Background: an optimization exercise with open tools, aiming at small area. Do not read the settings as production practice.
The RTL was checked by simulation tests, not by an equivalence proof against the original design.
Not every run is shown, and edits may drop behaviour that the tests do not exercise.
Power figures rest on the tool's default switching activity, not on a simulated workload.

==> flow/config.mk <==
export PLATFORM = sky130hd
export DESIGN_NAME = riscv_cpu
export DESIGN_NICKNAME = riscv_cpu
export VERILOG_FILES = /design/flow/design.v
export SDC_FILE = /design/flow/constraint.sdc
export NUM_CORES = 4
export LEC_CHECK = 0
export CAP_MARGIN = 20
export CORE_MARGIN = 2
export CORE_UTILIZATION = 40
export SETUP_SLACK_MARGIN = 0.5
export SLEW_MARGIN = 20
==> flow/constraint.sdc <==
create_clock -name core_clock -period 12.0 [get_ports {clk}]
set_input_delay 2.4000 -clock core_clock [delete_from_list [all_inputs] [get_ports {clk}]]
set_output_delay 2.4000 -clock core_clock [all_outputs]
set_load 0.01 [all_outputs]
==> flow/design.v <==
module adder #(parameter WIDTH = 32) (
    input       [WIDTH-1:0] a, b,
    output      [WIDTH-1:0] sum
);
assign sum = a + b;
endmodule
module mux2 #(parameter WIDTH = 32) (
    input       [WIDTH-1:0] d0, d1,
    input       sel,
    output      [WIDTH-1:0] y
);
assign y = sel ? d1 : d0;
endmodule
module mux4 #(parameter WIDTH = 32) (
    input       [WIDTH-1:0] d0, d1, d2, d3,
    input       [1:0] sel,
    output      [WIDTH-1:0] y
);
assign y = sel[1] ? (sel[0] ? d3 : d2) : (sel[0] ? d1 : d0);
endmodule
module reset_ff #(parameter WIDTH = 32) (
    input       clk, rst,
    input       [WIDTH-1:0] d,
    output reg  [WIDTH-1:0] q
);
always @(posedge clk or posedge rst) begin
    if (rst) q <= 0;
    else     q <= d;
end
endmodule
module reg_file #(parameter DATA_WIDTH = 32) (
    input       clk,
    input       wr_en,
    input       [4:0] rd_addr1, rd_addr2, wr_addr,
    input       [DATA_WIDTH-1:0] wr_data,
    output      [DATA_WIDTH-1:0] rd_data1, rd_data2
);
reg [DATA_WIDTH-1:0] reg_file_arr [0:31];
always @(posedge clk) begin
    if (wr_en) reg_file_arr[wr_addr] <= wr_data;
end
assign rd_data1 = ( rd_addr1 != 0 ) ? reg_file_arr[rd_addr1] : 0;
assign rd_data2 = ( rd_addr2 != 0 ) ? reg_file_arr[rd_addr2] : 0;
endmodule
module imm_extend (
    input  [31:7]     instr,
    input  [ 1:0]     immsrc,
    output reg [31:0] immext
);
always @(*) begin
case (immsrc)
    2'b00: immext = {{20{instr[31]}}, instr[31:20]};
    2'b01: immext = {{20{instr[31]}}, instr[31:25], instr[11:7]};
    2'b10: immext = {{20{instr[31]}}, instr[7], instr[30:25], instr[11:8], 1'b0};
    2'b11: immext = {{12{instr[31]}}, instr[19:12], instr[20], instr[30:21], 1'b0};
    default:immext = 32'bx; 
endcase    
end
endmodule
module alu #(parameter WIDTH = 32) (
    input [WIDTH-1:0] a, b,
    input [2:0] ALUControl,
    output reg [WIDTH-1:0] Result,
    output Zero,
    input funct7b6, funct3_bit
);
always @(*) begin
    case(ALUControl)
        3'b000: Result = a + b;  
        3'b001: Result = a - b;  
        3'b010: Result = a & b;  
        3'b011: Result = a | b;  
        3'b100: Result = a << b[4:0];  
        3'b101: case (funct3_bit)
            1'b0:begin 
                if(a[31]!= b[31]) Result = a[31] ?1:0; 
                else Result = (a < b) ? 1:0;
            end 
            1'b1: Result = (a < b) ? 1 : 0;  
                endcase
        3'b110: begin
            if(funct7b6) Result = $signed(a) >>> b[4:0];  
            else Result = a >> b[4:0];  
        end
        3'b111: Result = a ^ b;  
        default: Result = 32'b0;
        endcase
end
assign Zero = (Result == 0)?1:0;
endmodule
module alu_decoder (
    input            opb5,
    input [2:0]      funct3,
    input            funct7b5,
    input [1:0]      ALUOp,
    output reg [2:0] ALUControl
);
always @(*) begin
    case (ALUOp)
        2'b00: ALUControl = 3'b000;              
        2'b01: ALUControl = 3'b001;              
        2'b10: begin case (funct3)  
                3'b000: begin
                    if   (funct7b5 & opb5) ALUControl = 3'b001;  
                    else                   ALUControl = 3'b000;  
                end
                3'b001:  ALUControl = 3'b100; 
                3'b010:  ALUControl = 3'b101;  
				3'b011:  ALUControl = 3'b101;  
                3'b100:  ALUControl = 3'b111; 
				3'b101:  ALUControl = 3'b110;  
                3'b110:  ALUControl = 3'b011;  
                3'b111:  ALUControl = 3'b010;  
                default: ALUControl = 3'bxxx;  
            endcase
        end
        default: ALUControl = 3'b000;
    endcase
end
endmodule
module main_decoder (
    input  [6:0] op,
	 input  [2:0] funct3,
	 input        Zero,Lt,Ltu,
    output [1:0] ResultSrc,
    output       MemWrite, Branch, ALUSrc,
    output       RegWrite, Jump,jalr,
    output [1:0] ImmSrc,
    output [1:0] ALUOp
);
reg [10:0] controls;
reg Takebranch;
always @(*) begin
    Takebranch = 0;
    casez (op)
        7'b0000011: controls = 11'b1_00_1_0_01_00_0_0;  
        7'b0100011: controls = 11'b0_01_1_1_00_00_0_0;  
        7'b0110011: controls = 11'b1_xx_0_0_00_10_0_0;  
        7'b1100011: begin  
		  controls = 11'b0_10_0_0_00_01_0_0; 
		  case(funct3)
		  3'b000: Takebranch =Zero; 
		  3'b001: Takebranch =!Zero; 
		  3'b101: Takebranch =!Lt; 
		  3'b111: Takebranch =!Ltu; 
		  3'b100: Takebranch =Lt; 
		  3'b110: Takebranch =Ltu; 
		  endcase
		  end
        7'b0010011: controls = 11'b1_00_1_0_00_10_0_0;  
		7'b0?10111: controls = 11'b1_xx_x_0_11_xx_0_0;   
		7'b1100111: controls = 11'b1_00_1_0_10_00_0_1;   
        7'b1101111: controls = 11'b1_11_0_0_10_00_1_0;  
        default:    controls = 11'bx_xx_x_x_xx_xx_x_x;  
    endcase
end
assign Branch = Takebranch;
assign {RegWrite, ImmSrc, ALUSrc, MemWrite, ResultSrc, ALUOp, Jump,jalr} = controls;
endmodule
module controller (
    input [6:0]  op,
    input [2:0]  funct3,
    input        funct7b5,
    input        Zero,Lt,Ltu,
    output       [1:0] ResultSrc,
    output       MemWrite,
    output       PCSrc, ALUSrc,
    output       RegWrite, Jump, jalr,
    output [1:0] ImmSrc,
    output [2:0] ALUControl
);
wire [1:0] ALUOp;
wire       Branch;
main_decoder    md (op, funct3,Zero,Lt,Ltu,ResultSrc, MemWrite, Branch,
                    ALUSrc, RegWrite, Jump,jalr, ImmSrc, ALUOp);
alu_decoder     ad (op[5], funct3, funct7b5, ALUOp, ALUControl);
assign PCSrc = Branch | Jump;
endmodule
	module datapath(
    input         clk, reset,
    input [1:0]   ResultSrc,
    input         PCSrc, ALUSrc,
    input         RegWrite,
    input [1:0]   ImmSrc,
    input [2:0]   ALUControl,
	 input         jalr,
    output        Zero,Lt,Ltu,
    output [31:0] PC,
    input  [31:0] Instr,
    output [31:0] Mem_WrAddr, Mem_WrData,
    input  [31:0] ReadData,
    output [31:0] Result
);
wire [31:0] PCPlus4, PCTarget, PCNext,WriteData,ImmExt,ALUResult;
wire [31:0] Auipc,lAuipc,PCjalr,SrcA,SrcB;
wire [4:0]  rs1,rs2,rd;
mux2  pcmux(PCPlus4, PCTarget, PCSrc, PCNext);
mux2 jalrmux(PCNext, {ALUResult[31:1],1'b0}, jalr, PCjalr);
reset_ff pcff(clk, reset,PCjalr,PC);
adder pcadd4(PC, 32'd4, PCPlus4);
reg_file  rf (clk, RegWrite, rs1, rs2, rd, Result, SrcA, WriteData);
imm_extend imm( Instr[31:7], ImmSrc,ImmExt);
adder pcaddbranch(PC, ImmExt, PCTarget);
mux2  srcbmux(WriteData, ImmExt, ALUSrc, SrcB);
alu alu( SrcA, SrcB, ALUControl, ALUResult, Zero, Instr[30], Instr[12]);
adder auipcadder({Instr[31:12],12'b0},PC,Auipc);
mux2 luipcmux(Auipc,{Instr[31:12],12'b0},Instr[5],lAuipc);
mux4 Resmux(ALUResult, ReadData, PCPlus4,lAuipc, ResultSrc, Result);
assign Mem_WrAddr = ALUResult;
assign Mem_WrData = WriteData;
assign Lt  = $signed(SrcA) < $signed(SrcB);
assign Ltu = SrcA < SrcB;
assign rs1 = Instr[19:15];
assign rs2 = Instr[24:20];
assign rd = Instr[11:7];
endmodule
module riscv_cpu (
    input         clk, reset,
    output [31:0] PC,
    input  [31:0] Instr,
    output        MemWrite,
    output [31:0] Mem_WrAddr, Mem_WrData,
    input  [31:0] ReadData,
    output [31:0] Result
);
wire        funct7b5,ALUSrc, RegWrite, Jump, jalr,Zero,Lt,Ltu,PCSrc;
wire [1:0]  ResultSrc, ImmSrc;
wire [2:0]  ALUControl,funct3;
controller  c   (Instr[6:0], funct3, funct7b5, Zero,Lt,Ltu,
                ResultSrc, MemWrite, PCSrc, ALUSrc, RegWrite, Jump,jalr,
                ImmSrc, ALUControl);
datapath    dp  (clk, reset, ResultSrc, PCSrc,
                ALUSrc, RegWrite, ImmSrc, ALUControl,jalr,
                Zero, Lt, Ltu,PC, Instr, Mem_WrAddr, Mem_WrData, ReadData, Result);
assign funct3 = Instr[14:12];
assign funct7b5 = Instr[30];
endmodule
==> flow/run.sh <==
#!/bin/bash
# synth_recipe.tcl (not shown) runs the flow's synth.tcl, then flattens the netlist and writes it again
# the make line also repeats each setting of config.mk as NAME=value (left out here)
make -C /OpenROAD-flow-scripts/flow DESIGN_CONFIG=/design/flow/config.mk WORK_HOME=/design/flow/orfs CLKGATE_MAP_FILE= SYNTH_SCRIPT=/design/flow/synth_recipe.tcl finish
Figure 1. Ports around the boundary (run 1).
The bar under the picture is 100 µm long. Pins as bars across the die edge, other pins in gray.
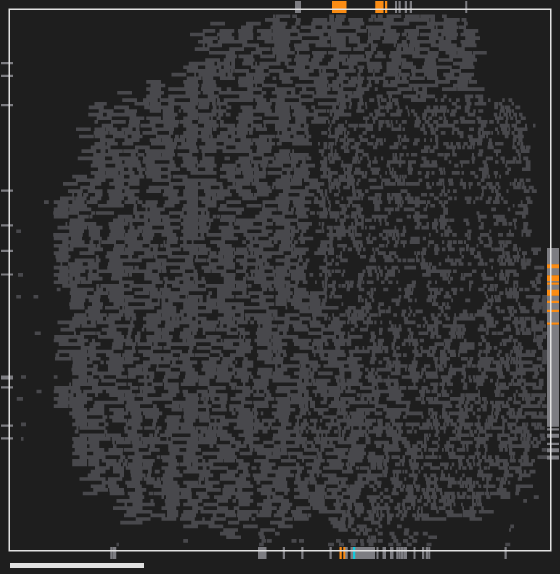
color	port	pins	direction	edge
cyan	MemWrite	1	output	south
orange	Mem_WrData	32	output	18 north, 12 east, 2 south
all pins by edge	106 east, 50 south, 27 north, 12 west

Figure 2. Cell outlines without signal wires (run 1).
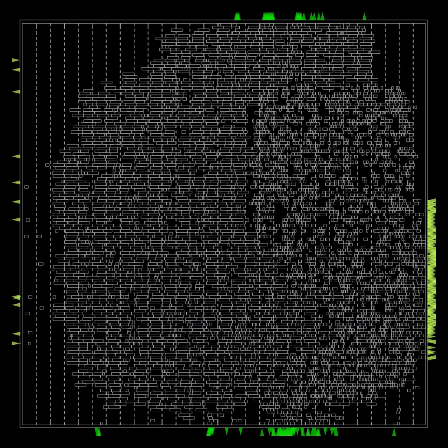
# Taps: 2072
Fill cells: 13900
core area: 158000 µm²

Figure 3. Routed clock nets over the placement (run 1).
The bar under the picture is 100 µm long.
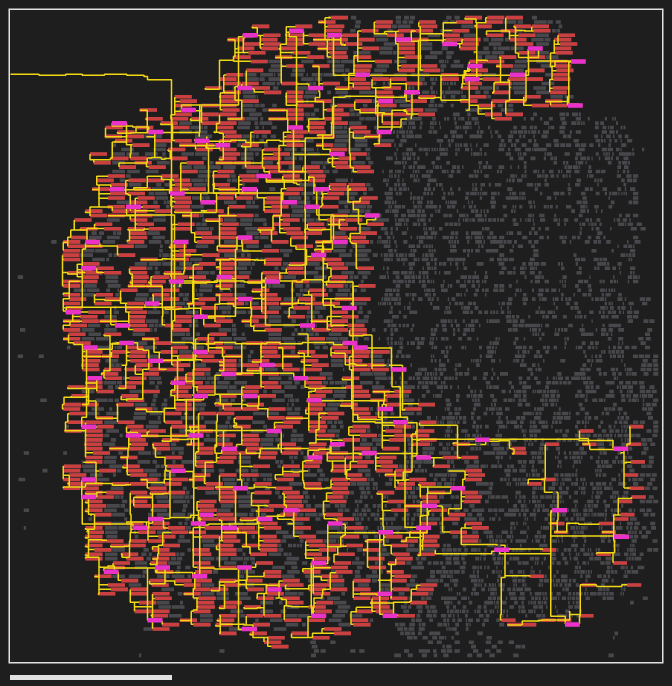
[magenta] clock-net drivers | count: 109
[yellow] clock wires | length: 12900 µm
[red] flip-flops | count: 1056
routed clock nets	110

Figure 4. Clock tree branches (run 1).
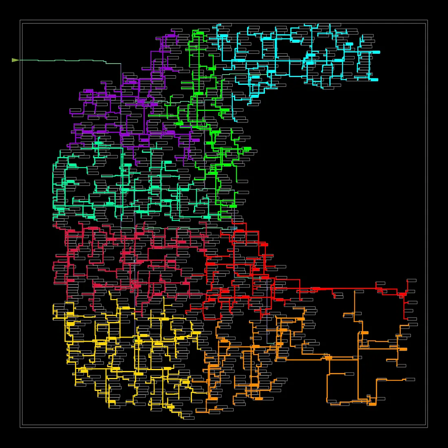
CTS root buf: clkbuf_16
depth of the CTS H-tree: 3

==> notes.md, run 1 <==
Critical path buffers and inverters 4; largest net degree at the start of global routing 91; grt total ovfl 0; Post-synth EDFFs roughly 1000; via count of the first global-routing pass 46800; Hold Path Sink dp.pcff.q[0]; die width around 400 µm; Ports approximately 200; CTS tree yes; RR Startpoint dp.rf.reg_file_arr[30][0]; Die Y-Extent roughly 400 µm; outcome complete, no violations; full die area roughly 160000 µm²; Area growth syn-to-layout 16.0%; power per cell area approximately 150 nW/µm²; CP Launch Type primary input; Hold Buf Count CTS 0; routed via count slightly below 50000; Max Transition Viols Final 0; Worst VDD drop about 120 µV; Hold Path Stages 1; worst setup path class primary input to primary output; layout cell share with drive strength beyond 1 0.247; global placement routability congestion ~1.1; initial antenna violation count 7; DRC violations left 0; family with the most delay on the worst path compound AO/OA/AOI/OAI gates; Netlist Area Pre-Place ~64000 µm²; Hold Startpoint dp.pcff.q[0]; crit path DAT 9180 ps; Final min period between 10000 and 15000 ps; Vias per Instance approximately 6.7; final instance area around 74000 µm²; Core Util, Final 0.467; Final Hold Viols 0; hold crit path type flip-flop to flip-flop; crit-path cells buf_12 -> buf_12 -> mux4_2 -> mux4_2 -> mux2i_1 -> buf_4 -> nor3_1 -> a21oi_1 -> ha_1 -> and3_1 -> a221oi_1 -> o21ai_0 -> o21ai_0 -> a211oi_2 -> a31oi_2 -> o21ai_1 -> a31o_2 -> a31o_2 -> a221o_1 -> a221o_1 -> mux2i_1 -> o211ai_1 -> o21a_2 -> clkdlybuf4s50_1; top-count cell post-synth edfxtp_1; Worst path slowest cell mux4_2; Clock Sinks 1056; Total Wirelength 266000 µm; first-pass GRT wire length 369000 µm; Final TNS setup 0 ps; Final nets approximately 5300; DP Area between 60000 and 70000 µm²; final clock period utilization by the worst path 0.965; Avg Cell Area, Syn between 10 and 15 µm²; Final HPWL DP approximately 180000 µm; DR iter-0 viols roughly 6900; asr flop ratio synth 0.0303; r2r setup slk just under 4000 ps; Worst-path clk slew roughly 70 ps; iteration count of the initial detailed-routing pass 6; CP required around 9600 ps; worst skew pair latency 770 ps; Final Skew between 50 and 60 ps; RSZ-0062 raised after global routing true; Commonest cells post-synth edfxtp_1 (1024), mux4_2 (488), mux2i_1 (333); cell row count about 150; gr usage total 0.321; total CTS buffers 109; WL per Instance around 37 µm; largest area contributor in the netlist edfxtp_1; Final setup violation count 0; critical path capture point type primary output; Max Root-Sink Buffers 3; #FFs+latches synth ~1100; synth warn 6; Antenna Nets Post-Route 0; Seq/Total Area, Yosys 0.495; Fmax roughly 86 MHz; gate count of the mapped netlist around 4700; LEAKAGE between 20 and 30 nW; worst reg-to-reg path cell count 29; max cap viols 0; Max FO, Critical Path 20; r2r endpoint dp.pcff.q[7]; I/O Buffers around 190; Synth top area share 0.482; Synth Flop Type edfxtp_1; CP peak stage delay between 500 and 600 ps; post-synth cell types ~110; Slew HR 0.268; total power around 11 mW; slew of the pin with the lowest slew margin around 1100 ps; Synth area leaders edfxtp_1 (48%), mux4_2 (17%), mux2i_1 (5.2%); Initial Util 0.402
run 1: cells by family (layout without fill, tap and decap cells):
family | Yosys count | in the layout | synth area share
buf+inv | 501 | 911 | 0.0381
fa+ha+maj | 154 | 154 | 0.0307
simple gates | 981 | 981 | 0.0738
mux | 865 | 865 | 0.233
other cells | 0 | 5 | 0
flops | 1056 | 1056 | 0.495
xor+xnor | 88 | 88 | 0.0121
compound gates | 1074 | 1074 | 0.118
run 1: worst max path at each step:
stage                    from  cells after the start         end
floorplan           Instr[21]                     29  Result[31]
finish              Instr[20]                     24  Result[29]
CTS                 Instr[20]                     25  Result[29]
global placement    Instr[23]                     22  Result[22]
detailed placement  Instr[23]                     22  Result[22]
global route        Instr[20]                     24  Result[29]
run 1: registers in the layout (all words and copies together) (netlist names):
name and flops:
dp.pcff.q 32, dp.rf.reg_file_arr 1024
run 1: cells in the final DEF (no fill, tap or decap), types with 112 or more instances in the layout:
cell             Yosys  routed
inv_1              131     129
edfxtp_1          1024    1024
mux2i_1            333     323
o21ai_0            156     138
nand2_1            294     293
nor2_1             275     237
buf_4               29     345
clkdlybuf4s50_1      0     180
mux4_2             488     488
ha_1               150     148
clkbuf_16            0     112
a21oi_1            242     227
run 1: where the power goes:
part / switching (mW) / internal (mW)
combinational: 2.03 / 1.29
sequential: 0.160 / 4.20
clock: 1.53 / 1.95
run 1: layout make-up:
class / count / area [µm²]
Tap cell: 2072 / 2590
Multi-Input combinational cell: 3162 / 30500
Antenna cell: 5 / 12.5
Clock buffer: 128 / 2800
Sequential cell: 1056 / 31600
Fill cell: 13900 / 84400
Inverter: 141 / 557
Timing Repair Buffer: 564 / 5080
Timing Repair inverter: 1 / 8.76
Clock inverter: 77 / 848
run 1: metal layers:
metal | routed length [µm] | GRT usage
met1 | 101000 | 0.429
met2 | 119000 | 0.495
met3 | 29000 | 0.0669
met4 | 16900 | 0.171
met5 | 36 | 0
run 1: through the flow:
stage | hold WS, ps | std cells | setup WS, ps
after global placement | 659 | 6989 | -198
final | 738 | 7206 | 419
after detailed placement | 652 | 6989 | -157
after CTS | 664 | 7194 | 456
after floorplan | 589 | 4719 | 503
after global routing | 734 | 7201 | 293
run 1: timing repair:
action,in CTS,in global routing
cloned,0,4
gates resized for setup,29,40
pin swaps,1,6
hold endpoints to repair,0,0
endpoints found under the setup margin,18,24
buffers inserted,0,3
--- run 2 (changed files replaced; the others as in run 1) ---
==> flow/design.v <==
module reg_file (
    input             clk,
    input      [31:0] we,       
    input      [31:0] wd,
    input      [31:0] sel1,     
    input      [31:0] sel2,
    output reg [31:0] rd1,
    output reg [31:0] rd2
);
reg [31:0] r [1:31];
integer i;
genvar g;
generate for (g = 1; g < 32; g = g + 1) begin : row
    always @(posedge clk)
        if (we[g]) r[g] <= wd;
end endgenerate
always @(*) begin
    rd1 = 32'b0;
    rd2 = 32'b0;
    for (i = 1; i < 32; i = i + 1) begin
        rd1 = rd1 | (r[i] & {32{sel1[i]}});
        rd2 = rd2 | (r[i] & {32{sel2[i]}});
    end
end
endmodule
module riscv_cpu (
    input         clk, reset,
    output [31:0] PC,
    input  [31:0] Instr,
    output        MemWrite,
    output [31:0] Mem_WrAddr, Mem_WrData,
    input  [31:0] ReadData,
    output [31:0] Result
);
wire b2 = Instr[2], b3 = Instr[3], b4 = Instr[4], b5 = Instr[5], b6 = Instr[6];
wire [2:0] f3 = Instr[14:12];
wire isJ    = b6 & b3;               
wire isJR   = b6 & b2 & ~b3;         
wire isBr   = b6 & ~b2;              
wire isU    = ~b6 & b2;              
wire isLUI  = isU & b5;
wire isAUI  = isU & ~b5;
wire isLd   = ~b6 & ~b4 & ~b5;       
wire isSt   = ~b6 & ~b4 & b5;        
wire isAlu  = ~b6 & b4 & ~b2;        
wire isOp   = isAlu & b5;            
assign MemWrite = isSt;
wire regWrite = ~(isBr | isSt);
reg [31:1] pcq;
assign PC = {pcq, 1'b0};
wire [4:0] rs1 = Instr[19:15], rs2 = Instr[24:20], rd = Instr[11:7];
wire useRs1 = ~(isU | isJ);
wire [31:0] sel1, sel2, we;
genvar g;
generate for (g = 0; g < 32; g = g + 1) begin : dec
    assign sel1[g] = (rs1 == g) & useRs1;
    assign sel2[g] = (rs2 == g);
    assign we[g]   = (rd == g) & regWrite;
end endgenerate
wire [31:0] r1, r2;
reg_file rf (.clk(clk), .we(we), .wd(Result), .sel1(sel1), .sel2(sel2), .rd1(r1), .rd2(r2));
wire i31 = Instr[31];
reg [31:0] imm;
always @(*) begin
    if (isU)       imm = {Instr[31:12], 12'b0};
    else if (isJ)  imm = {{12{i31}}, Instr[19:12], Instr[20], Instr[30:21], 1'b0};
    else if (isBr) imm = {{20{i31}}, Instr[7], Instr[30:25], Instr[11:8], 1'b0};
    else if (isSt) imm = {{20{i31}}, Instr[31:25], Instr[11:7]};
    else           imm = {{20{i31}}, Instr[31:20]};
end
wire usePC = isBr | isJ | isAUI;
wire [31:0] A = usePC ? PC : r1;            
wire [31:0] srcB = isOp ? r2 : imm;
wire sub = isAlu & ((f3 == 3'b010) | (f3 == 3'b011) | (isOp & (f3 == 3'b000) & Instr[30]));
wire [31:0] Bx = srcB ^ {32{sub}};
wire [32:0] sum = {1'b0, A} + {1'b0, Bx} + {32'b0, sub};
wire ltu_s = ~sum[32];
wire lt_s  = (A[31] ^ srcB[31]) ? A[31] : sum[31];
wire slt   = f3[0] ? ltu_s : lt_s;
wire [4:0] sh = srcB[4:0];
wire left = ~f3[2];
function [31:0] rev(input [31:0] x);
    integer k;
    for (k = 0; k < 32; k = k + 1) rev[k] = x[31-k];
endfunction
wire [31:0] shIn = left ? rev(r1) : r1;
wire fill = Instr[30] & r1[31] & ~left;
wire [63:0] shX = {{32{fill}}, shIn} >> sh;
wire [31:0] shR = shX[31:0];
wire [31:0] shOut = left ? rev(shR) : shR;
wire [31:0] lg = f3[1] ? (f3[0] ? (r1 & srcB) : (r1 | srcB)) : (r1 ^ srcB);
wire eq  = (r1 == r2);
wire ltu = r1 < r2;
wire lt  = (r1[31] ^ r2[31]) ? r1[31] : ltu;
reg take;
always @(*) begin
    case ({f3[2], f3[1]})
        2'b00: take = eq;
        2'b10: take = lt;
        2'b11: take = ltu;
        default: take = 1'bx;
    endcase
    take = take ^ f3[0];
end
wire [31:2] pc4 = pcq[31:2] + 30'd1;
wire [31:0] pcPlus4 = {pc4, pcq[1], 1'b0};
wire aluSum   = isU | (isAlu & (f3 == 3'b000));
wire aluShift = isAlu & (f3[1:0] == 2'b01);
wire aluSlt   = isAlu & (f3[2:1] == 2'b01);
wire aluLog   = isAlu & f3[2] & (f3[1] | ~f3[0]);
wire link     = isJ | isJR;
assign Result = ({32{aluSum}} & sum[31:0])
              | ({32{aluShift}} & shOut)
              | ({31'b0, aluSlt & slt})
              | ({32{aluLog}} & lg)
              | ({32{link}} & pcPlus4)
              | ReadData;     
assign Mem_WrAddr = sum[31:0];
assign Mem_WrData = r2;
wire jump = isJ | isJR | (isBr & take);
wire [31:1] pcNext = jump ? sum[31:1] : {pc4, pcq[1]};
always @(posedge clk or posedge reset)
    if (reset) pcq <= 31'b0;
    else       pcq <= pcNext;
endmodule
==> flow/config.mk <==
export PLATFORM = sky130hd
export DESIGN_NAME = riscv_cpu
export DESIGN_NICKNAME = riscv_cpu
export VERILOG_FILES = /design/flow/design.v
export SDC_FILE = /design/flow/constraint.sdc
export NUM_CORES = 4
export LEC_CHECK = 0
export CAP_MARGIN = 20
export CORE_MARGIN = 2
export CORE_UTILIZATION = 60
export CTS_BUF_LIST = sky130_fd_sc_hd__clkbuf_4 sky130_fd_sc_hd__clkbuf_8
export CTS_CLUSTER_DIAMETER = 60
export CTS_CLUSTER_SIZE = 20
export GPL_TIMING_DRIVEN = 0
export SETUP_SLACK_MARGIN = 0.1
export SLEW_MARGIN = 20
==> notes.md, run 2 <==
outcome stopped before the end; Failed at 5_1_grt; Log Error [ERROR GRT-0232] Routing congestion too high. Check the congestion heatmap in the GUI.; largest family of logic cells by synthesized area compound AO/OA/AOI/OAI gates; synthesized-area fraction occupied by adder cells 0.0293 (-0.00145); Clock Sinks 1023 (-3.1%); Seq/Total Area, Yosys 0.551 (+0.0564); Post-synth EDFFs 992 (-3.1%); Max Root-Sink Buffers 3 (unchanged); pre-CTS WS -3380 ps (-3230 ps); top-count cell post-synth edfxtp_1; gate count of the mapped netlist 4841 (+2.6%); Ports 195 (unchanged); Synth top area share 0.537 (+0.0550); die width 308 µm (-24%); Die Y-Extent 308 µm (-24%); asr flop ratio synth 0.0303 (unchanged); grt total ovfl 18; Commonest cells post-synth edfxtp_1 (992), a22oi_1 (534), nand2_1 (338); post-synthesis mux area share 0.0450 (-0.188); Synth Area in Simple Gates 0.118 (+0.0441); gr usage total 0.825; global placement routability congestion 1.23 (+17%); DP Area 62100 µm² (-11%); Initial Util 0.605 (+0.202); total CTS buffers 81 (-26%); Post-Synth XOR/XNOR Area 0.0139 (+0.00181); Placed Cells 6346 (-9.2%); largest net degree at the start of global routing 33; I/O Buffers 185 (-4.6%); cell row count 111 (-24%); Netlist Area Pre-Place 55400 µm² (-13%); Synth Flop Type edfxtp_1; Final HPWL DP 255000 µm (+41%); CTS root buf clkbuf_8; Avg Cell Area, Syn 11.4 µm² (-15%); largest area contributor in the netlist edfxtp_1; depth of the CTS H-tree 3 (unchanged); complex-gate fraction of the synthesized area 0.204 (+0.0861); Synth area leaders edfxtp_1 (54%), a22oi_1 (7.2%), ha_1 (2.9%); post-synth cell types 98 (-10%); synth warn 3 (-3); #FFs+latches synth 1023 (-3.1%)
run 2: cell types whose count changed after synthesis, sizes merged, moves of 33 or more:
| cell | before | now |
|---|---|---|
| a211oi | 91 | 57 |
| a221oi | 25 | 71 |
| a222oi | 3 | 42 |
| a22oi | 62 | 534 |
| and3 | 44 | 99 |
| clkbuf | 190 | 259 |
| mux2i | 334 | 119 |
| mux4 | 488 | 25 |
| nand2 | 294 | 339 |
| nand3 | 72 | 212 |
| nand4 | 22 | 100 |
| o22ai | 76 | 43 |
run 2: per-layer routing:
metal  overflow  GRT usage
met5          0      0.579
met4          4      0.783
met3          5      0.756
met2          8      0.908
met1          1      0.837
run 2: cell families after synthesis:
family / Yosys count
other: 1
AND/OR/NAND/NOR: 1302
adder cells (fa/ha/maj): 129
flip-flops: 1023
buffers and inverters: 535
AO/OA/AOI/OAI: 1554
XOR/XNOR: 88
multiplexers: 209
run 2: repair_timing:
item                       4_1_cts
cloned                           4
buffers inserted                40
resized for setup              442
setup endpoints to repair       60
pin swaps                       19
hold buffers                     0
run 2: worst max path at each step:
stage,depth (start not counted),from,slack [ps],endpoint
floorplan,24,Instr[22],1330,Result[0]
global placement,16,Instr[15],-6640,Result[17]
detailed placement,28,Instr[20],-3380,Result[30]
CTS,28,Instr[23],40,Result[29]
run 2: power by group through the flow:
stage                     combinational (mW)  sequential (mW)  clock [mW]
after floorplan                         1.39             4.43           0
after global placement                  2.76             4.46           0
after detailed placement                2.95             4.43           0
after CTS                               3.15             4.34        2.16
==> run 3: a larger rewrite; changed files in full <==
removed: flow/run.sh
==> flow/design.v <==
module k_wr (input q, nwe, d, we, output y);
assign y = (q & nwe) | (d & we);
endmodule
module k_aoi222 (input a1, a2, b1, b2, c1, c2, output y);
assign y = ~((a1 & a2) | (b1 & b2) | (c1 & c2));
endmodule
module k_aoi2221 (input a1, a2, b1, b2, c1, c2, d, output y);
assign y = ~((a1 & a2) | (b1 & b2) | (c1 & c2) | d);
endmodule
module k_or3n (input an, b, c, output y);
assign y = ~(~an & b & c);
endmodule
module k_a21o (input a1, a2, b1, output y);
assign y = (a1 & a2) | b1;
endmodule
module k_nor2 (input a, b, output y);
assign y = ~(a | b);
endmodule
module k_nand2 (input a, b, output y);
assign y = ~(a & b);
endmodule
module k_or11n (input [10:0] t, output y);
assign y = ~&t;
endmodule
module rd_bit (input [31:1] d, input [31:1] s, output y);
wire [10:0] t;
genvar g;
generate for (g = 0; g < 10; g = g + 1) begin : grp
    k_aoi222 a (.a1(d[3*g+1]), .a2(s[3*g+1]), .b1(d[3*g+2]), .b2(s[3*g+2]),
                .c1(d[3*g+3]), .c2(s[3*g+3]), .y(t[g]));
end endgenerate
k_nand2 n31 (.a(d[31]), .b(s[31]), .y(t[10]));
k_or11n o (.t(t), .y(y));
endmodule
module reg_file (
    input         clk,
    input  [31:1] we,       
    input  [31:1] nwe,      
    input  [31:0] wd,
    input  [31:1] sel1,     
    input  [31:1] sel2,
    output [31:0] rd1,
    output [31:0] rd2
);
genvar i, b;
generate for (i = 1; i < 32; i = i + 1) begin : row
    reg  [31:0] q;
    wire [31:0] nx;
    for (b = 0; b < 32; b = b + 1) begin : col
        k_wr w (.q(q[b]), .nwe(nwe[i]), .d(wd[b]), .we(we[i]), .y(nx[b]));
    end
    always @(posedge clk) q <= nx;
end endgenerate
generate for (b = 0; b < 32; b = b + 1) begin : rbit
    wire [31:1] d;
    for (i = 1; i < 32; i = i + 1) begin : g
        assign d[i] = row[i].q[b];
    end
    rd_bit p1 (.d(d), .s(sel1), .y(rd1[b]));
    rd_bit p2 (.d(d), .s(sel2), .y(rd2[b]));
end endgenerate
endmodule
module bk_add (input [31:0] p0, g0, input cin, output [31:0] s, output cout);
wire [31:0] G [0:5];
wire [31:0] P [0:5];
assign G[0] = {g0[31:1], g0[0] | (p0[0] & cin)};
assign P[0] = p0;
genvar l, i;
generate
for (l = 1; l <= 5; l = l + 1) begin : up
    for (i = 0; i < 32; i = i + 1) begin : n
        if ((i % (1 << l)) == ((1 << l) - 1)) begin : node
            assign G[l][i] = G[l-1][i] | (P[l-1][i] & G[l-1][i-(1<<(l-1))]);
            assign P[l][i] = P[l-1][i] & P[l-1][i-(1<<(l-1))];
        end else begin : pass
            assign G[l][i] = G[l-1][i];
            assign P[l][i] = P[l-1][i];
        end
    end
end
endgenerate
wire [31:0] C [0:4];
assign C[4] = G[5];
generate
for (l = 4; l >= 1; l = l - 1) begin : dn
    for (i = 0; i < 32; i = i + 1) begin : n
        if (((i + 1) % (1 << l)) == (1 << (l - 1)) && i >= (1 << l)) begin : node
            assign C[l-1][i] = C[l][i] | (P[l-1][i] & C[l][i-(1<<(l-1))]);
        end else begin : pass
            assign C[l-1][i] = C[l][i];
        end
    end
end
endgenerate
assign s = p0 ^ {C[0][30:0], cin};
assign cout = C[0][31];
endmodule
module cmp32 (input [31:0] a, b, output lt, eq);
wire [31:0] g0 = ~a & b, e0 = ~(a ^ b);
wire [31:0] G [0:5];
wire [31:0] E [0:5];
assign G[0] = g0;
assign E[0] = e0;
genvar l, i;
generate
for (l = 1; l <= 5; l = l + 1) begin : up
    for (i = 0; i < (32 >> l); i = i + 1) begin : n
        assign G[l][i] = G[l-1][2*i+1] | (E[l-1][2*i+1] & G[l-1][2*i]);
        assign E[l][i] = E[l-1][2*i+1] & E[l-1][2*i];
    end
    for (i = (32 >> l); i < 32; i = i + 1) begin : z
        assign G[l][i] = 1'b0;
        assign E[l][i] = 1'b0;
    end
end
endgenerate
assign lt = G[5][0];
assign eq = E[5][0];
endmodule
module k_mux2i (input a, b, s, output y);
assign y = ~(s ? b : a);
endmodule
module shf32 (input [31:0] x, input left, input [4:0] sh, input fill,
              output [31:0] y);
wire [31:0] s0, s1, s2, s3, s4, s5;
wire fn = ~fill;
genvar i;
generate for (i = 0; i < 32; i = i + 1) begin : b
    k_mux2i m0 (.a(x[i]), .b(x[31-i]), .s(left), .y(s0[i]));                           
    k_mux2i m1 (.a(s0[i]), .b(i + 1 < 32 ? s0[i+1] : fn), .s(sh[0]), .y(s1[i]));       
    k_mux2i m2 (.a(s1[i]), .b(i + 2 < 32 ? s1[i+2] : fill), .s(sh[1]), .y(s2[i]));     
    k_mux2i m3 (.a(s2[i]), .b(i + 4 < 32 ? s2[i+4] : fn), .s(sh[2]), .y(s3[i]));       
    k_mux2i m4 (.a(s3[i]), .b(i + 8 < 32 ? s3[i+8] : fill), .s(sh[3]), .y(s4[i]));     
    k_mux2i m5 (.a(s4[i]), .b(i + 16 < 32 ? s4[i+16] : fn), .s(sh[4]), .y(s5[i]));     
    assign y[i] = s5[i];
end endgenerate
endmodule
module riscv_cpu (
    input         clk, reset,
    output [31:0] PC,
    input  [31:0] Instr,
    output        MemWrite,
    output [31:0] Mem_WrAddr, Mem_WrData,
    input  [31:0] ReadData,
    output [31:0] Result
);
wire b2 = Instr[2], b3 = Instr[3], b4 = Instr[4], b5 = Instr[5], b6 = Instr[6];
wire [2:0] f3 = Instr[14:12];
wire isJ    = b6 & b3;               
wire isJR   = b6 & b2 & ~b3;         
wire isBr   = b6 & ~b2;              
wire isU    = ~b6 & b2;              
wire isAUI  = isU & ~b5;
wire isSt   = ~b6 & ~b4 & b5;        
wire isAlu  = ~b6 & b4 & ~b2;        
wire isOp   = isAlu & b5;            
assign MemWrite = isSt;
wire regWrite = ~(isBr | isSt);
reg [31:1] pcq;
assign PC = {pcq, 1'b0};
wire [4:0] rs1 = Instr[19:15], rs2 = Instr[24:20], rd = Instr[11:7];
wire [31:1] sel1, sel2, we, nwe;
genvar g;
wire [3:0] a_lo_n, b_lo_n, d_lo, d_lo_n;
wire [7:0] a_hi_n, b_hi_n, d_hi, d_hi_n;
generate for (g = 0; g < 4; g = g + 1) begin : plo
    assign a_lo_n[g] = ~(rs1[1:0] == g);
    assign b_lo_n[g] = ~(rs2[1:0] == g);
    assign d_lo[g]   = (rd[1:0] == g);
    assign d_lo_n[g] = ~d_lo[g];
end endgenerate
generate for (g = 0; g < 8; g = g + 1) begin : phi
    assign a_hi_n[g] = ~(rs1[4:2] == g);
    assign b_hi_n[g] = ~(rs2[4:2] == g);
    assign d_hi[g]   = (rd[4:2] == g) & regWrite;
    assign d_hi_n[g] = ~d_hi[g];
end endgenerate
generate for (g = 1; g < 32; g = g + 1) begin : dec
    k_nor2  s1 (.a(a_lo_n[g%4]), .b(a_hi_n[g/4]), .y(sel1[g]));
    k_nor2  s2 (.a(b_lo_n[g%4]), .b(b_hi_n[g/4]), .y(sel2[g]));
    k_nor2  w  (.a(d_lo_n[g%4]), .b(d_hi_n[g/4]), .y(we[g]));
    k_nand2 nw (.a(d_lo[g%4]),   .b(d_hi[g/4]),   .y(nwe[g]));
end endgenerate
wire [31:0] r1, r2;
reg_file rf (.clk(clk), .we(we), .nwe(nwe), .wd(Result), .sel1(sel1), .sel2(sel2), .rd1(r1), .rd2(r2));
wire i31 = Instr[31];
reg [31:0] imm;
always @(*) begin
    if (isU)       imm = {Instr[31:12], 12'b0};
    else if (isJ)  imm = {{12{i31}}, Instr[19:12], Instr[20], Instr[30:21], 1'b0};
    else if (isBr) imm = {{20{i31}}, Instr[7], Instr[30:25], Instr[11:8], 1'b0};
    else if (isSt) imm = {{20{i31}}, Instr[31:25], Instr[11:7]};
    else           imm = {{20{i31}}, Instr[31:20]};
end
wire usePC = isBr | isJ | isAUI;
wire useR1 = ~(isU | isJ | isBr);            
wire [31:0] A = ({32{usePC}} & PC) | ({32{useR1}} & r1);
wire [31:0] immz = isOp ? 32'b0 : imm;
wire [31:0] srcB;
generate for (g = 0; g < 32; g = g + 1) begin : sb
    k_a21o m (.a1(r2[g]), .a2(isOp), .b1(immz[g]), .y(srcB[g]));
end endgenerate
wire sub = isAlu & (((f3[2:1] == 2'b01)) | (isOp & (f3 == 3'b000) & Instr[30]));
wire [31:0] Bx = srcB ^ {32{sub}};
wire [31:0] pg = A & Bx;      
wire [31:0] pp = A ^ Bx;      
wire [31:0] sum;
wire cout;
bk_add add (.p0(pp), .g0(pg), .cin(sub), .s(sum), .cout(cout));
wire ltu_s = ~cout;
wire lt_s  = (A[31] ^ srcB[31]) ? A[31] : ltu_s;    
wire slt   = f3[0] ? ltu_s : lt_s;
wire left = ~f3[2];
wire fill = Instr[30] & r1[31] & ~left;
wire [31:0] shR, shL;
wire [4:0] shamt;
generate for (g = 0; g < 5; g = g + 1) begin : sa
    k_a21o m (.a1(r2[g]), .a2(isOp), .b1(immz[g]), .y(shamt[g]));
end endgenerate
shf32 shf (.x(r1), .left(left), .sh(shamt), .fill(fill), .y(shR));
generate for (g = 0; g < 32; g = g + 1) begin : shl
    assign shL[g] = shR[31-g];
end endgenerate
wire ltu, eq;
cmp32 cmp (.a(r1), .b(r2), .lt(ltu), .eq(eq));
wire lt = (r1[31] ^ r2[31]) ? r1[31] : ltu;
reg take;
always @(*) begin
    case ({f3[2], f3[1]})
        2'b00: take = eq;
        2'b10: take = lt;
        2'b11: take = ltu;
        default: take = 1'bx;
    endcase
    take = take ^ f3[0];
end
wire [31:2] pc4;
wire [31:2] c4;
assign c4[2] = 1'b1;
generate for (g = 3; g < 32; g = g + 1) begin : inc
    assign c4[g] = c4[g-1] & pcq[g-1];
end endgenerate
assign pc4 = pcq[31:2] ^ c4;
wire [31:0] pcPlus4 = {pc4, pcq[1], 1'b0};
wire aluSum = isU | (isAlu & (f3 == 3'b000));
wire aluSR  = isAlu & (f3 == 3'b101);
wire aluSL  = isAlu & (f3 == 3'b001);
wire aluSlt = isAlu & (f3[2:1] == 2'b01);
wire aluX   = isAlu & f3[2] & ~f3[0];       
wire aluG   = isAlu & f3[2] & f3[1];        
wire link   = isJ | isJR;
wire [31:0] t1, t2;
generate for (g = 0; g < 32; g = g + 1) begin : res
    k_aoi222 a1 (.a1(sum[g]), .a2(aluSum), .b1(pp[g]), .b2(aluX), .c1(pg[g]), .c2(aluG), .y(t1[g]));
    if (g == 0) begin : b0
        k_aoi2221 a2 (.a1(shR[g]), .a2(aluSR), .b1(shL[g]), .b2(aluSL), .c1(pcPlus4[g]), .c2(link),
                      .d(aluSlt & slt), .y(t2[g]));
    end else begin : bn
        k_aoi222 a2 (.a1(shR[g]), .a2(aluSR), .b1(shL[g]), .b2(aluSL), .c1(pcPlus4[g]), .c2(link), .y(t2[g]));
    end
    k_or3n o (.an(ReadData[g]), .b(t1[g]), .c(t2[g]), .y(Result[g]));    
end endgenerate
assign Mem_WrAddr = sum;
assign Mem_WrData = r2;
wire jump = isJ | isJR | (isBr & take);
wire njump = ~jump;
wire [31:1] pcSeq = {pc4, pcq[1]};
wire [31:1] pcNext;
generate for (g = 1; g < 32; g = g + 1) begin : np
    k_wr m (.q(pcSeq[g]), .nwe(njump), .d(sum[g]), .we(jump), .y(pcNext[g]));
end endgenerate
always @(posedge clk or posedge reset)
    if (reset) pcq <= 31'b0;
    else       pcq <= pcNext;
endmodule
==> flow/flow/run.sh <==
#!/bin/bash
# Layout flow: the standard flow (standard.sh) with the standard synthesis
# unchanged; after synthesis two changes:
#  - placement, CTS and routing may not use buffers or inverters larger than
#    size 4, nor the delay cells, so port and repair buffers are small cells;
#  - CTS inserts no dummy loads.
# Each make run's full output goes to its own log here; ORFS's own logs are
# under orfs/logs.
set -euo pipefail
cd "$(dirname "$0")/.."
PLATFORM_DONT_USE=$(sed -n '/export DONT_USE_CELLS/,/[^\\]$/p' "$FLOW_HOME/platforms/$FLOW_PLATFORM/config.mk" \
  | grep -o 'sky130_fd_sc_hd__[A-Za-z0-9_]*' | tr '\n' ' ')
EXTRA=""
for c in buf_6 buf_8 buf_12 buf_16 bufbuf_8 bufbuf_16 bufinv_8 bufinv_16 \
         inv_6 inv_8 inv_12 inv_16 clkinv_8 clkinv_16 clkinvlp_4 clkbuf_16 \
         clkdlybuf4s15_1 clkdlybuf4s15_2 clkdlybuf4s18_1 clkdlybuf4s18_2 \
         clkdlybuf4s25_1 clkdlybuf4s25_2 clkdlybuf4s50_1 clkdlybuf4s50_2 dlygate4sd1_1 dlygate4sd2_1 \
         dlygate4sd3_1 dlymetal6s2s_1 dlymetal6s4s_1 dlymetal6s6s_1; do
  EXTRA="$EXTRA sky130_fd_sc_hd__$c"
done
CTS="-sink_clustering_enable -repair_clock_nets -sink_clustering_size 16 -sink_clustering_max_diameter 45"
CTS="$CTS -buf_list sky130_fd_sc_hd__clkbuf_8 -dont_use_dummy_load"
# 1. the standard synthesis, unchanged
bash standard.sh synth > synth.log 2>&1
# 2. the rest of the standard flow with the changes above
bash standard.sh "DONT_USE_CELLS=$PLATFORM_DONT_USE $EXTRA" "CTS_ARGS=$CTS" finish > layout.log 2>&1
==> flow/standard.sh <==
#!/bin/bash
# synth_recipe.tcl (not shown) runs the flow's synth.tcl, then flattens the netlist and writes it again
# the make line also repeats each setting of config.mk as NAME=value (left out here)
make -C /OpenROAD-flow-scripts/flow DESIGN_CONFIG=/design/flow/config.mk WORK_HOME=/design/flow/orfs CLKGATE_MAP_FILE= SYNTH_SCRIPT=/design/flow/synth_recipe.tcl "${@:-finish}"
==> flow/config.mk <==
export PLATFORM = sky130hd
export DESIGN_NAME = riscv_cpu
export DESIGN_NICKNAME = riscv_cpu
export VERILOG_FILES = /design/flow/design.v
export SDC_FILE = /design/flow/constraint.sdc
export NUM_CORES = 4
export LEC_CHECK = 0
export CAP_MARGIN = 0
export CORE_MARGIN = 2
export CORE_UTILIZATION = 55
export GPL_TIMING_DRIVEN = 0
export SETUP_SLACK_MARGIN = 0.5
export SLEW_MARGIN = 0
export SYNTH_HIERARCHICAL = 1
export SYNTH_MINIMUM_KEEP_SIZE = 0
Figure 5. Clock tree branches (run 3).
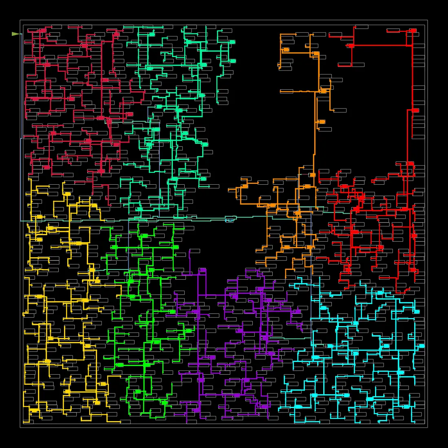
Seq cells: 1023
CTS root buf: clkbuf_8

Figure 6. Met1 routing (run 3).
The bar under the picture is 100 µm long.
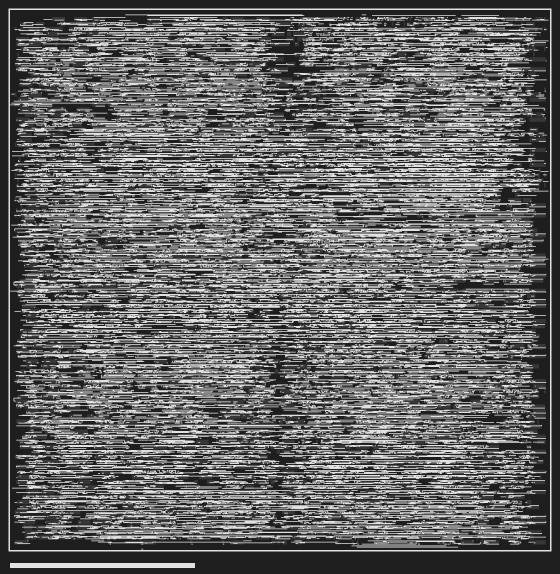
main direction	horizontal
longest straight run	107 µm
Total Wirelength: 239000 µm
routed via count: 48700
met1 GRT Util: 0.637

==> notes.md, run 3 <==
asr flop ratio synth 0.0303 (unchanged); Commonest cells post-synth a22o_1 (1054), dfxtp_1 (992), a222oi_1 (703); complex-gate fraction of the synthesized area 0.380 (+0.176); gr usage total 0.526; RSZ-0062 raised after global routing false; Synth area leaders dfxtp_1 (44%), a22o_1 (20%), a222oi_1 (15%); Worst-path clk slew approximately 50 ps; Placed Cells 5422 (-15%); critical path capture point type primary output; crit path DAT slightly above 9000 ps; Critical path buffers and inverters 5; cell row count 105 (-5.4%); Worst path slowest cell or3_1; Synth Area in Simple Gates 0.0732 (-0.0447); grt total ovfl 0; Clock Sinks 1023 (unchanged); Ports 195 (unchanged); LEAKAGE between 20 and 25 nW; Post-synth EDFFs 0 (-100%); Die Y-Extent 292 µm (-5.2%); largest area contributor in the netlist dfxtp_1; most frequent cells in the layout a22o_1 (1054), dfxtp_1 (992), a222oi_1 (703); worst setup path class primary input to primary output; Synth top area share 0.436 (-0.102); Synth Flop Type dfxtp_1; Post-Synth XOR/XNOR Area 0.0124 (-0.00155); outcome failed layout checks; top-count cell post-synth a22o_1; pre-CTS WS -1130 ps (+2250 ps); Seq/Total Area, Yosys 0.453 (-0.0987); full die area 85200 µm²; power per cell area around 220 nW/µm²; Initial Util 0.555 (-0.0496); gate count of the mapped netlist 4005 (-17%); Avg Cell Area, Syn 11.4 µm² (-0.61%); Final HPWL DP 155000 µm (-39%); I/O Buffers 183 (-1.1%); global placement routability congestion 1.02 (-17%); largest family of logic cells by synthesized area compound AO/OA/AOI/OAI gates; #FFs+latches synth 1023 (unchanged); post-synth cell types 63 (-36%); final clock period utilization by the worst path 0.972; Final Skew 140 ps; Area growth syn-to-layout 14.4%; Final Hold Viols 0; Max FO, Critical Path 17; total CTS buffers 116 (+43%); family with the most delay on the worst path simple AND/OR/NAND/NOR gates; synthesized-area fraction occupied by adder cells 0.0299 (+0.000670); max cap viols 1; post-synthesis mux area share 0.0435 (-0.00150); Netlist Area Pre-Place 45600 µm² (-18%); violated checks max-capacitance violations, max-slew violations; Max Root-Sink Buffers 3 (unchanged); slew of the pin with the lowest slew margin ~1600 ps; die width 292 µm (-5.2%); Final nets 4735; depth of the CTS H-tree 3 (unchanged); largest net degree at the start of global routing 47; Max Transition Viols Final 33; CP Launch Type primary input; synth warn 10 (+7)
Figure 7. Cell outlines without signal wires (run 3).
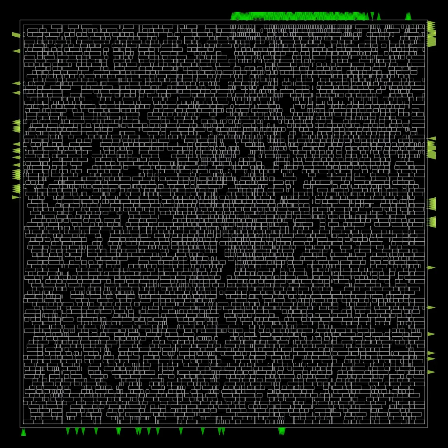
post-route insts no fill: 5670
core area: 82100 µm²
Fill cells: 6773
register share of the cell area: 0.396

Figure 8. Gate-type map (run 3).
The bar under the picture is 100 µm long.
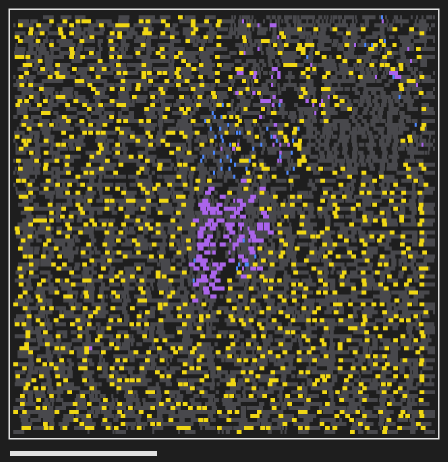
color	family	cells	most used
yellow	non-inverting ao/oa cells	1124	a22o_1
purple	nor cells	154	nor2_4
blue	inv cells	55	inv_1
commonest non-fill, non-tap cell in the layout: a22o_1
multi-input combinational area share: 0.490

run 3: cell types whose count changed after synthesis, moves of 141 or more:
cell	previous run	this run
a22o_1	36	1054
clkbuf_1	259	13
nand2_1	338	136
edfxtp_1	992	0
nand3_1	212	71
a21oi_1	250	42
a222oi_1	42	703
dfxtp_1	0	992
a22oi_1	534	0
run 3: power by group:
group	total (mW)	switching [mW]	internal, mW
combinational	3.82	2.23	1.59
clock	2.07	1.22	0.849
sequential	5.40	0.900	4.50
total	11.3	4.35	6.94
run 3: modules after synthesis, one instance, submodules excluded, a selection:
module     cell area, µm²  cells inside
riscv_cpu            3390           358
k_aoi222             10.0             1
cmp32                 795           110
k_nor2               3.75             1
k_or11n              23.8             4
k_or3n               7.51             1
k_nand2              3.75             1
k_a21o               7.51             1
k_wr                 8.76             1
k_mux2i              10.0             1
bk_add                845           111
shf32                3.75             1
k_aoi2221            21.3             2
reg_file            19900           992
run 3: cell type report:
class / count / area, µm²
diodes: 42 / 105
plain buffers: 27 / 173
clock buffers: 116 / 1600
fillers: 6773 / 30000
inverters: 55 / 206
multi-input cells: 2902 / 25600
flip-flops and latches: 1023 / 20600
well taps: 1070 / 1340
repair buffers: 435 / 2510
run 3: metrics by stage:
stage | power (mW) | instance area [µm²]
2_1_floorplan | 7.44 | 45600
4_1_cts | 10.9 | 51500
3_5_place_dp | 8.89 | 49600
6_report | 11.3 | 52100
5_1_grt | 11.6 | 52100
3_3_place_gp | 8.72 | 47600
run 3: timing repair:
| item | 4_1_cts | 5_1_grt |
|---|---|---|
| setup endpoints to repair | 45 | 22 |
| buffers inserted | 39 | 43 |
| pin swaps | 19 | 29 |
| resized for setup | 32 | 54 |
| hold endpoints to repair | 0 | 0 |
| hold buffers | 0 | 0 |
| cloned | 1 | 6 |
run 3: worst paths after layout:
| kind | cells past startpoint | from | end |
|---|---|---|---|
| setup / recovery | 25 | Instr[20] | Result[31] |
| hold / removal | 1 | rf.row[15].q[23] | rf.row[15].q[23] |
| setup reg to reg | 33 | pcq[2] | rf.row[21].q[29] |
| hold reg to reg | 1 | rf.row[15].q[23] | rf.row[15].q[23] |
| max in group asynchronous | 3 | reset | pcq[30] |
| min in group asynchronous | 2 | reset | pcq[11] |
run 3: layer usage:
metal  global-route usage  up-vias  wire, µm
li1                     -    19100         -
met1                0.637    23500     81400
met2                0.710     4861     92500
met3                0.270     1242     43200
met4                0.372       34     21300
met5               0.0227        -       293
Figure 9. Routed clock nets over the placement (run 3).
The bar under the picture is 100 µm long.
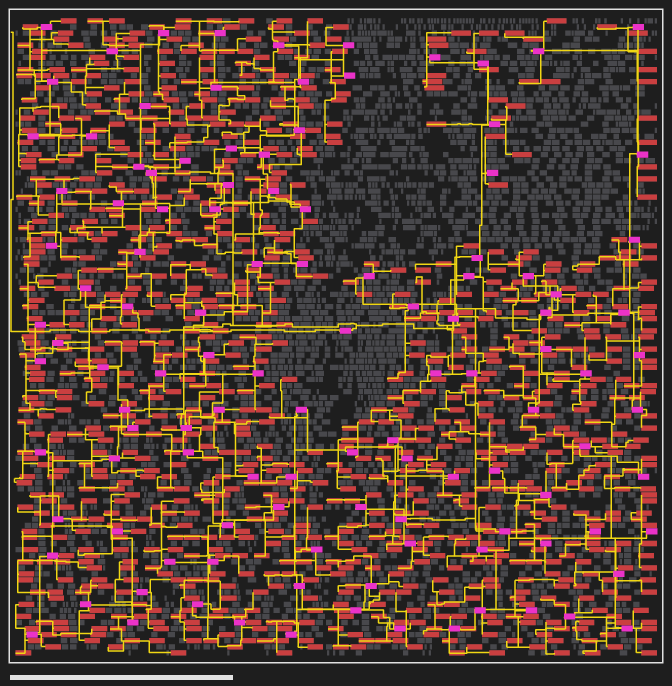

==> run 4: changes to the inputs <==
--- a/flow/design.v
+++ b/flow/design.v
@@ -183,5 +183,6 @@
 end endgenerate
 wire [31:0] r1, r2;
-reg_file rf (.clk(clk), .we(we), .nwe(nwe), .wd(Result), .sel1(sel1), .sel2(sel2), .rd1(r1), .rd2(r2));
+wire [31:0] wd;
+reg_file rf (.clk(clk), .we(we), .nwe(nwe), .wd(wd), .sel1(sel1), .sel2(sel2), .rd1(r1), .rd2(r2));
 wire i31 = Instr[31];
 reg [31:0] imm;
@@ -259,5 +260,6 @@
         k_aoi222 a2 (.a1(shR[g]), .a2(aluSR), .b1(shL[g]), .b2(aluSL), .c1(pcPlus4[g]), .c2(link), .y(t2[g]));
     end
-    k_or3n o (.an(ReadData[g]), .b(t1[g]), .c(t2[g]), .y(Result[g]));    
+    k_or3n o (.an(ReadData[g]), .b(t1[g]), .c(t2[g]), .y(Result[g]));
+    k_or3n w (.an(ReadData[g]), .b(t1[g]), .c(t2[g]), .y(wd[g]));
 end endgenerate
 assign Mem_WrAddr = sum;
--- a/flow/flow/run.sh
+++ b/flow/flow/run.sh
@@ -19,5 +19,5 @@
   EXTRA="$EXTRA sky130_fd_sc_hd__$c"
 done
-CTS="-sink_clustering_enable -repair_clock_nets -sink_clustering_size 16 -sink_clustering_max_diameter 45"
+CTS="-sink_clustering_enable -repair_clock_nets -sink_clustering_size 16 -sink_clustering_max_diameter 80"
 CTS="$CTS -buf_list sky130_fd_sc_hd__clkbuf_8 -dont_use_dummy_load"
 # 1. the standard synthesis, unchanged
Figure 10. Routed clock nets over the placement (run 4).
The bar under the picture is 100 µm long.
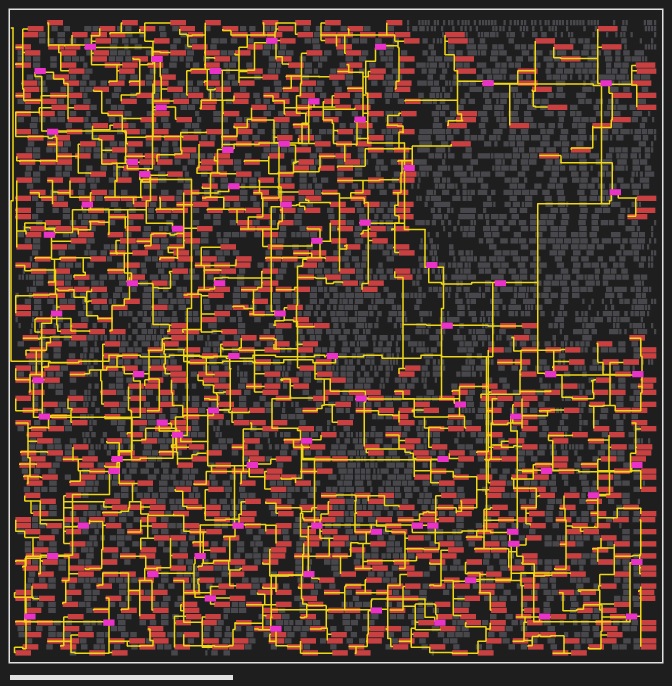
[yellow] clock wires | length: 11600 µm
[red] flip-flops | count: 1023
[magenta] clock-net drivers | count: 75
routed clock nets	76
flops lie	spread over the die
clock-net power: 1.71 mW
Clk network pwr share: 0.160
worst skew pair latency: 780 ps

Figure 11. Ports around the boundary (run 4).
The bar under the picture is 100 µm long. Pins as bars across the die edge, other pins in gray.
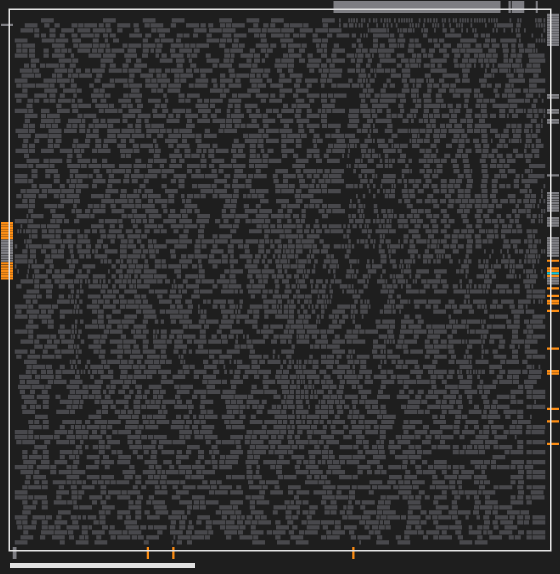
color	port	pins	direction	edge
cyan	MemWrite	1	output	east
orange	Mem_WrData	32	output	15 east, 14 west, 3 south
all pins by edge	107 north, 59 east, 24 west, 5 south

Figure 12. Clock tree branches (run 4).
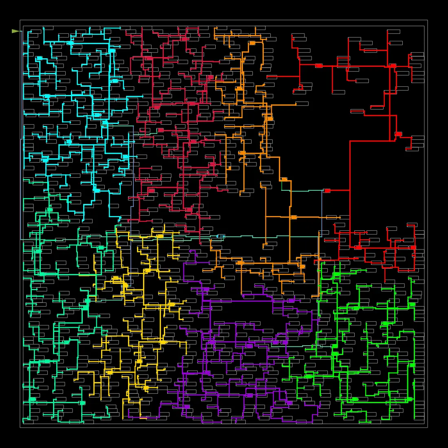
total CTS buffers: 75
Clock Sinks: 1023

Figure 13. Cell outlines without signal wires (run 4).
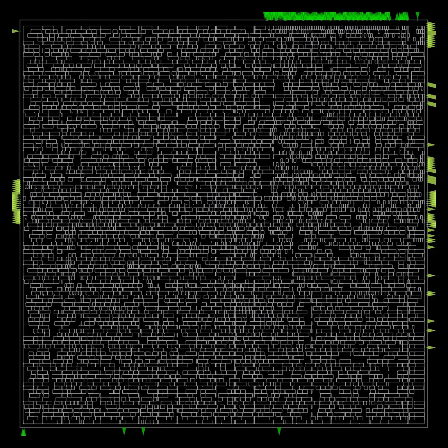
Fill cells: 6926
core area: 82200 µm²

==> notes.md, run 4 <==
LEAKAGE 19.9 nW (-2.7%); Max FO, Critical Path 17 (unchanged); Synth Flop Type dfxtp_1; Post-synth EDFFs 0 (unchanged); CP Launch Type primary input; combinational power 3.58 mW (-6.3%); Ports 195 (unchanged); #FFs+latches synth 1023 (unchanged); Die Y-Extent 293 µm (+0.26%); Final Skew 98.1 ps (-42.3 ps); Hold Path Stages 1 (unchanged); crit path DAT 9060 ps (-200 ps); commonest non-fill, non-tap cell in the layout a22o_1; cell row count 105 (unchanged); RSZ-0062 raised after global routing false; Seq/Total Area, Yosys 0.450 (-0.00237); largest area contributor in the netlist dfxtp_1; Final Hold Viols 0 (unchanged); Max Transition Viols Final 33 (unchanged); top sig layer met5; Area growth syn-to-layout 11.3%; Synth area leaders dfxtp_1 (43%), a22o_1 (20%), a222oi_1 (15%); Synth top area share 0.433 (-0.00228); power per cell area 209 nW/µm² (-3.3%); Avg Cell Area, Syn 11.3 µm² (-0.27%); depth of the CTS H-tree 3 (unchanged); routed via count 46900 (-3.7%); die width 293 µm (+0.26%); Most Used Layer, Global Route met2; post-route insts no fill 5547 (-2.2%); Hold Path Sink rf.row[22].q[23]; r2r endpoint rf.row[4].q[31]; max cap viols 1 (unchanged); most frequent cells in the layout a22o_1 (1054), dfxtp_1 (992), a222oi_1 (703); met2 wire length 88100 µm (-4.7%); final clock period utilization by the worst path 0.955 (-0.0169); post-synth cell types 63 (unchanged); met1 GRT Util 0.601 (-0.0362); global placement routability congestion 1.01 (-1.4%); violated checks max-capacitance violations, max-slew violations; Initial Util 0.557 (+0.00203); outcome failed layout checks; Worst-path clk slew 70 ps (+20 ps); worst reg-to-reg path cell count 33 (unchanged); worst setup path class primary input to primary output; Psw 4.08 mW (-6.1%); Netlist Area Pre-Place 45800 µm² (+0.53%); grt total ovfl 0 (unchanged); Sw Ratio 0.382 (-0.00290); I/O Buffers 183 (unchanged); gr usage total 0.487 (-0.0392); met3 WL 34800 µm (-19%); Hold Buf Count CTS 0 (unchanged); gate count of the mapped netlist 4037 (+0.80%); largest net degree at the start of global routing 47 (unchanged); CTS root buf clkbuf_8; pre-CTS WS -93.5 ps (+1040 ps); Hold Startpoint rf.row[22].q[23]; Max power group sequential cells; Commonest cells post-synth a22o_1 (1054), dfxtp_1 (992), a222oi_1 (703); total power 10.7 mW (-5.4%); grt met3 use 0.193 (-0.0769); Flop pwr share 0.505 (+0.026); critical path capture point type primary output; Final HPWL DP 145000 µm (-6.8%)
run 4: Yosys stat by module (local to each module, per instance), excerpt:
module | flops+latches | copies in the design | cells | area (µm²)
k_mux2i | 0 | 192 | 1 | 10.0
k_aoi222 | 0 | 703 | 1 | 10.0
riscv_cpu | 31 | 1 | 358 | 3390
shf32 | 0 | 1 | 1 | 3.75
k_or3n | 0 | 64 | 1 | 7.51
k_aoi2221 | 0 | 1 | 2 | 21.3
k_a21o | 0 | 37 | 1 | 7.51
cmp32 | 0 | 1 | 110 | 795
k_or11n | 0 | 64 | 4 | 23.8
run 4: timing repair:
action | in CTS | in global routing
setup endpoints to repair | 20 | 17
setup buffers | 10 | 13
cloned | 0 | 0
gates resized for setup | 16 | 16
pin swaps | 5 | 5
run 4: how the worst max path moves through the flow:
stage               from    endpoint  depth (start not counted)
3_5_place_dp   Instr[20]  Result[31]                         26
6_report       Instr[18]  Result[27]                         25
2_1_floorplan  Instr[24]  Result[21]                         24
4_1_cts        Instr[16]  Result[27]                         25
3_3_place_gp   Instr[23]  Result[31]                         25
5_1_grt        Instr[20]  Result[27]                         26
run 4: cells by family (layout without fill, tap and decap cells):
| logic type | after synthesis | in the layout | share of synthesized area |
|---|---|---|---|
| AOI/OAI and AO/OA | 1908 | 1908 | 0.378 |
| DFF | 1023 | 1023 | 0.450 |
| and+or+nand+nor | 668 | 668 | 0.0780 |
| muxes | 198 | 198 | 0.0433 |
| adders and majority gates | 109 | 109 | 0.0298 |
| buffers and inverters | 82 | 506 | 0.00787 |
| xor gates and xnor gates | 48 | 48 | 0.0123 |
| other | 1 | 17 | 0.0000819 |
run 4: cell type report:
type,count,area (µm²),share of cell area
Sequential cell,1023,20600,0.405
Inverter,55,206,0.00405
Multi-Input combinational cell,2933,25700,0.504
Antenna cell,15,37.5,0.000736
Timing Repair Buffer,349,1880,0.0369
Tap cell,1070,1340,0.0263
Clock buffer,75,1030,0.0202
Buffer,27,163,0.00319
run 4: critical path, stage by stage:
cell and delay, ps:
clkbuf_2 300, or3b_2 630, nor2_4 560, buf_4 450, a222oi_1 160, nand4_1 320, or3_4 280, and2_1 150
ha_1 240, ha_1 190, or2_2 340, ha_1 210, o211ai_1 310, a211oi_2 120, nor3_2 290, o31ai_4 130
a41oi_2 280, inv_1 90, a31o_1 220, ha_1 170, nor2_1 110, xnor2_1 150, a222oi_1 480, nand3b_1 230
buf_1 190
Figure 14. Gate-type map (run 4).
The bar under the picture is 100 µm long.
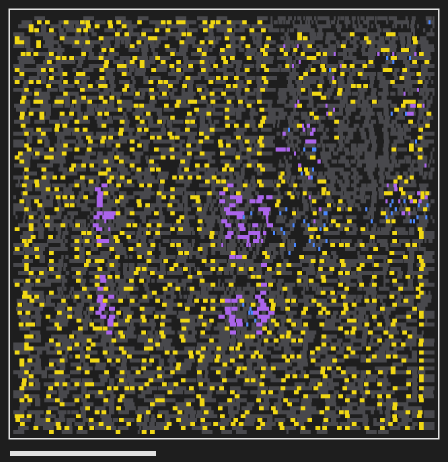

==> run 5: changes to the inputs <==
--- a/flow/config.mk
+++ b/flow/config.mk
@@ -6,10 +6,10 @@
 export NUM_CORES = 4
 export LEC_CHECK = 0
-export CAP_MARGIN = 0
+export CAP_MARGIN = 10
 export CORE_MARGIN = 2
 export CORE_UTILIZATION = 55
 export GPL_TIMING_DRIVEN = 0
-export SETUP_SLACK_MARGIN = 0.5
-export SLEW_MARGIN = 0
+export SETUP_SLACK_MARGIN = 0.4
+export SLEW_MARGIN = 10
 export SYNTH_HIERARCHICAL = 1
 export SYNTH_MINIMUM_KEEP_SIZE = 0
Figure 15. Gate-type map (run 5).
The bar under the picture is 100 µm long.
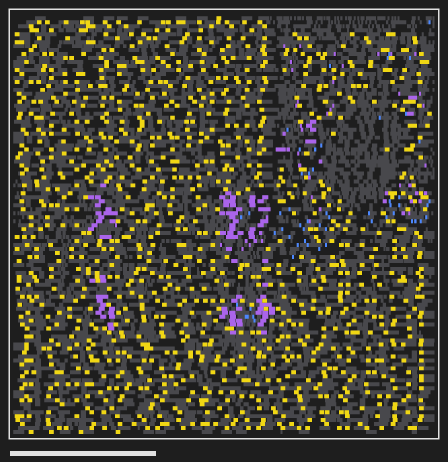
multi-input combinational area share: 0.501
post-route insts no fill: 5586

Figure 16. Routed clock nets over the placement (run 5).
The bar under the picture is 100 µm long.
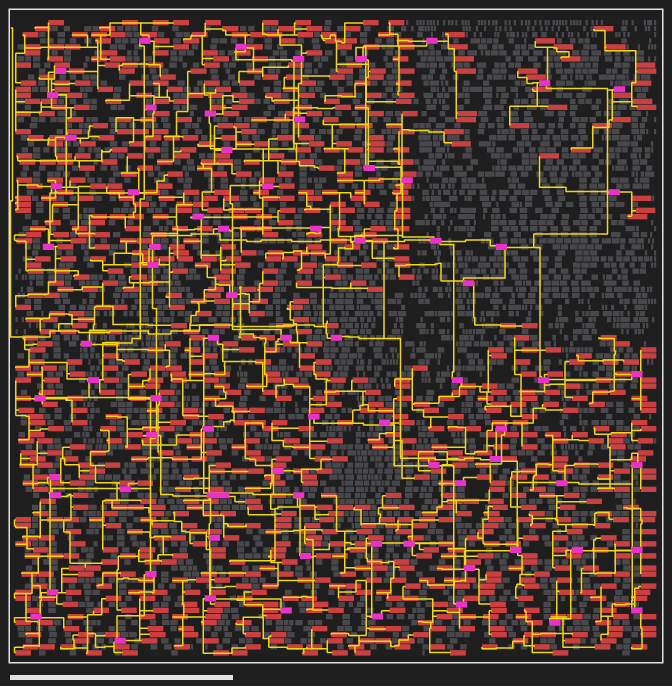
[magenta] clock-net drivers | count: 76
[red] flip-flops | count: 1023
[yellow] clock wires | length: 11600 µm
flops lie	spread over the die
routed clock nets	77
Final Skew: 88.4 ps

==> notes.md, run 5 <==
top-count cell post-synth a22o_1; Post-synth EDFFs 0 (unchanged); global placement routability congestion 1.01 (unchanged); CTS tree yes; Initial Util 0.557 (unchanged); Fill cells 6961 (+0.51%); CP required roughly 9600 ps; commonest non-fill, non-tap cell in the layout a22o_1; Max FO, Critical Path 17 (unchanged); Hold Path Sink rf.row[22].q[21]; family with the most delay on the worst path simple AND/OR/NAND/NOR gates; Worst VDD drop 131 µV; depth of the CTS H-tree 3 (unchanged); CP Launch Type primary input; worst reg-to-reg path cell count 31 (-6.1%); largest register by flop count rf.row.q; final clock period utilization by the worst path 0.955 (about the same); worst setup path class primary input to primary output; crit path DAT 9060 ps (about the same); Slew HR 0.153; CP dominant cell by count ha_1; Antenna Nets Post-Route 0; Regs by FF count rf.row.q: 992 flops, pcq: 31 flops; Netlist Area Pre-Place 45800 µm² (unchanged); Fmax between 80 and 90 MHz; core area 82200 µm² (unchanged); DP Area around 50000 µm²; Synth Flop Type dfxtp_1; Worst-path clk slew 50 ps (-20 ps); outcome complete, no violations; WL per Instance 39.3 µm; Final nets about 4700; Ports 195 (unchanged); Hold Startpoint rf.row[22].q[21]; grt total ovfl 0 (unchanged); hold crit path type flip-flop to flip-flop; Seq/Total Area, Yosys 0.450 (unchanged); Clock Sinks 1023 (unchanged); r2r endpoint rf.row[24].q[29]; DRC violations left 0; CP peak stage delay 660 ps (+30 ps); critical path capture point type primary output; #FFs+latches synth 1023 (unchanged); worst skew pair latency 780 ps (about the same); Final min period 11460 ps; via count of the first global-routing pass between 40000 and 50000; LEAKAGE 20.0 nW (+0.86%); Final Hold Viols 0 (unchanged); asr flop ratio synth 0.0303; Area growth syn-to-layout 12.0%; Hold WS approximately 500 ps; total CTS buffers 76 (+1.3%); Avg Cell Area, Syn 11.3 µm² (unchanged); iteration count of the initial detailed-routing pass 15; max cap viols 0 (-1); Max Root-Sink Buffers 3; r2r setup slk 4170 ps; final instance area just over 50000 µm²; Worst path slowest cell or3b_2; most frequent cells in the layout a22o_1 (1054), dfxtp_1 (992), a222oi_1 (703); RSZ-0062 raised after global routing false; slew of the pin with the lowest slew margin roughly 1300 ps; gr usage total 0.485 (-0.00150); RR Startpoint pcq[2]; Hold Path Stages 1 (unchanged); Synth top area share 0.433 (unchanged); Core Util, Final 0.624; first-pass GRT wire length 306000 µm; initial antenna violation count 26; Hold Buf Count CTS 0 (unchanged); DR iter-0 viols around 12000; Max Transition Viols Final 0 (-100%); post-synth cell types 63 (unchanged); Final HPWL DP 147000 µm (+1.9%); full die area 85600 µm²; largest area contributor in the netlist dfxtp_1; synth warn 10; gate count of the mapped netlist 4037 (unchanged); Crit path depth 25 (unchanged); Critical path buffers and inverters 3 (-1); largest net degree at the start of global routing 47 (unchanged); Final setup violation count 0; Synth area leaders dfxtp_1 (43%), a22o_1 (20%), a222oi_1 (15%); Vias per Instance 8.43; cell row count 105 (unchanged); Commonest cells post-synth a22o_1 (1054), dfxtp_1 (992), a222oi_1 (703); layout cell share with drive strength beyond 1 0.108; max reg flops slightly below 1000; CTS root buf clkbuf_8; power per cell area 209 nW/µm² (-0.39%)
Figure 17. Met1 routing (run 5).
The bar under the picture is 100 µm long.
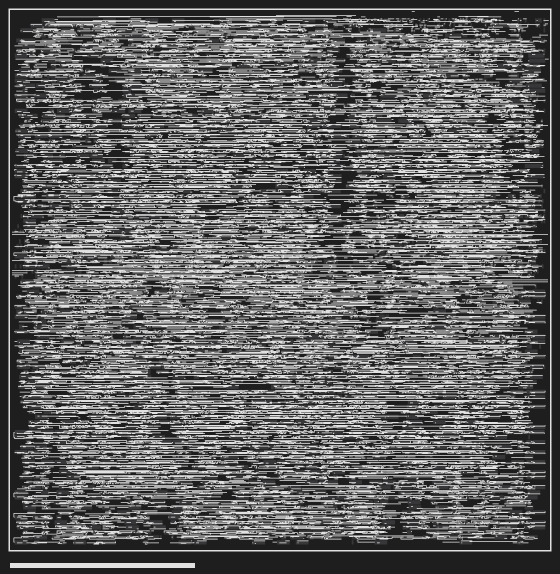
routed via count: 47100
Total Wirelength: 220000 µm
met1 GRT Util: 0.601

Figure 18. Ports around the boundary (run 5).
The bar under the picture is 100 µm long. Pins as bars across the die edge, other pins in gray.
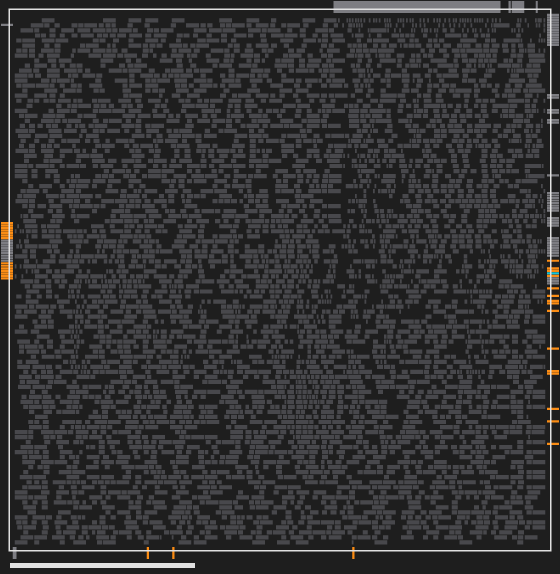
color	port	pins	direction	edge
orange	Mem_WrData	32	output	15 east, 14 west, 3 south
cyan	MemWrite	1	output	east
I/O Buffers: 183
die width: 293 µm
Die Y-Extent: 293 µm

## run 5: cell counts after synthesis
Identical to the previous run, type by type.
## run 5: modules after synthesis (local to each module, per instance), excerpt
module	times used	flops+latches	cells inside
cmp32	1	0	110
k_a21o	37	0	1
k_aoi222	703	0	1
k_mux2i	192	0	1
k_nand2	95	0	1
k_nor2	93	0	1
k_or3n	64	0	1
k_wr	1023	0	1
reg_file	1	992	992
## run 5: power breakdown
| group | total (mW) | switching, mW | internal (mW) | leakage (nW) |
|---|---|---|---|---|
| combinational | 3.59 | 2.04 | 1.55 | 10.8 |
| sequential | 5.40 | 0.903 | 4.50 | 8.69 |
| clock | 1.71 | 1.14 | 0.570 | 0.547 |
| total | 10.7 | 4.08 | 6.62 | 20.0 |
## run 5: repair_timing
action,CTS,global route
gates resized for setup,10,25
hold endpoints to repair,0,0
setup endpoints to repair,15,17
pin swaps,2,3
setup buffers,1,22
## run 5: worst max-delay path by stage
stage | from | to
after floorplan | Instr[24] | Result[21]
after global placement | Instr[23] | Result[31]
after detailed placement | Instr[20] | Result[31]
after CTS | Instr[17] | Result[23]
after global routing | Instr[24] | Result[27]
final | Instr[19] | Result[23]
## run 5: metrics by stage
step	TNS (ps)	std cells	setup slack (ps)	power, mW
after floorplan	0	4038	1460	7.46
after global placement	-676480	5291	-1800	8.64
after detailed placement	-13.6	5470	-13.6	8.81
after CTS	0	5547	403	10.5
after global routing	0	5579	429	11.0
final	0	5586	537	10.7
## run 5: cell families after synthesis
kind of cell / after synthesis / synth area share
AOI/OAI and AO/OA: 1908 / 0.378
DFF: 1023 / 0.450
and+or+nand+nor: 668 / 0.0780
muxes: 198 / 0.0433
adders and majority gates: 109 / 0.0298
buffers and inverters: 82 / 0.00787
xor gates and xnor gates: 48 / 0.0123
other: 1 / 0.0000819
## run 5: final cells by class
type	count	area (µm²)	share of cell area
timing repair buffer	385	2150	0.0418
clock buffer	76	1050	0.0204
inverter	55	206	0.00402
buffer	27	163	0.00317
sequential	1023	20600	0.402
multi-input combinational	2933	25700	0.501
tap	1070	1340	0.0261
antenna	17	42.5	0.000829
## run 5: per-layer routing
layer  GRT usage  up-vias  share of wire
met5      0.0306        -         0.0021
li1            -    19000              -
met4       0.349       23          0.084
met2       0.683     4278           0.40
met1       0.601    22800           0.35
met3       0.188     1008           0.16
Figure 19. Cell outlines without signal wires (run 5).
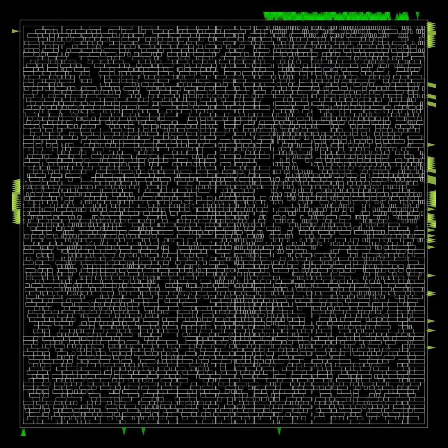

==> run 6: changes to the inputs <==
--- a/flow/config.mk
+++ b/flow/config.mk
@@ -10,5 +10,5 @@
 export CORE_UTILIZATION = 55
 export GPL_TIMING_DRIVEN = 0
-export SETUP_SLACK_MARGIN = 0.4
+export SETUP_SLACK_MARGIN = 0.25
 export SLEW_MARGIN = 10
 export SYNTH_HIERARCHICAL = 1
Figure 20. Cell outlines without signal wires (run 6).
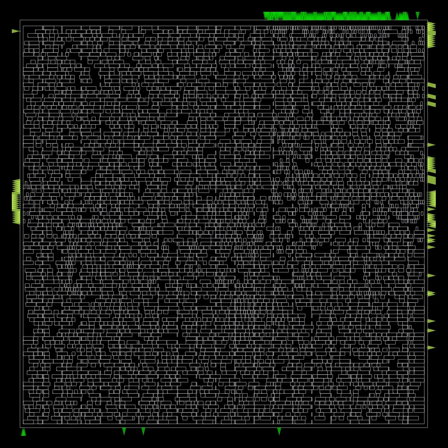
# Taps: 1070
Fill cells: 6979
post-route insts no fill: 5566
register share of the cell area: 0.403

Figure 21. Routed clock nets over the placement (run 6).
The bar under the picture is 100 µm long.
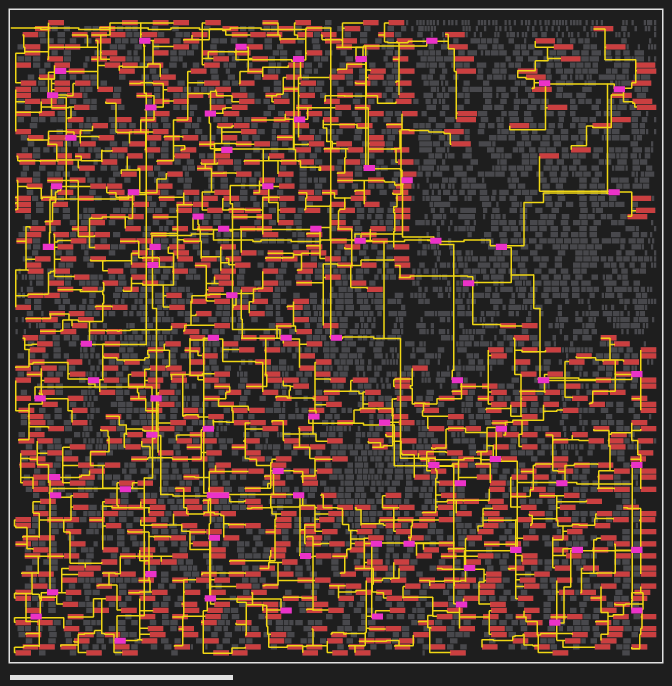
[yellow] clock wires | length: 11600 µm
[magenta] clock-net drivers | count: 76
[red] flip-flops | count: 1023
routed clock nets	77
flops lie	spread over the die
worst skew pair latency: 760 ps
Final Skew: 86.0 ps

==> notes.md, run 6 <==
synth warn 10 (unchanged); Synth area leaders dfxtp_1 (43%), a22o_1 (20%), a222oi_1 (15%); critical path capture point type primary output; CP peak stage delay 620 ps (-40 ps); commonest non-fill, non-tap cell in the layout a22o_1; Final setup violation count 0 (unchanged); largest area contributor in the netlist dfxtp_1; Initial Util 0.557 (unchanged); die width 293 µm (unchanged); DRC violations left 0 (unchanged); CP dominant cell by count ha_1; Final nets 4660 (-0.34%); max reg flops 992 (unchanged); Final TNS setup 0 ps (unchanged); LEAKAGE 20.0 nW (-0.29%); layout cell share with drive strength beyond 1 0.105 (-0.00229); initial antenna violation count 27 (+3.8%); Final HPWL DP 147000 µm (unchanged); core area 82200 µm² (unchanged); crit path DAT 9270 ps (+210 ps); Hold Startpoint rf.row[22].q[21]; full die area 85600 µm² (unchanged); final instance area 51200 µm² (-0.22%); WL per Instance 39.4 µm (+0.21%); DR iter-0 viols 12500 (+2.9%); Area growth syn-to-layout 11.7%; Vias per Instance 8.43 (about the same); total power 10.7 mW (about the same); Max Transition Viols Final 0 (unchanged); Post-synth EDFFs 0 (unchanged); final clock period utilization by the worst path 0.972 (+0.0172); hold crit path type flip-flop to flip-flop; most frequent cells in the layout a22o_1 (1054), dfxtp_1 (992), a222oi_1 (703); Avg Cell Area, Syn 11.3 µm² (unchanged); Critical path buffers and inverters 3 (unchanged); first-pass GRT wire length 306000 µm (about the same); worst setup path class primary input to primary output; gate count of the mapped netlist 4037 (unchanged); asr flop ratio synth 0.0303 (unchanged); Die Y-Extent 293 µm (unchanged); Fmax 85.7 MHz (-1.8%); Hold Path Stages 1 (unchanged); via count of the first global-routing pass 43500 (-0.039%); Slew HR 0.140 (-0.0123); Synth Flop Type dfxtp_1; Commonest cells post-synth a22o_1 (1054), dfxtp_1 (992), a222oi_1 (703); Final Hold Viols 0 (unchanged); slew of the pin with the lowest slew margin 1290 ps (+18.5 ps); r2r setup slk 4150 ps (-20 ps); top-count cell post-synth a22o_1; Hold Path Sink rf.row[22].q[21]; gr usage total 0.486 (about the same); iteration count of the initial detailed-routing pass 15 (unchanged); Placed Cells 5470 (unchanged); cell row count 105 (unchanged); Synth top area share 0.433 (unchanged); Max Root-Sink Buffers 3 (unchanged); CP Launch Type primary input; depth of the CTS H-tree 3 (unchanged); Worst path slowest cell a222oi_1; post-synth cell types 63 (unchanged); Clock Sinks 1023 (unchanged); Antenna Nets Post-Route 0 (unchanged); worst reg-to-reg path cell count 31 (unchanged); CTS tree yes; largest register by flop count rf.row.q; Worst VDD drop 131 µV (-0.63%); I/O Buffers 183 (unchanged); Netlist Area Pre-Place 45800 µm² (unchanged); Worst-path clk slew 50 ps (about the same); CTS root buf clkbuf_8; Max FO, Critical Path 21 (+4); r2r endpoint rf.row[24].q[29]; largest net degree at the start of global routing 47 (unchanged); RR Startpoint pcq[2]; Core Util, Final 0.622 (-0.00135); RSZ-0062 raised after global routing false; outcome complete, no violations; family with the most delay on the worst path simple AND/OR/NAND/NOR gates; power per cell area 209 nW/µm² (+0.19%); Seq/Total Area, Yosys 0.450 (unchanged); global placement routability congestion 1.01 (unchanged); CP required 9600 ps (about the same); grt total ovfl 0 (unchanged); max cap viols 0 (unchanged); Regs by FF count rf.row.q: 992 flops, pcq: 31 flops; Final min period 11670 ps (+207 ps); #FFs+latches synth 1023 (unchanged); DP Area 50000 µm² (unchanged); Ports 195 (unchanged)
Figure 22. Clock tree branches (run 6).
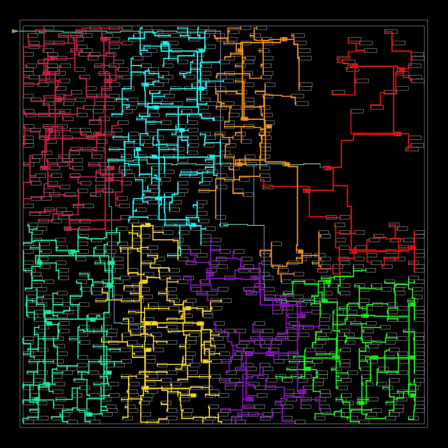
total CTS buffers: 76

Figure 23. Met1 routing (run 6).
The bar under the picture is 100 µm long.
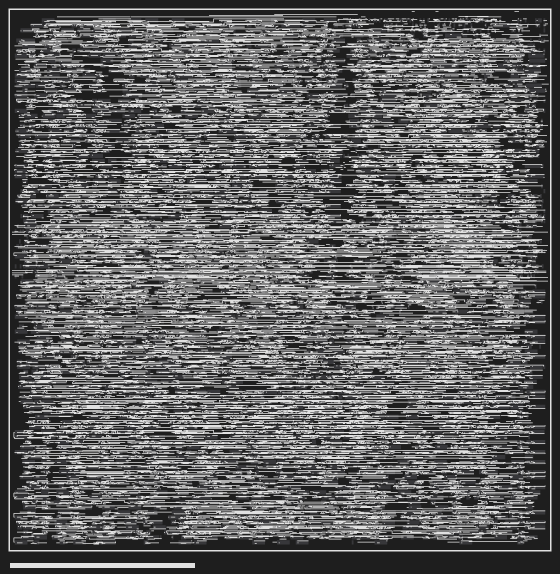
nets with wire on the layer	4442
longest straight run	111 µm
share of all routed wire	35%
main direction	horizontal
met1 GRT Util: 0.600
routed via count: 46900
Total Wirelength: 219000 µm

==> run 6: area by class of cell <==
type | instances | area (µm²) | area share
antenna | 13 | 32.5 | 0.000636
buffer | 27 | 161 | 0.00315
clock buffer | 76 | 1050 | 0.0204
inverter | 55 | 206 | 0.00403
multi-input combinational | 2933 | 25700 | 0.502
sequential | 1023 | 20600 | 0.403
tap | 1070 | 1340 | 0.0262
timing repair buffer | 369 | 2070 | 0.0404
==> run 6: kinds of logic after synthesis <==
logic type                 share of synthesized area
AOI/OAI and AO/OA                              0.378
DFF                                            0.450
and+or+nand+nor                               0.0780
muxes                                         0.0433
adders and majority gates                     0.0298
buffers and inverters                        0.00787
xor gates and xnor gates                      0.0123
other                                      0.0000819
==> run 6: what timing repair did <==
action	CTS	global route
pin swaps	2	3
hold buffers	0	0
setup endpoints to repair	11	13
gates resized for setup	6	21
buffers inserted	0	7
==> run 6: how the worst max path moves through the flow <==
| stage | start | endpoint | slack, ps | depth (start not counted) |
|---|---|---|---|---|
| floorplan | Instr[24] | Result[21] | 1460 | 24 |
| global placement | Instr[23] | Result[31] | -1800 | 25 |
| detailed placement | Instr[20] | Result[31] | -10 | 26 |
| CTS | Instr[24] | Result[31] | 250 | 26 |
| global route | Instr[20] | Result[27] | 200 | 26 |
| finish | Instr[21] | Result[31] | 330 | 26 |
==> run 6: per-layer routing <==
metal	vias up	routed length (µm)	track usage
li1	19000	-	-
met1	22400	76700	0.600
met2	4410	87800	0.683
met3	1055	35600	0.193
met4	20	18900	0.350
met5	-	277	0.0130
==> run 6: where the power goes <==
part	switching (mW)	internal [mW]	leakage (nW)
clock	1.14	0.570	0.547
combinational	2.04	1.55	10.7
sequential	0.902	4.50	8.69
total	4.08	6.62	20.0
==> run 6: through the flow <==
| step | hold WS, ps | setup slack (ps) |
|---|---|---|
| finish | 508 | 330 |
| global route | 532 | 201 |
| CTS | 516 | 251 |
| detailed placement | 493 | -13.6 |
| global placement | 487 | -1800 |
| floorplan | 477 | 1460 |
Figure 24. Ports around the boundary (run 6).
The bar under the picture is 100 µm long. Pins as bars across the die edge, other pins in gray.
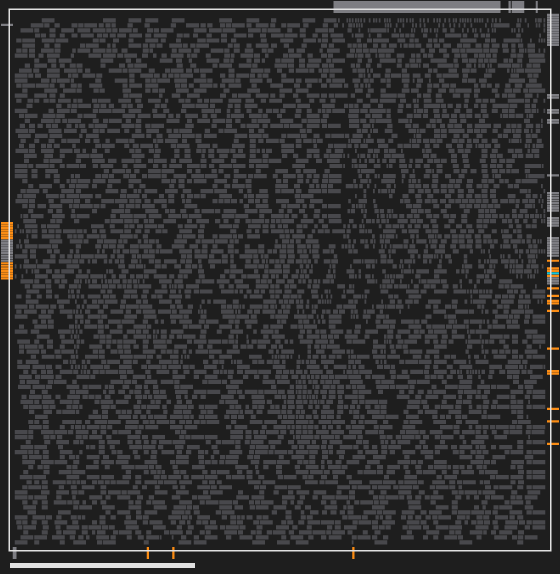

==> run 7: changes to the inputs <==
--- a/flow/config.mk
+++ b/flow/config.mk
@@ -6,10 +6,10 @@
 export NUM_CORES = 4
 export LEC_CHECK = 0
-export CAP_MARGIN = 10
+export CAP_MARGIN = 20
 export CORE_MARGIN = 2
-export CORE_UTILIZATION = 55
+export CORE_UTILIZATION = 50
 export GPL_TIMING_DRIVEN = 0
-export SETUP_SLACK_MARGIN = 0.25
-export SLEW_MARGIN = 10
+export SETUP_SLACK_MARGIN = 0.5
+export SLEW_MARGIN = 20
 export SYNTH_HIERARCHICAL = 1
 export SYNTH_MINIMUM_KEEP_SIZE = 0
Figure 25. Ports around the boundary (run 7).
The bar under the picture is 100 µm long. Pins as bars across the die edge, other pins in gray.
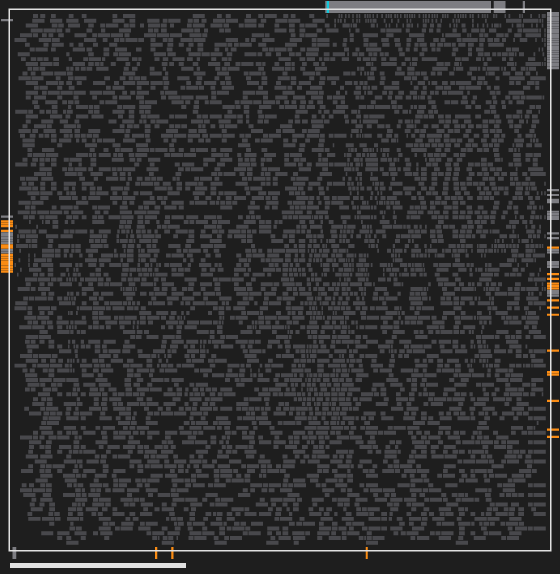
color	port	pins	direction	edge
orange	Mem_WrData	32	output	15 east, 14 west, 3 south
cyan	MemWrite	1	output	north
all pins by edge	110 north, 57 east, 23 west, 5 south
Die Y-Extent: 307 µm
die width: 307 µm

Figure 26. Routed clock nets over the placement (run 7).
The bar under the picture is 100 µm long.
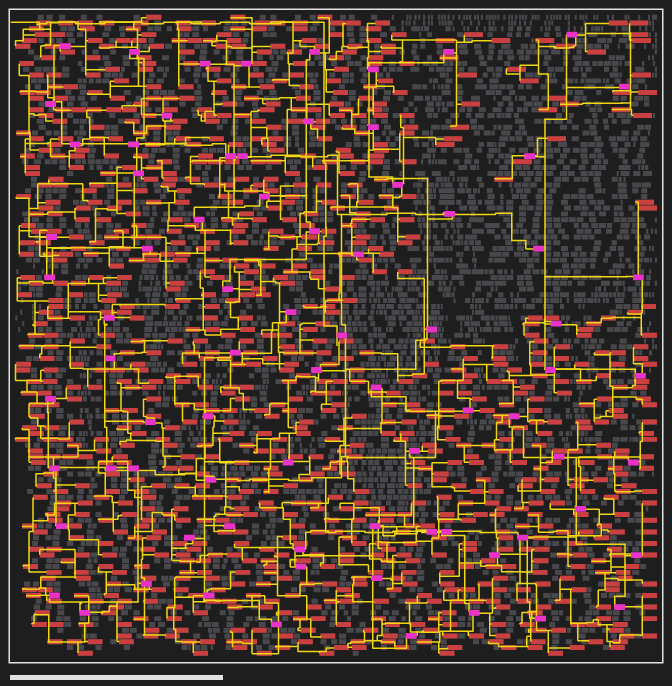
[magenta] clock-net drivers | count: 77
[yellow] clock wires | length: 12300 µm
[red] flip-flops | count: 1023
flops lie	spread over the die

Figure 27. Met1 routing (run 7).
The bar under the picture is 100 µm long.
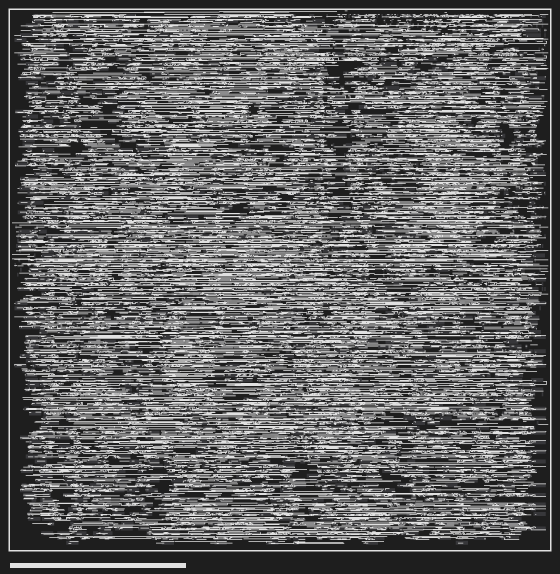
share of all routed wire	37%
nets with wire on the layer	4523
main direction	horizontal
Total Wirelength: 230000 µm
routed via count: 47200

Figure 28. Cell outlines without signal wires (run 7).
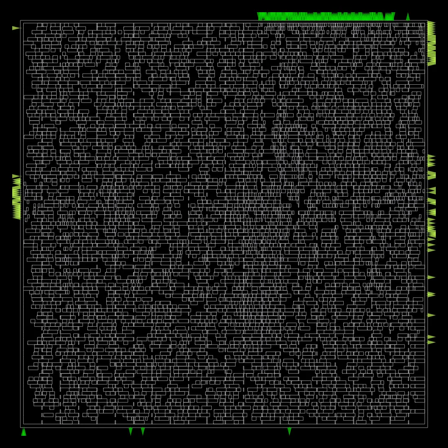
post-route insts no fill: 5746
register share of the cell area: 0.399
# Taps: 1186

==> notes.md, run 7 <==
outcome complete, no violations; Avg Cell Area, Syn 11.3 µm² (unchanged); CP required 9600 ps (about the same); Crit. Startpoint Instr[24]; most frequent cells in the layout a22o_1 (1054), dfxtp_1 (992), a222oi_1 (703); Synth area leaders dfxtp_1 (43%), a22o_1 (20%), a222oi_1 (15%); Clock Sinks 1023 (unchanged); Final Skew 100 ps (+14.0 ps); crit path setup slack, layout 640 ps (+310 ps); post-synthesis mux area share 0.0433 (unchanged); largest area contributor in the netlist dfxtp_1; Final Hold Viols 0 (unchanged); depth of the CTS H-tree 3 (unchanged); full die area 94100 µm² (+9.9%); max reg flops 992 (unchanged); Worst VDD drop 133 µV (+1.8%); WL per Instance 40.0 µm (+1.6%); Final nets 4717 (+1.2%); Sw Ratio 0.384 (+0.00256); Clk network pwr share 0.162 (+0.002); Placed Cells 5612 (+2.6%); Hold Path Stages 1 (unchanged); critical path capture point type primary output; Commonest cells post-synth a22o_1 (1054), dfxtp_1 (992), a222oi_1 (703); Fmax 88.0 MHz (+2.7%); hold crit path type flip-flop to flip-flop; initial antenna violation count 31 (+15%); Core Util, Final 0.567 (-0.0558); crit path DAT 8960 ps (-310 ps); Synth Area in Simple Gates 0.0780 (unchanged); Flop pwr share 0.501 (-0.004); Worst path slowest cell or3_4; Hold Buf Count CTS 0 (unchanged); Antenna Nets Post-Route 0 (unchanged); DR iter-0 viols 12000 (-3.9%); #FFs+latches synth 1023 (unchanged); layout cell share with drive strength beyond 1 0.114 (+0.00859); final clock period utilization by the worst path 0.947 (-0.0258); largest register by flop count rf.row.q; gate count of the mapped netlist 4037 (unchanged); max cap viols 0 (unchanged); CP peak stage delay 520 ps (-100 ps); Max FO, Critical Path 17 (-19%); gr usage total 0.464 (-0.0212); worst setup path class primary input to primary output; Post-synth EDFFs 0 (unchanged); RSZ-0062 raised after global routing false; Synth top area share 0.433 (unchanged); grt total ovfl 0 (unchanged); Initial Util 0.502 (-0.0550); RR Startpoint pcq[2]; Final setup violation count 0 (unchanged); Seq/Total Area, Yosys 0.450 (unchanged); crit path to Result[23]; internal power 6.64 mW (+0.39%); top-count cell post-synth a22o_1; Max Transition Viols Final 0 (unchanged); slew of the pin with the lowest slew margin 1150 ps (-136 ps); largest net degree at the start of global routing 33 (-30%); Max Root-Sink Buffers 3 (unchanged); LEAKAGE 20.2 nW (+1.1%); Slew HR 0.230 (+0.0900); r2r setup slk 3700 ps (-450 ps); global placement routability congestion 0.997 (-1.1%); iteration count of the initial detailed-routing pass 17 (+2); Post-Synth XOR/XNOR Area 0.0123 (unchanged); power per cell area 209 nW/µm² (-0.20%); total power 10.8 mW (+0.81%); total CTS buffers 77 (+1.3%); synthesized-area fraction occupied by adder cells 0.0298 (unchanged); Synth Flop Type dfxtp_1; CTS tree yes; CP dominant cell by count ha_1; synth warn 10 (unchanged); Netlist Area Pre-Place 45800 µm² (unchanged); Final min period 11360 ps (-310 ps); Vias per Instance 8.21 (-2.6%); complex-gate fraction of the synthesized area 0.378 (unchanged); Area growth syn-to-layout 12.8%; first-pass GRT wire length 318000 µm (+3.8%); CP Launch Type primary input; Regs by FF count rf.row.q: 992 flops, pcq: 31 flops; DRC violations left 0 (unchanged); largest family of logic cells by synthesized area compound AO/OA/AOI/OAI gates; worst reg-to-reg path cell count 34 (+9.7%); CTS root buf clkbuf_8; cell row count 111 (+5.7%); asr flop ratio synth 0.0303 (unchanged); Final HPWL DP 156000 µm (+5.6%); worst skew pair latency 820 ps (+60 ps); commonest non-fill, non-tap cell in the layout a22o_1; post-synth cell types 63 (unchanged); core area 91200 µm² (+11%); r2r endpoint rf.row[17].q[31]; I/O Buffers 183 (unchanged); Ports 195 (unchanged); via count of the first global-routing pass 43300 (-0.53%); Psw 4.14 mW (+1.5%); combinational share of power 0.338 (+0.002); Worst-path clk slew 70 ps (+20 ps); pre-CTS WS -89.6 ps (-76.0 ps)
==> run 7: cell count changes in the layout (fill, tap and decap cells not counted), sizes merged <==
cell / previous run / this run
nor2: 131 / 134
buf: 381 / 435
diode: 13 / 20
==> run 7: layer usage <==
| layer | routed length, µm | track usage |
|---|---|---|
| met3 | 35100 | 0.178 |
| met1 | 84200 | 0.588 |
| met5 | 140 | 0 |
| met4 | 16800 | 0.285 |
| met2 | 93700 | 0.665 |
==> run 7: cell families after synthesis <==
kind of cell / after synthesis
AO/OA/AOI/OAI: 1908
XOR/XNOR: 48
adder cells (fa/ha/maj): 109
buffers and inverters: 82
flip-flops: 1023
multiplexers: 198
other: 1
AND/OR/NAND/NOR: 668
==> run 7: final cells by class <==
class                   count  area, µm²
fillers                  8003      39500
multi-input cells        2936      25700
flip-flops and latches   1023      20600
repair buffers            422       2380
well taps                1186       1480
clock buffers              77       1060
inverters                  55        206
plain buffers              27        163
diodes                     20       50.0
==> run 7: worst min path at each step <==
stage	end	startpoint	slack [ps]
after floorplan	rf.row[10].q[0]	rf.row[10].q[0]	480
after detailed placement	rf.row[22].q[23]	rf.row[22].q[23]	490
after global routing	rf.row[13].q[10]	rf.row[13].q[10]	530
after CTS	rf.row[22].q[22]	rf.row[22].q[22]	520
after global placement	rf.row[28].q[11]	rf.row[28].q[11]	490
final	rf.row[22].q[16]	rf.row[22].q[16]	520
==> run 7: worst max-delay path, delay by kind of cell <==
| family | cells | cell delay [ps] |
|---|---|---|
| compound gates | 9 | 2280 |
| xor+xnor | 2 | 310 |
| fa+ha+maj | 4 | 920 |
| buf+inv | 3 | 730 |
| simple gates | 8 | 2300 |
==> run 7: metrics by stage <==
stage	area [µm²]	setup TNS [ps]	hold WS (ps)
after floorplan	45800	0	477
after global placement	48000	-985390	487
after detailed placement	50300	-204	493
after CTS	51500	0	519
after global routing	51700	0	532
final	51700	0	519
==> run 7: what timing repair did <==
action	in CTS	in global routing
setup endpoints to repair	23	10
pin swaps	11	8
cloned	3	0
resized for setup	21	5
setup buffers	12	22
==> run 7: power groups by stage <==
stage	combinational, mW	clock (mW)	sequential [mW]
2_1_floorplan	2.25	0	5.21
3_3_place_gp	3.30	0	5.38
3_5_place_dp	3.45	0	5.41
4_1_cts	3.47	1.74	5.34
5_1_grt	3.78	1.85	5.51
6_report	3.64	1.74	5.40
Figure 29. Clock tree branches (run 7).
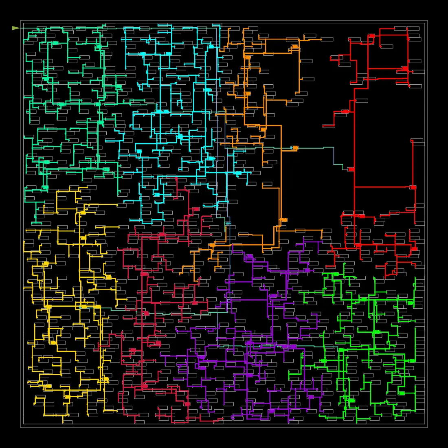

==> run 8: changes to the inputs <==
--- a/flow/flow/run.sh
+++ b/flow/flow/run.sh
@@ -19,5 +19,5 @@
   EXTRA="$EXTRA sky130_fd_sc_hd__$c"
 done
-CTS="-sink_clustering_enable -repair_clock_nets -sink_clustering_size 16 -sink_clustering_max_diameter 80"
+CTS="-sink_clustering_enable -repair_clock_nets -sink_clustering_size 18 -sink_clustering_max_diameter 80"
 CTS="$CTS -buf_list sky130_fd_sc_hd__clkbuf_8 -dont_use_dummy_load"
 # 1. the standard synthesis, unchanged
--- a/flow/config.mk
+++ b/flow/config.mk
@@ -6,10 +6,10 @@
 export NUM_CORES = 4
 export LEC_CHECK = 0
-export CAP_MARGIN = 20
+export CAP_MARGIN = 10
 export CORE_MARGIN = 2
-export CORE_UTILIZATION = 50
+export CORE_UTILIZATION = 55
 export GPL_TIMING_DRIVEN = 0
-export SETUP_SLACK_MARGIN = 0.5
-export SLEW_MARGIN = 20
+export SETUP_SLACK_MARGIN = 0.15
+export SLEW_MARGIN = 10
 export SYNTH_HIERARCHICAL = 1
 export SYNTH_MINIMUM_KEEP_SIZE = 0
Figure 30. Clock tree branches (run 8).
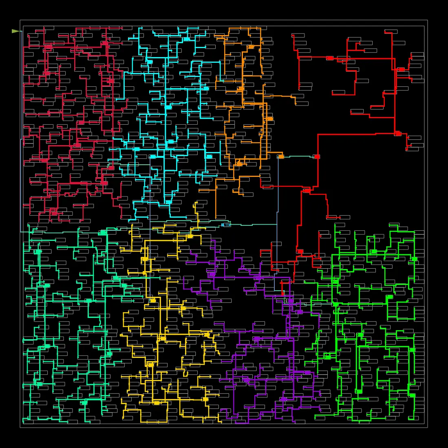
total CTS buffers: 68

Figure 31. Ports around the boundary (run 8).
The bar under the picture is 100 µm long. Pins as bars across the die edge, other pins in gray.
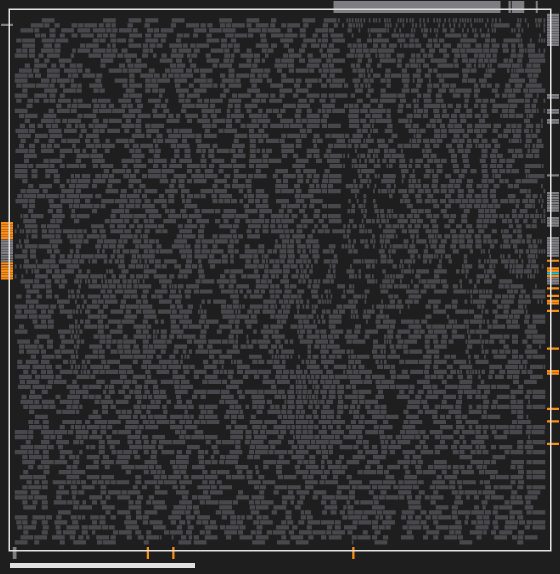
die width: 293 µm
Die Y-Extent: 293 µm

==> notes.md, run 8 <==
outcome complete, no violations; Hold Startpoint rf.row[10].q[10]; crit path to Result[31]; commonest non-fill, non-tap cell in the layout a22o_1; Commonest cells post-synth a22o_1 (1054), dfxtp_1 (992), a222oi_1 (703); Clock Sinks 1023 (unchanged); Max Transition Viols Final 0 (unchanged); Fmax 84.8 MHz (-3.6%); LEAKAGE 19.9 nW (-1.4%); hold crit path type flip-flop to flip-flop; max reg flops 992 (unchanged); Hold WS 523 ps (+4.30 ps); synthesized-area fraction occupied by adder cells 0.0298 (unchanged); Worst-path clk slew 60 ps (about the same); largest net degree at the start of global routing 47 (+42%); initial antenna violation count 23 (-26%); largest area contributor in the netlist dfxtp_1; Final HPWL DP 147000 µm (-5.3%); post-synth cell types 63 (unchanged); WL per Instance 39.4 µm (-1.5%); Post-synth EDFFs 0 (unchanged); gr usage total 0.485 (+0.0205); largest register by flop count rf.row.q; max cap viols 0 (unchanged); RSZ-0062 raised after global routing false; DRC violations left 0 (unchanged); CP required 9600 ps (about the same); Area growth syn-to-layout 11.5%; Final Skew 110 ps (+9.65 ps); Final nets 4656 (-1.3%); largest family of logic cells by synthesized area compound AO/OA/AOI/OAI gates; asr flop ratio synth 0.0303 (unchanged); grt total ovfl 0 (unchanged); I/O Buffers 183 (unchanged); Max Root-Sink Buffers 3 (unchanged); slew of the pin with the lowest slew margin 1270 ps (+120 ps); Regs by FF count rf.row.q: 992 flops, pcq: 31 flops; Worst path slowest cell a222oi_1; critical path capture point type primary output; #FFs+latches synth 1023 (unchanged); worst reg-to-reg path cell count 31 (-8.8%); Crit. Startpoint Instr[23]; first-pass GRT wire length 306000 µm (-3.7%); worst skew pair latency 750 ps (-70 ps); Antenna Nets Post-Route 0 (unchanged); Ports 195 (unchanged); top-count cell post-synth a22o_1; Synth top area share 0.433 (unchanged); routed via count 47100 (-0.25%); RR Startpoint pcq[2]; worst setup path class primary input to primary output; Vias per Instance 8.46 (+3.0%); most frequent cells in the layout a22o_1 (1054), dfxtp_1 (992), a222oi_1 (703); Synth Area in Simple Gates 0.0780 (unchanged); CP peak stage delay 630 ps (+110 ps); Crit path depth 26 (unchanged); Max FO, Critical Path 13 (-4); CTS tree yes; Worst VDD drop 136 µV (+2.3%); CP dominant cell by count ha_1
Figure 32. Cell outlines without signal wires (run 8).
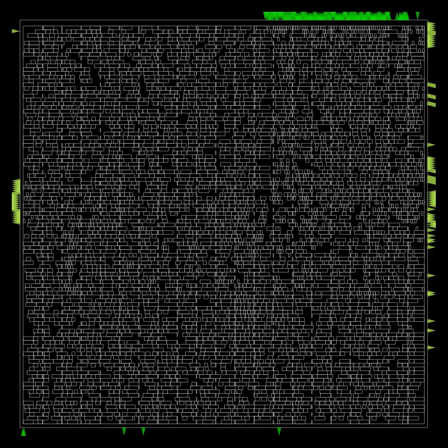
cell row count: 105
register share of the cell area: 0.404
Fill cells: 6980
post-route insts no fill: 5565
# Taps: 1070

Figure 33. Routed clock nets over the placement (run 8).
The bar under the picture is 100 µm long.
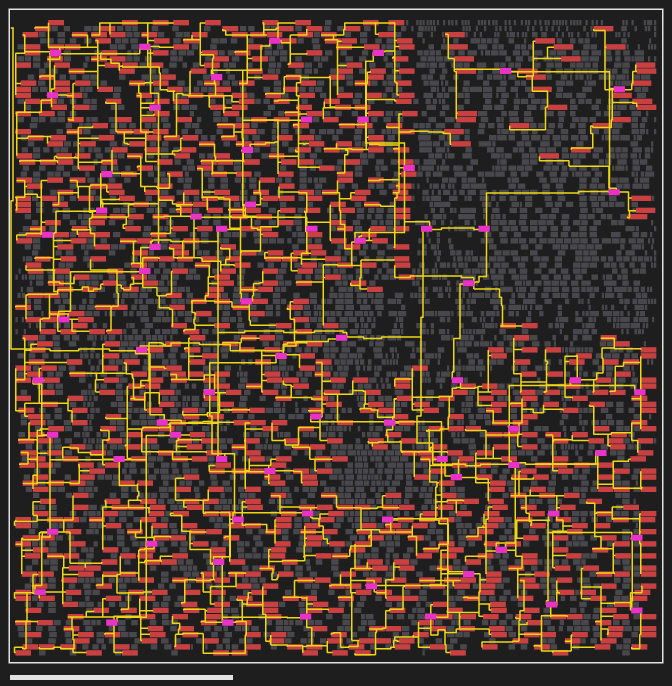
[red] flip-flops | count: 1023
[yellow] clock wires | length: 11300 µm
[magenta] clock-net drivers | count: 68
routed clock nets	69

==> run 8: area by class of cell <==
class / instances / area, µm²
Antenna cell: 16 / 40.0
Buffer: 27 / 159
Clock buffer: 68 / 936
Fill cell: 6980 / 31200
Inverter: 55 / 206
Multi-Input combinational cell: 2933 / 25700
Sequential cell: 1023 / 20600
Tap cell: 1070 / 1340
Timing Repair Buffer: 373 / 2080
==> run 8: per-module statistics from Yosys (local to each module, per instance), a selection <==
module / cells / cell area (µm²) / times used
k_nor2: 1 / 3.75 / 93
reg_file: 992 / 19900 / 1
bk_add: 111 / 845 / 1
k_wr: 1 / 8.76 / 1023
k_a21o: 1 / 7.51 / 37
k_mux2i: 1 / 10.0 / 192
cmp32: 110 / 795 / 1
k_aoi2221: 2 / 21.3 / 1
riscv_cpu: 358 / 3390 / 1
shf32: 1 / 3.75 / 1
k_or3n: 1 / 7.51 / 64
k_or11n: 4 / 23.8 / 64
k_nand2: 1 / 3.75 / 95
k_aoi222: 1 / 10.0 / 703
==> run 8: metal layers <==
layer  vias up  track usage  part of all wire
li1      19000            -                 -
met4        20        0.349             0.085
met5         -      0.00908            0.0015
met3      1051        0.187              0.16
met1     22600        0.604              0.35
met2      4404        0.681              0.40
==> run 8: what timing repair did <==
action                                  in CTS  in global routing
endpoints found under the hold margin        0                  0
endpoints found under the setup margin       8                 13
buffers inserted                             0                 11
pin swaps                                    0                  6
resized for setup                            4                 17
==> run 8: logic make-up after synthesis <==
| logic type | after synthesis |
|---|---|
| simple gates | 668 |
| buf+inv | 82 |
| fa+ha+maj | 109 |
| other cells | 1 |
| mux | 198 |
| flops | 1023 |
| compound gates | 1908 |
| xor+xnor | 48 |
==> run 8: stage by stage <==
step / total power, mW / cells / utilization / worst slack (ps) / instance area (µm²)
floorplan: 7.46 / 4038 / - / 1460 / 45800
finish: 10.6 / 5565 / 0.621 / 214 / 51100
global placement: 8.64 / 5291 / 0.582 / -1800 / 47800
detailed placement: 8.81 / 5470 / 0.608 / -13.6 / 50000
global route: 11.0 / 5556 / 0.621 / 103 / 51100
CTS: 10.4 / 5538 / 0.620 / 202 / 51000
==> run 8: power by group <==
group          internal [mW]  switching [mW]
Clock                  0.513            1.12
Combinational           1.55            2.04
Sequential              4.49           0.905

==> what the ideal ports hide <==
In the flow no input, the clock included, has a driving cell. The finished layouts below were timed again as built, in two steps. Step 1: set_driving_cell puts a clkbuf_16 on clk and a buf_2 on each other input, an assumption about the parent block. Step 2 adds t to the input delays and takes it off the output delays; t is the mean of the earliest and latest rising clock arrival at the registers after step 1. Input paths then give back, and output paths get back, about the clock's delay inside the block. a / b / c = no drivers / after step 1 / after step 2; a / b = the first two.
run	shift t [ns]	setup WS [ns]	hold WS [ns]
run 1	0.825	0.419 / 0.349 / 0.349	0.738 / 0.738 / 0.738
run 3	0.861	0.336 / 0.205 / 0.205	0.513 / 0.513 / 0.513
run 4	0.802	0.538 / 0.425 / 0.425	0.515 / 0.515 / 0.515
run 5	0.797	0.537 / 0.370 / 0.370	0.513 / 0.513 / 0.513
run 6	0.797	0.330 / 0.176 / 0.176	0.508 / 0.508 / 0.508
run 7	0.844	0.640 / 0.460 / 0.460	0.519 / 0.519 / 0.519
run 8	0.768	0.214 / 0.036 / 0.036	0.523 / 0.523 / 0.523
For run 7, which loses most, drivers alone change the setup slack by -0.180 ns; drivers and shift together by -0.180 ns.
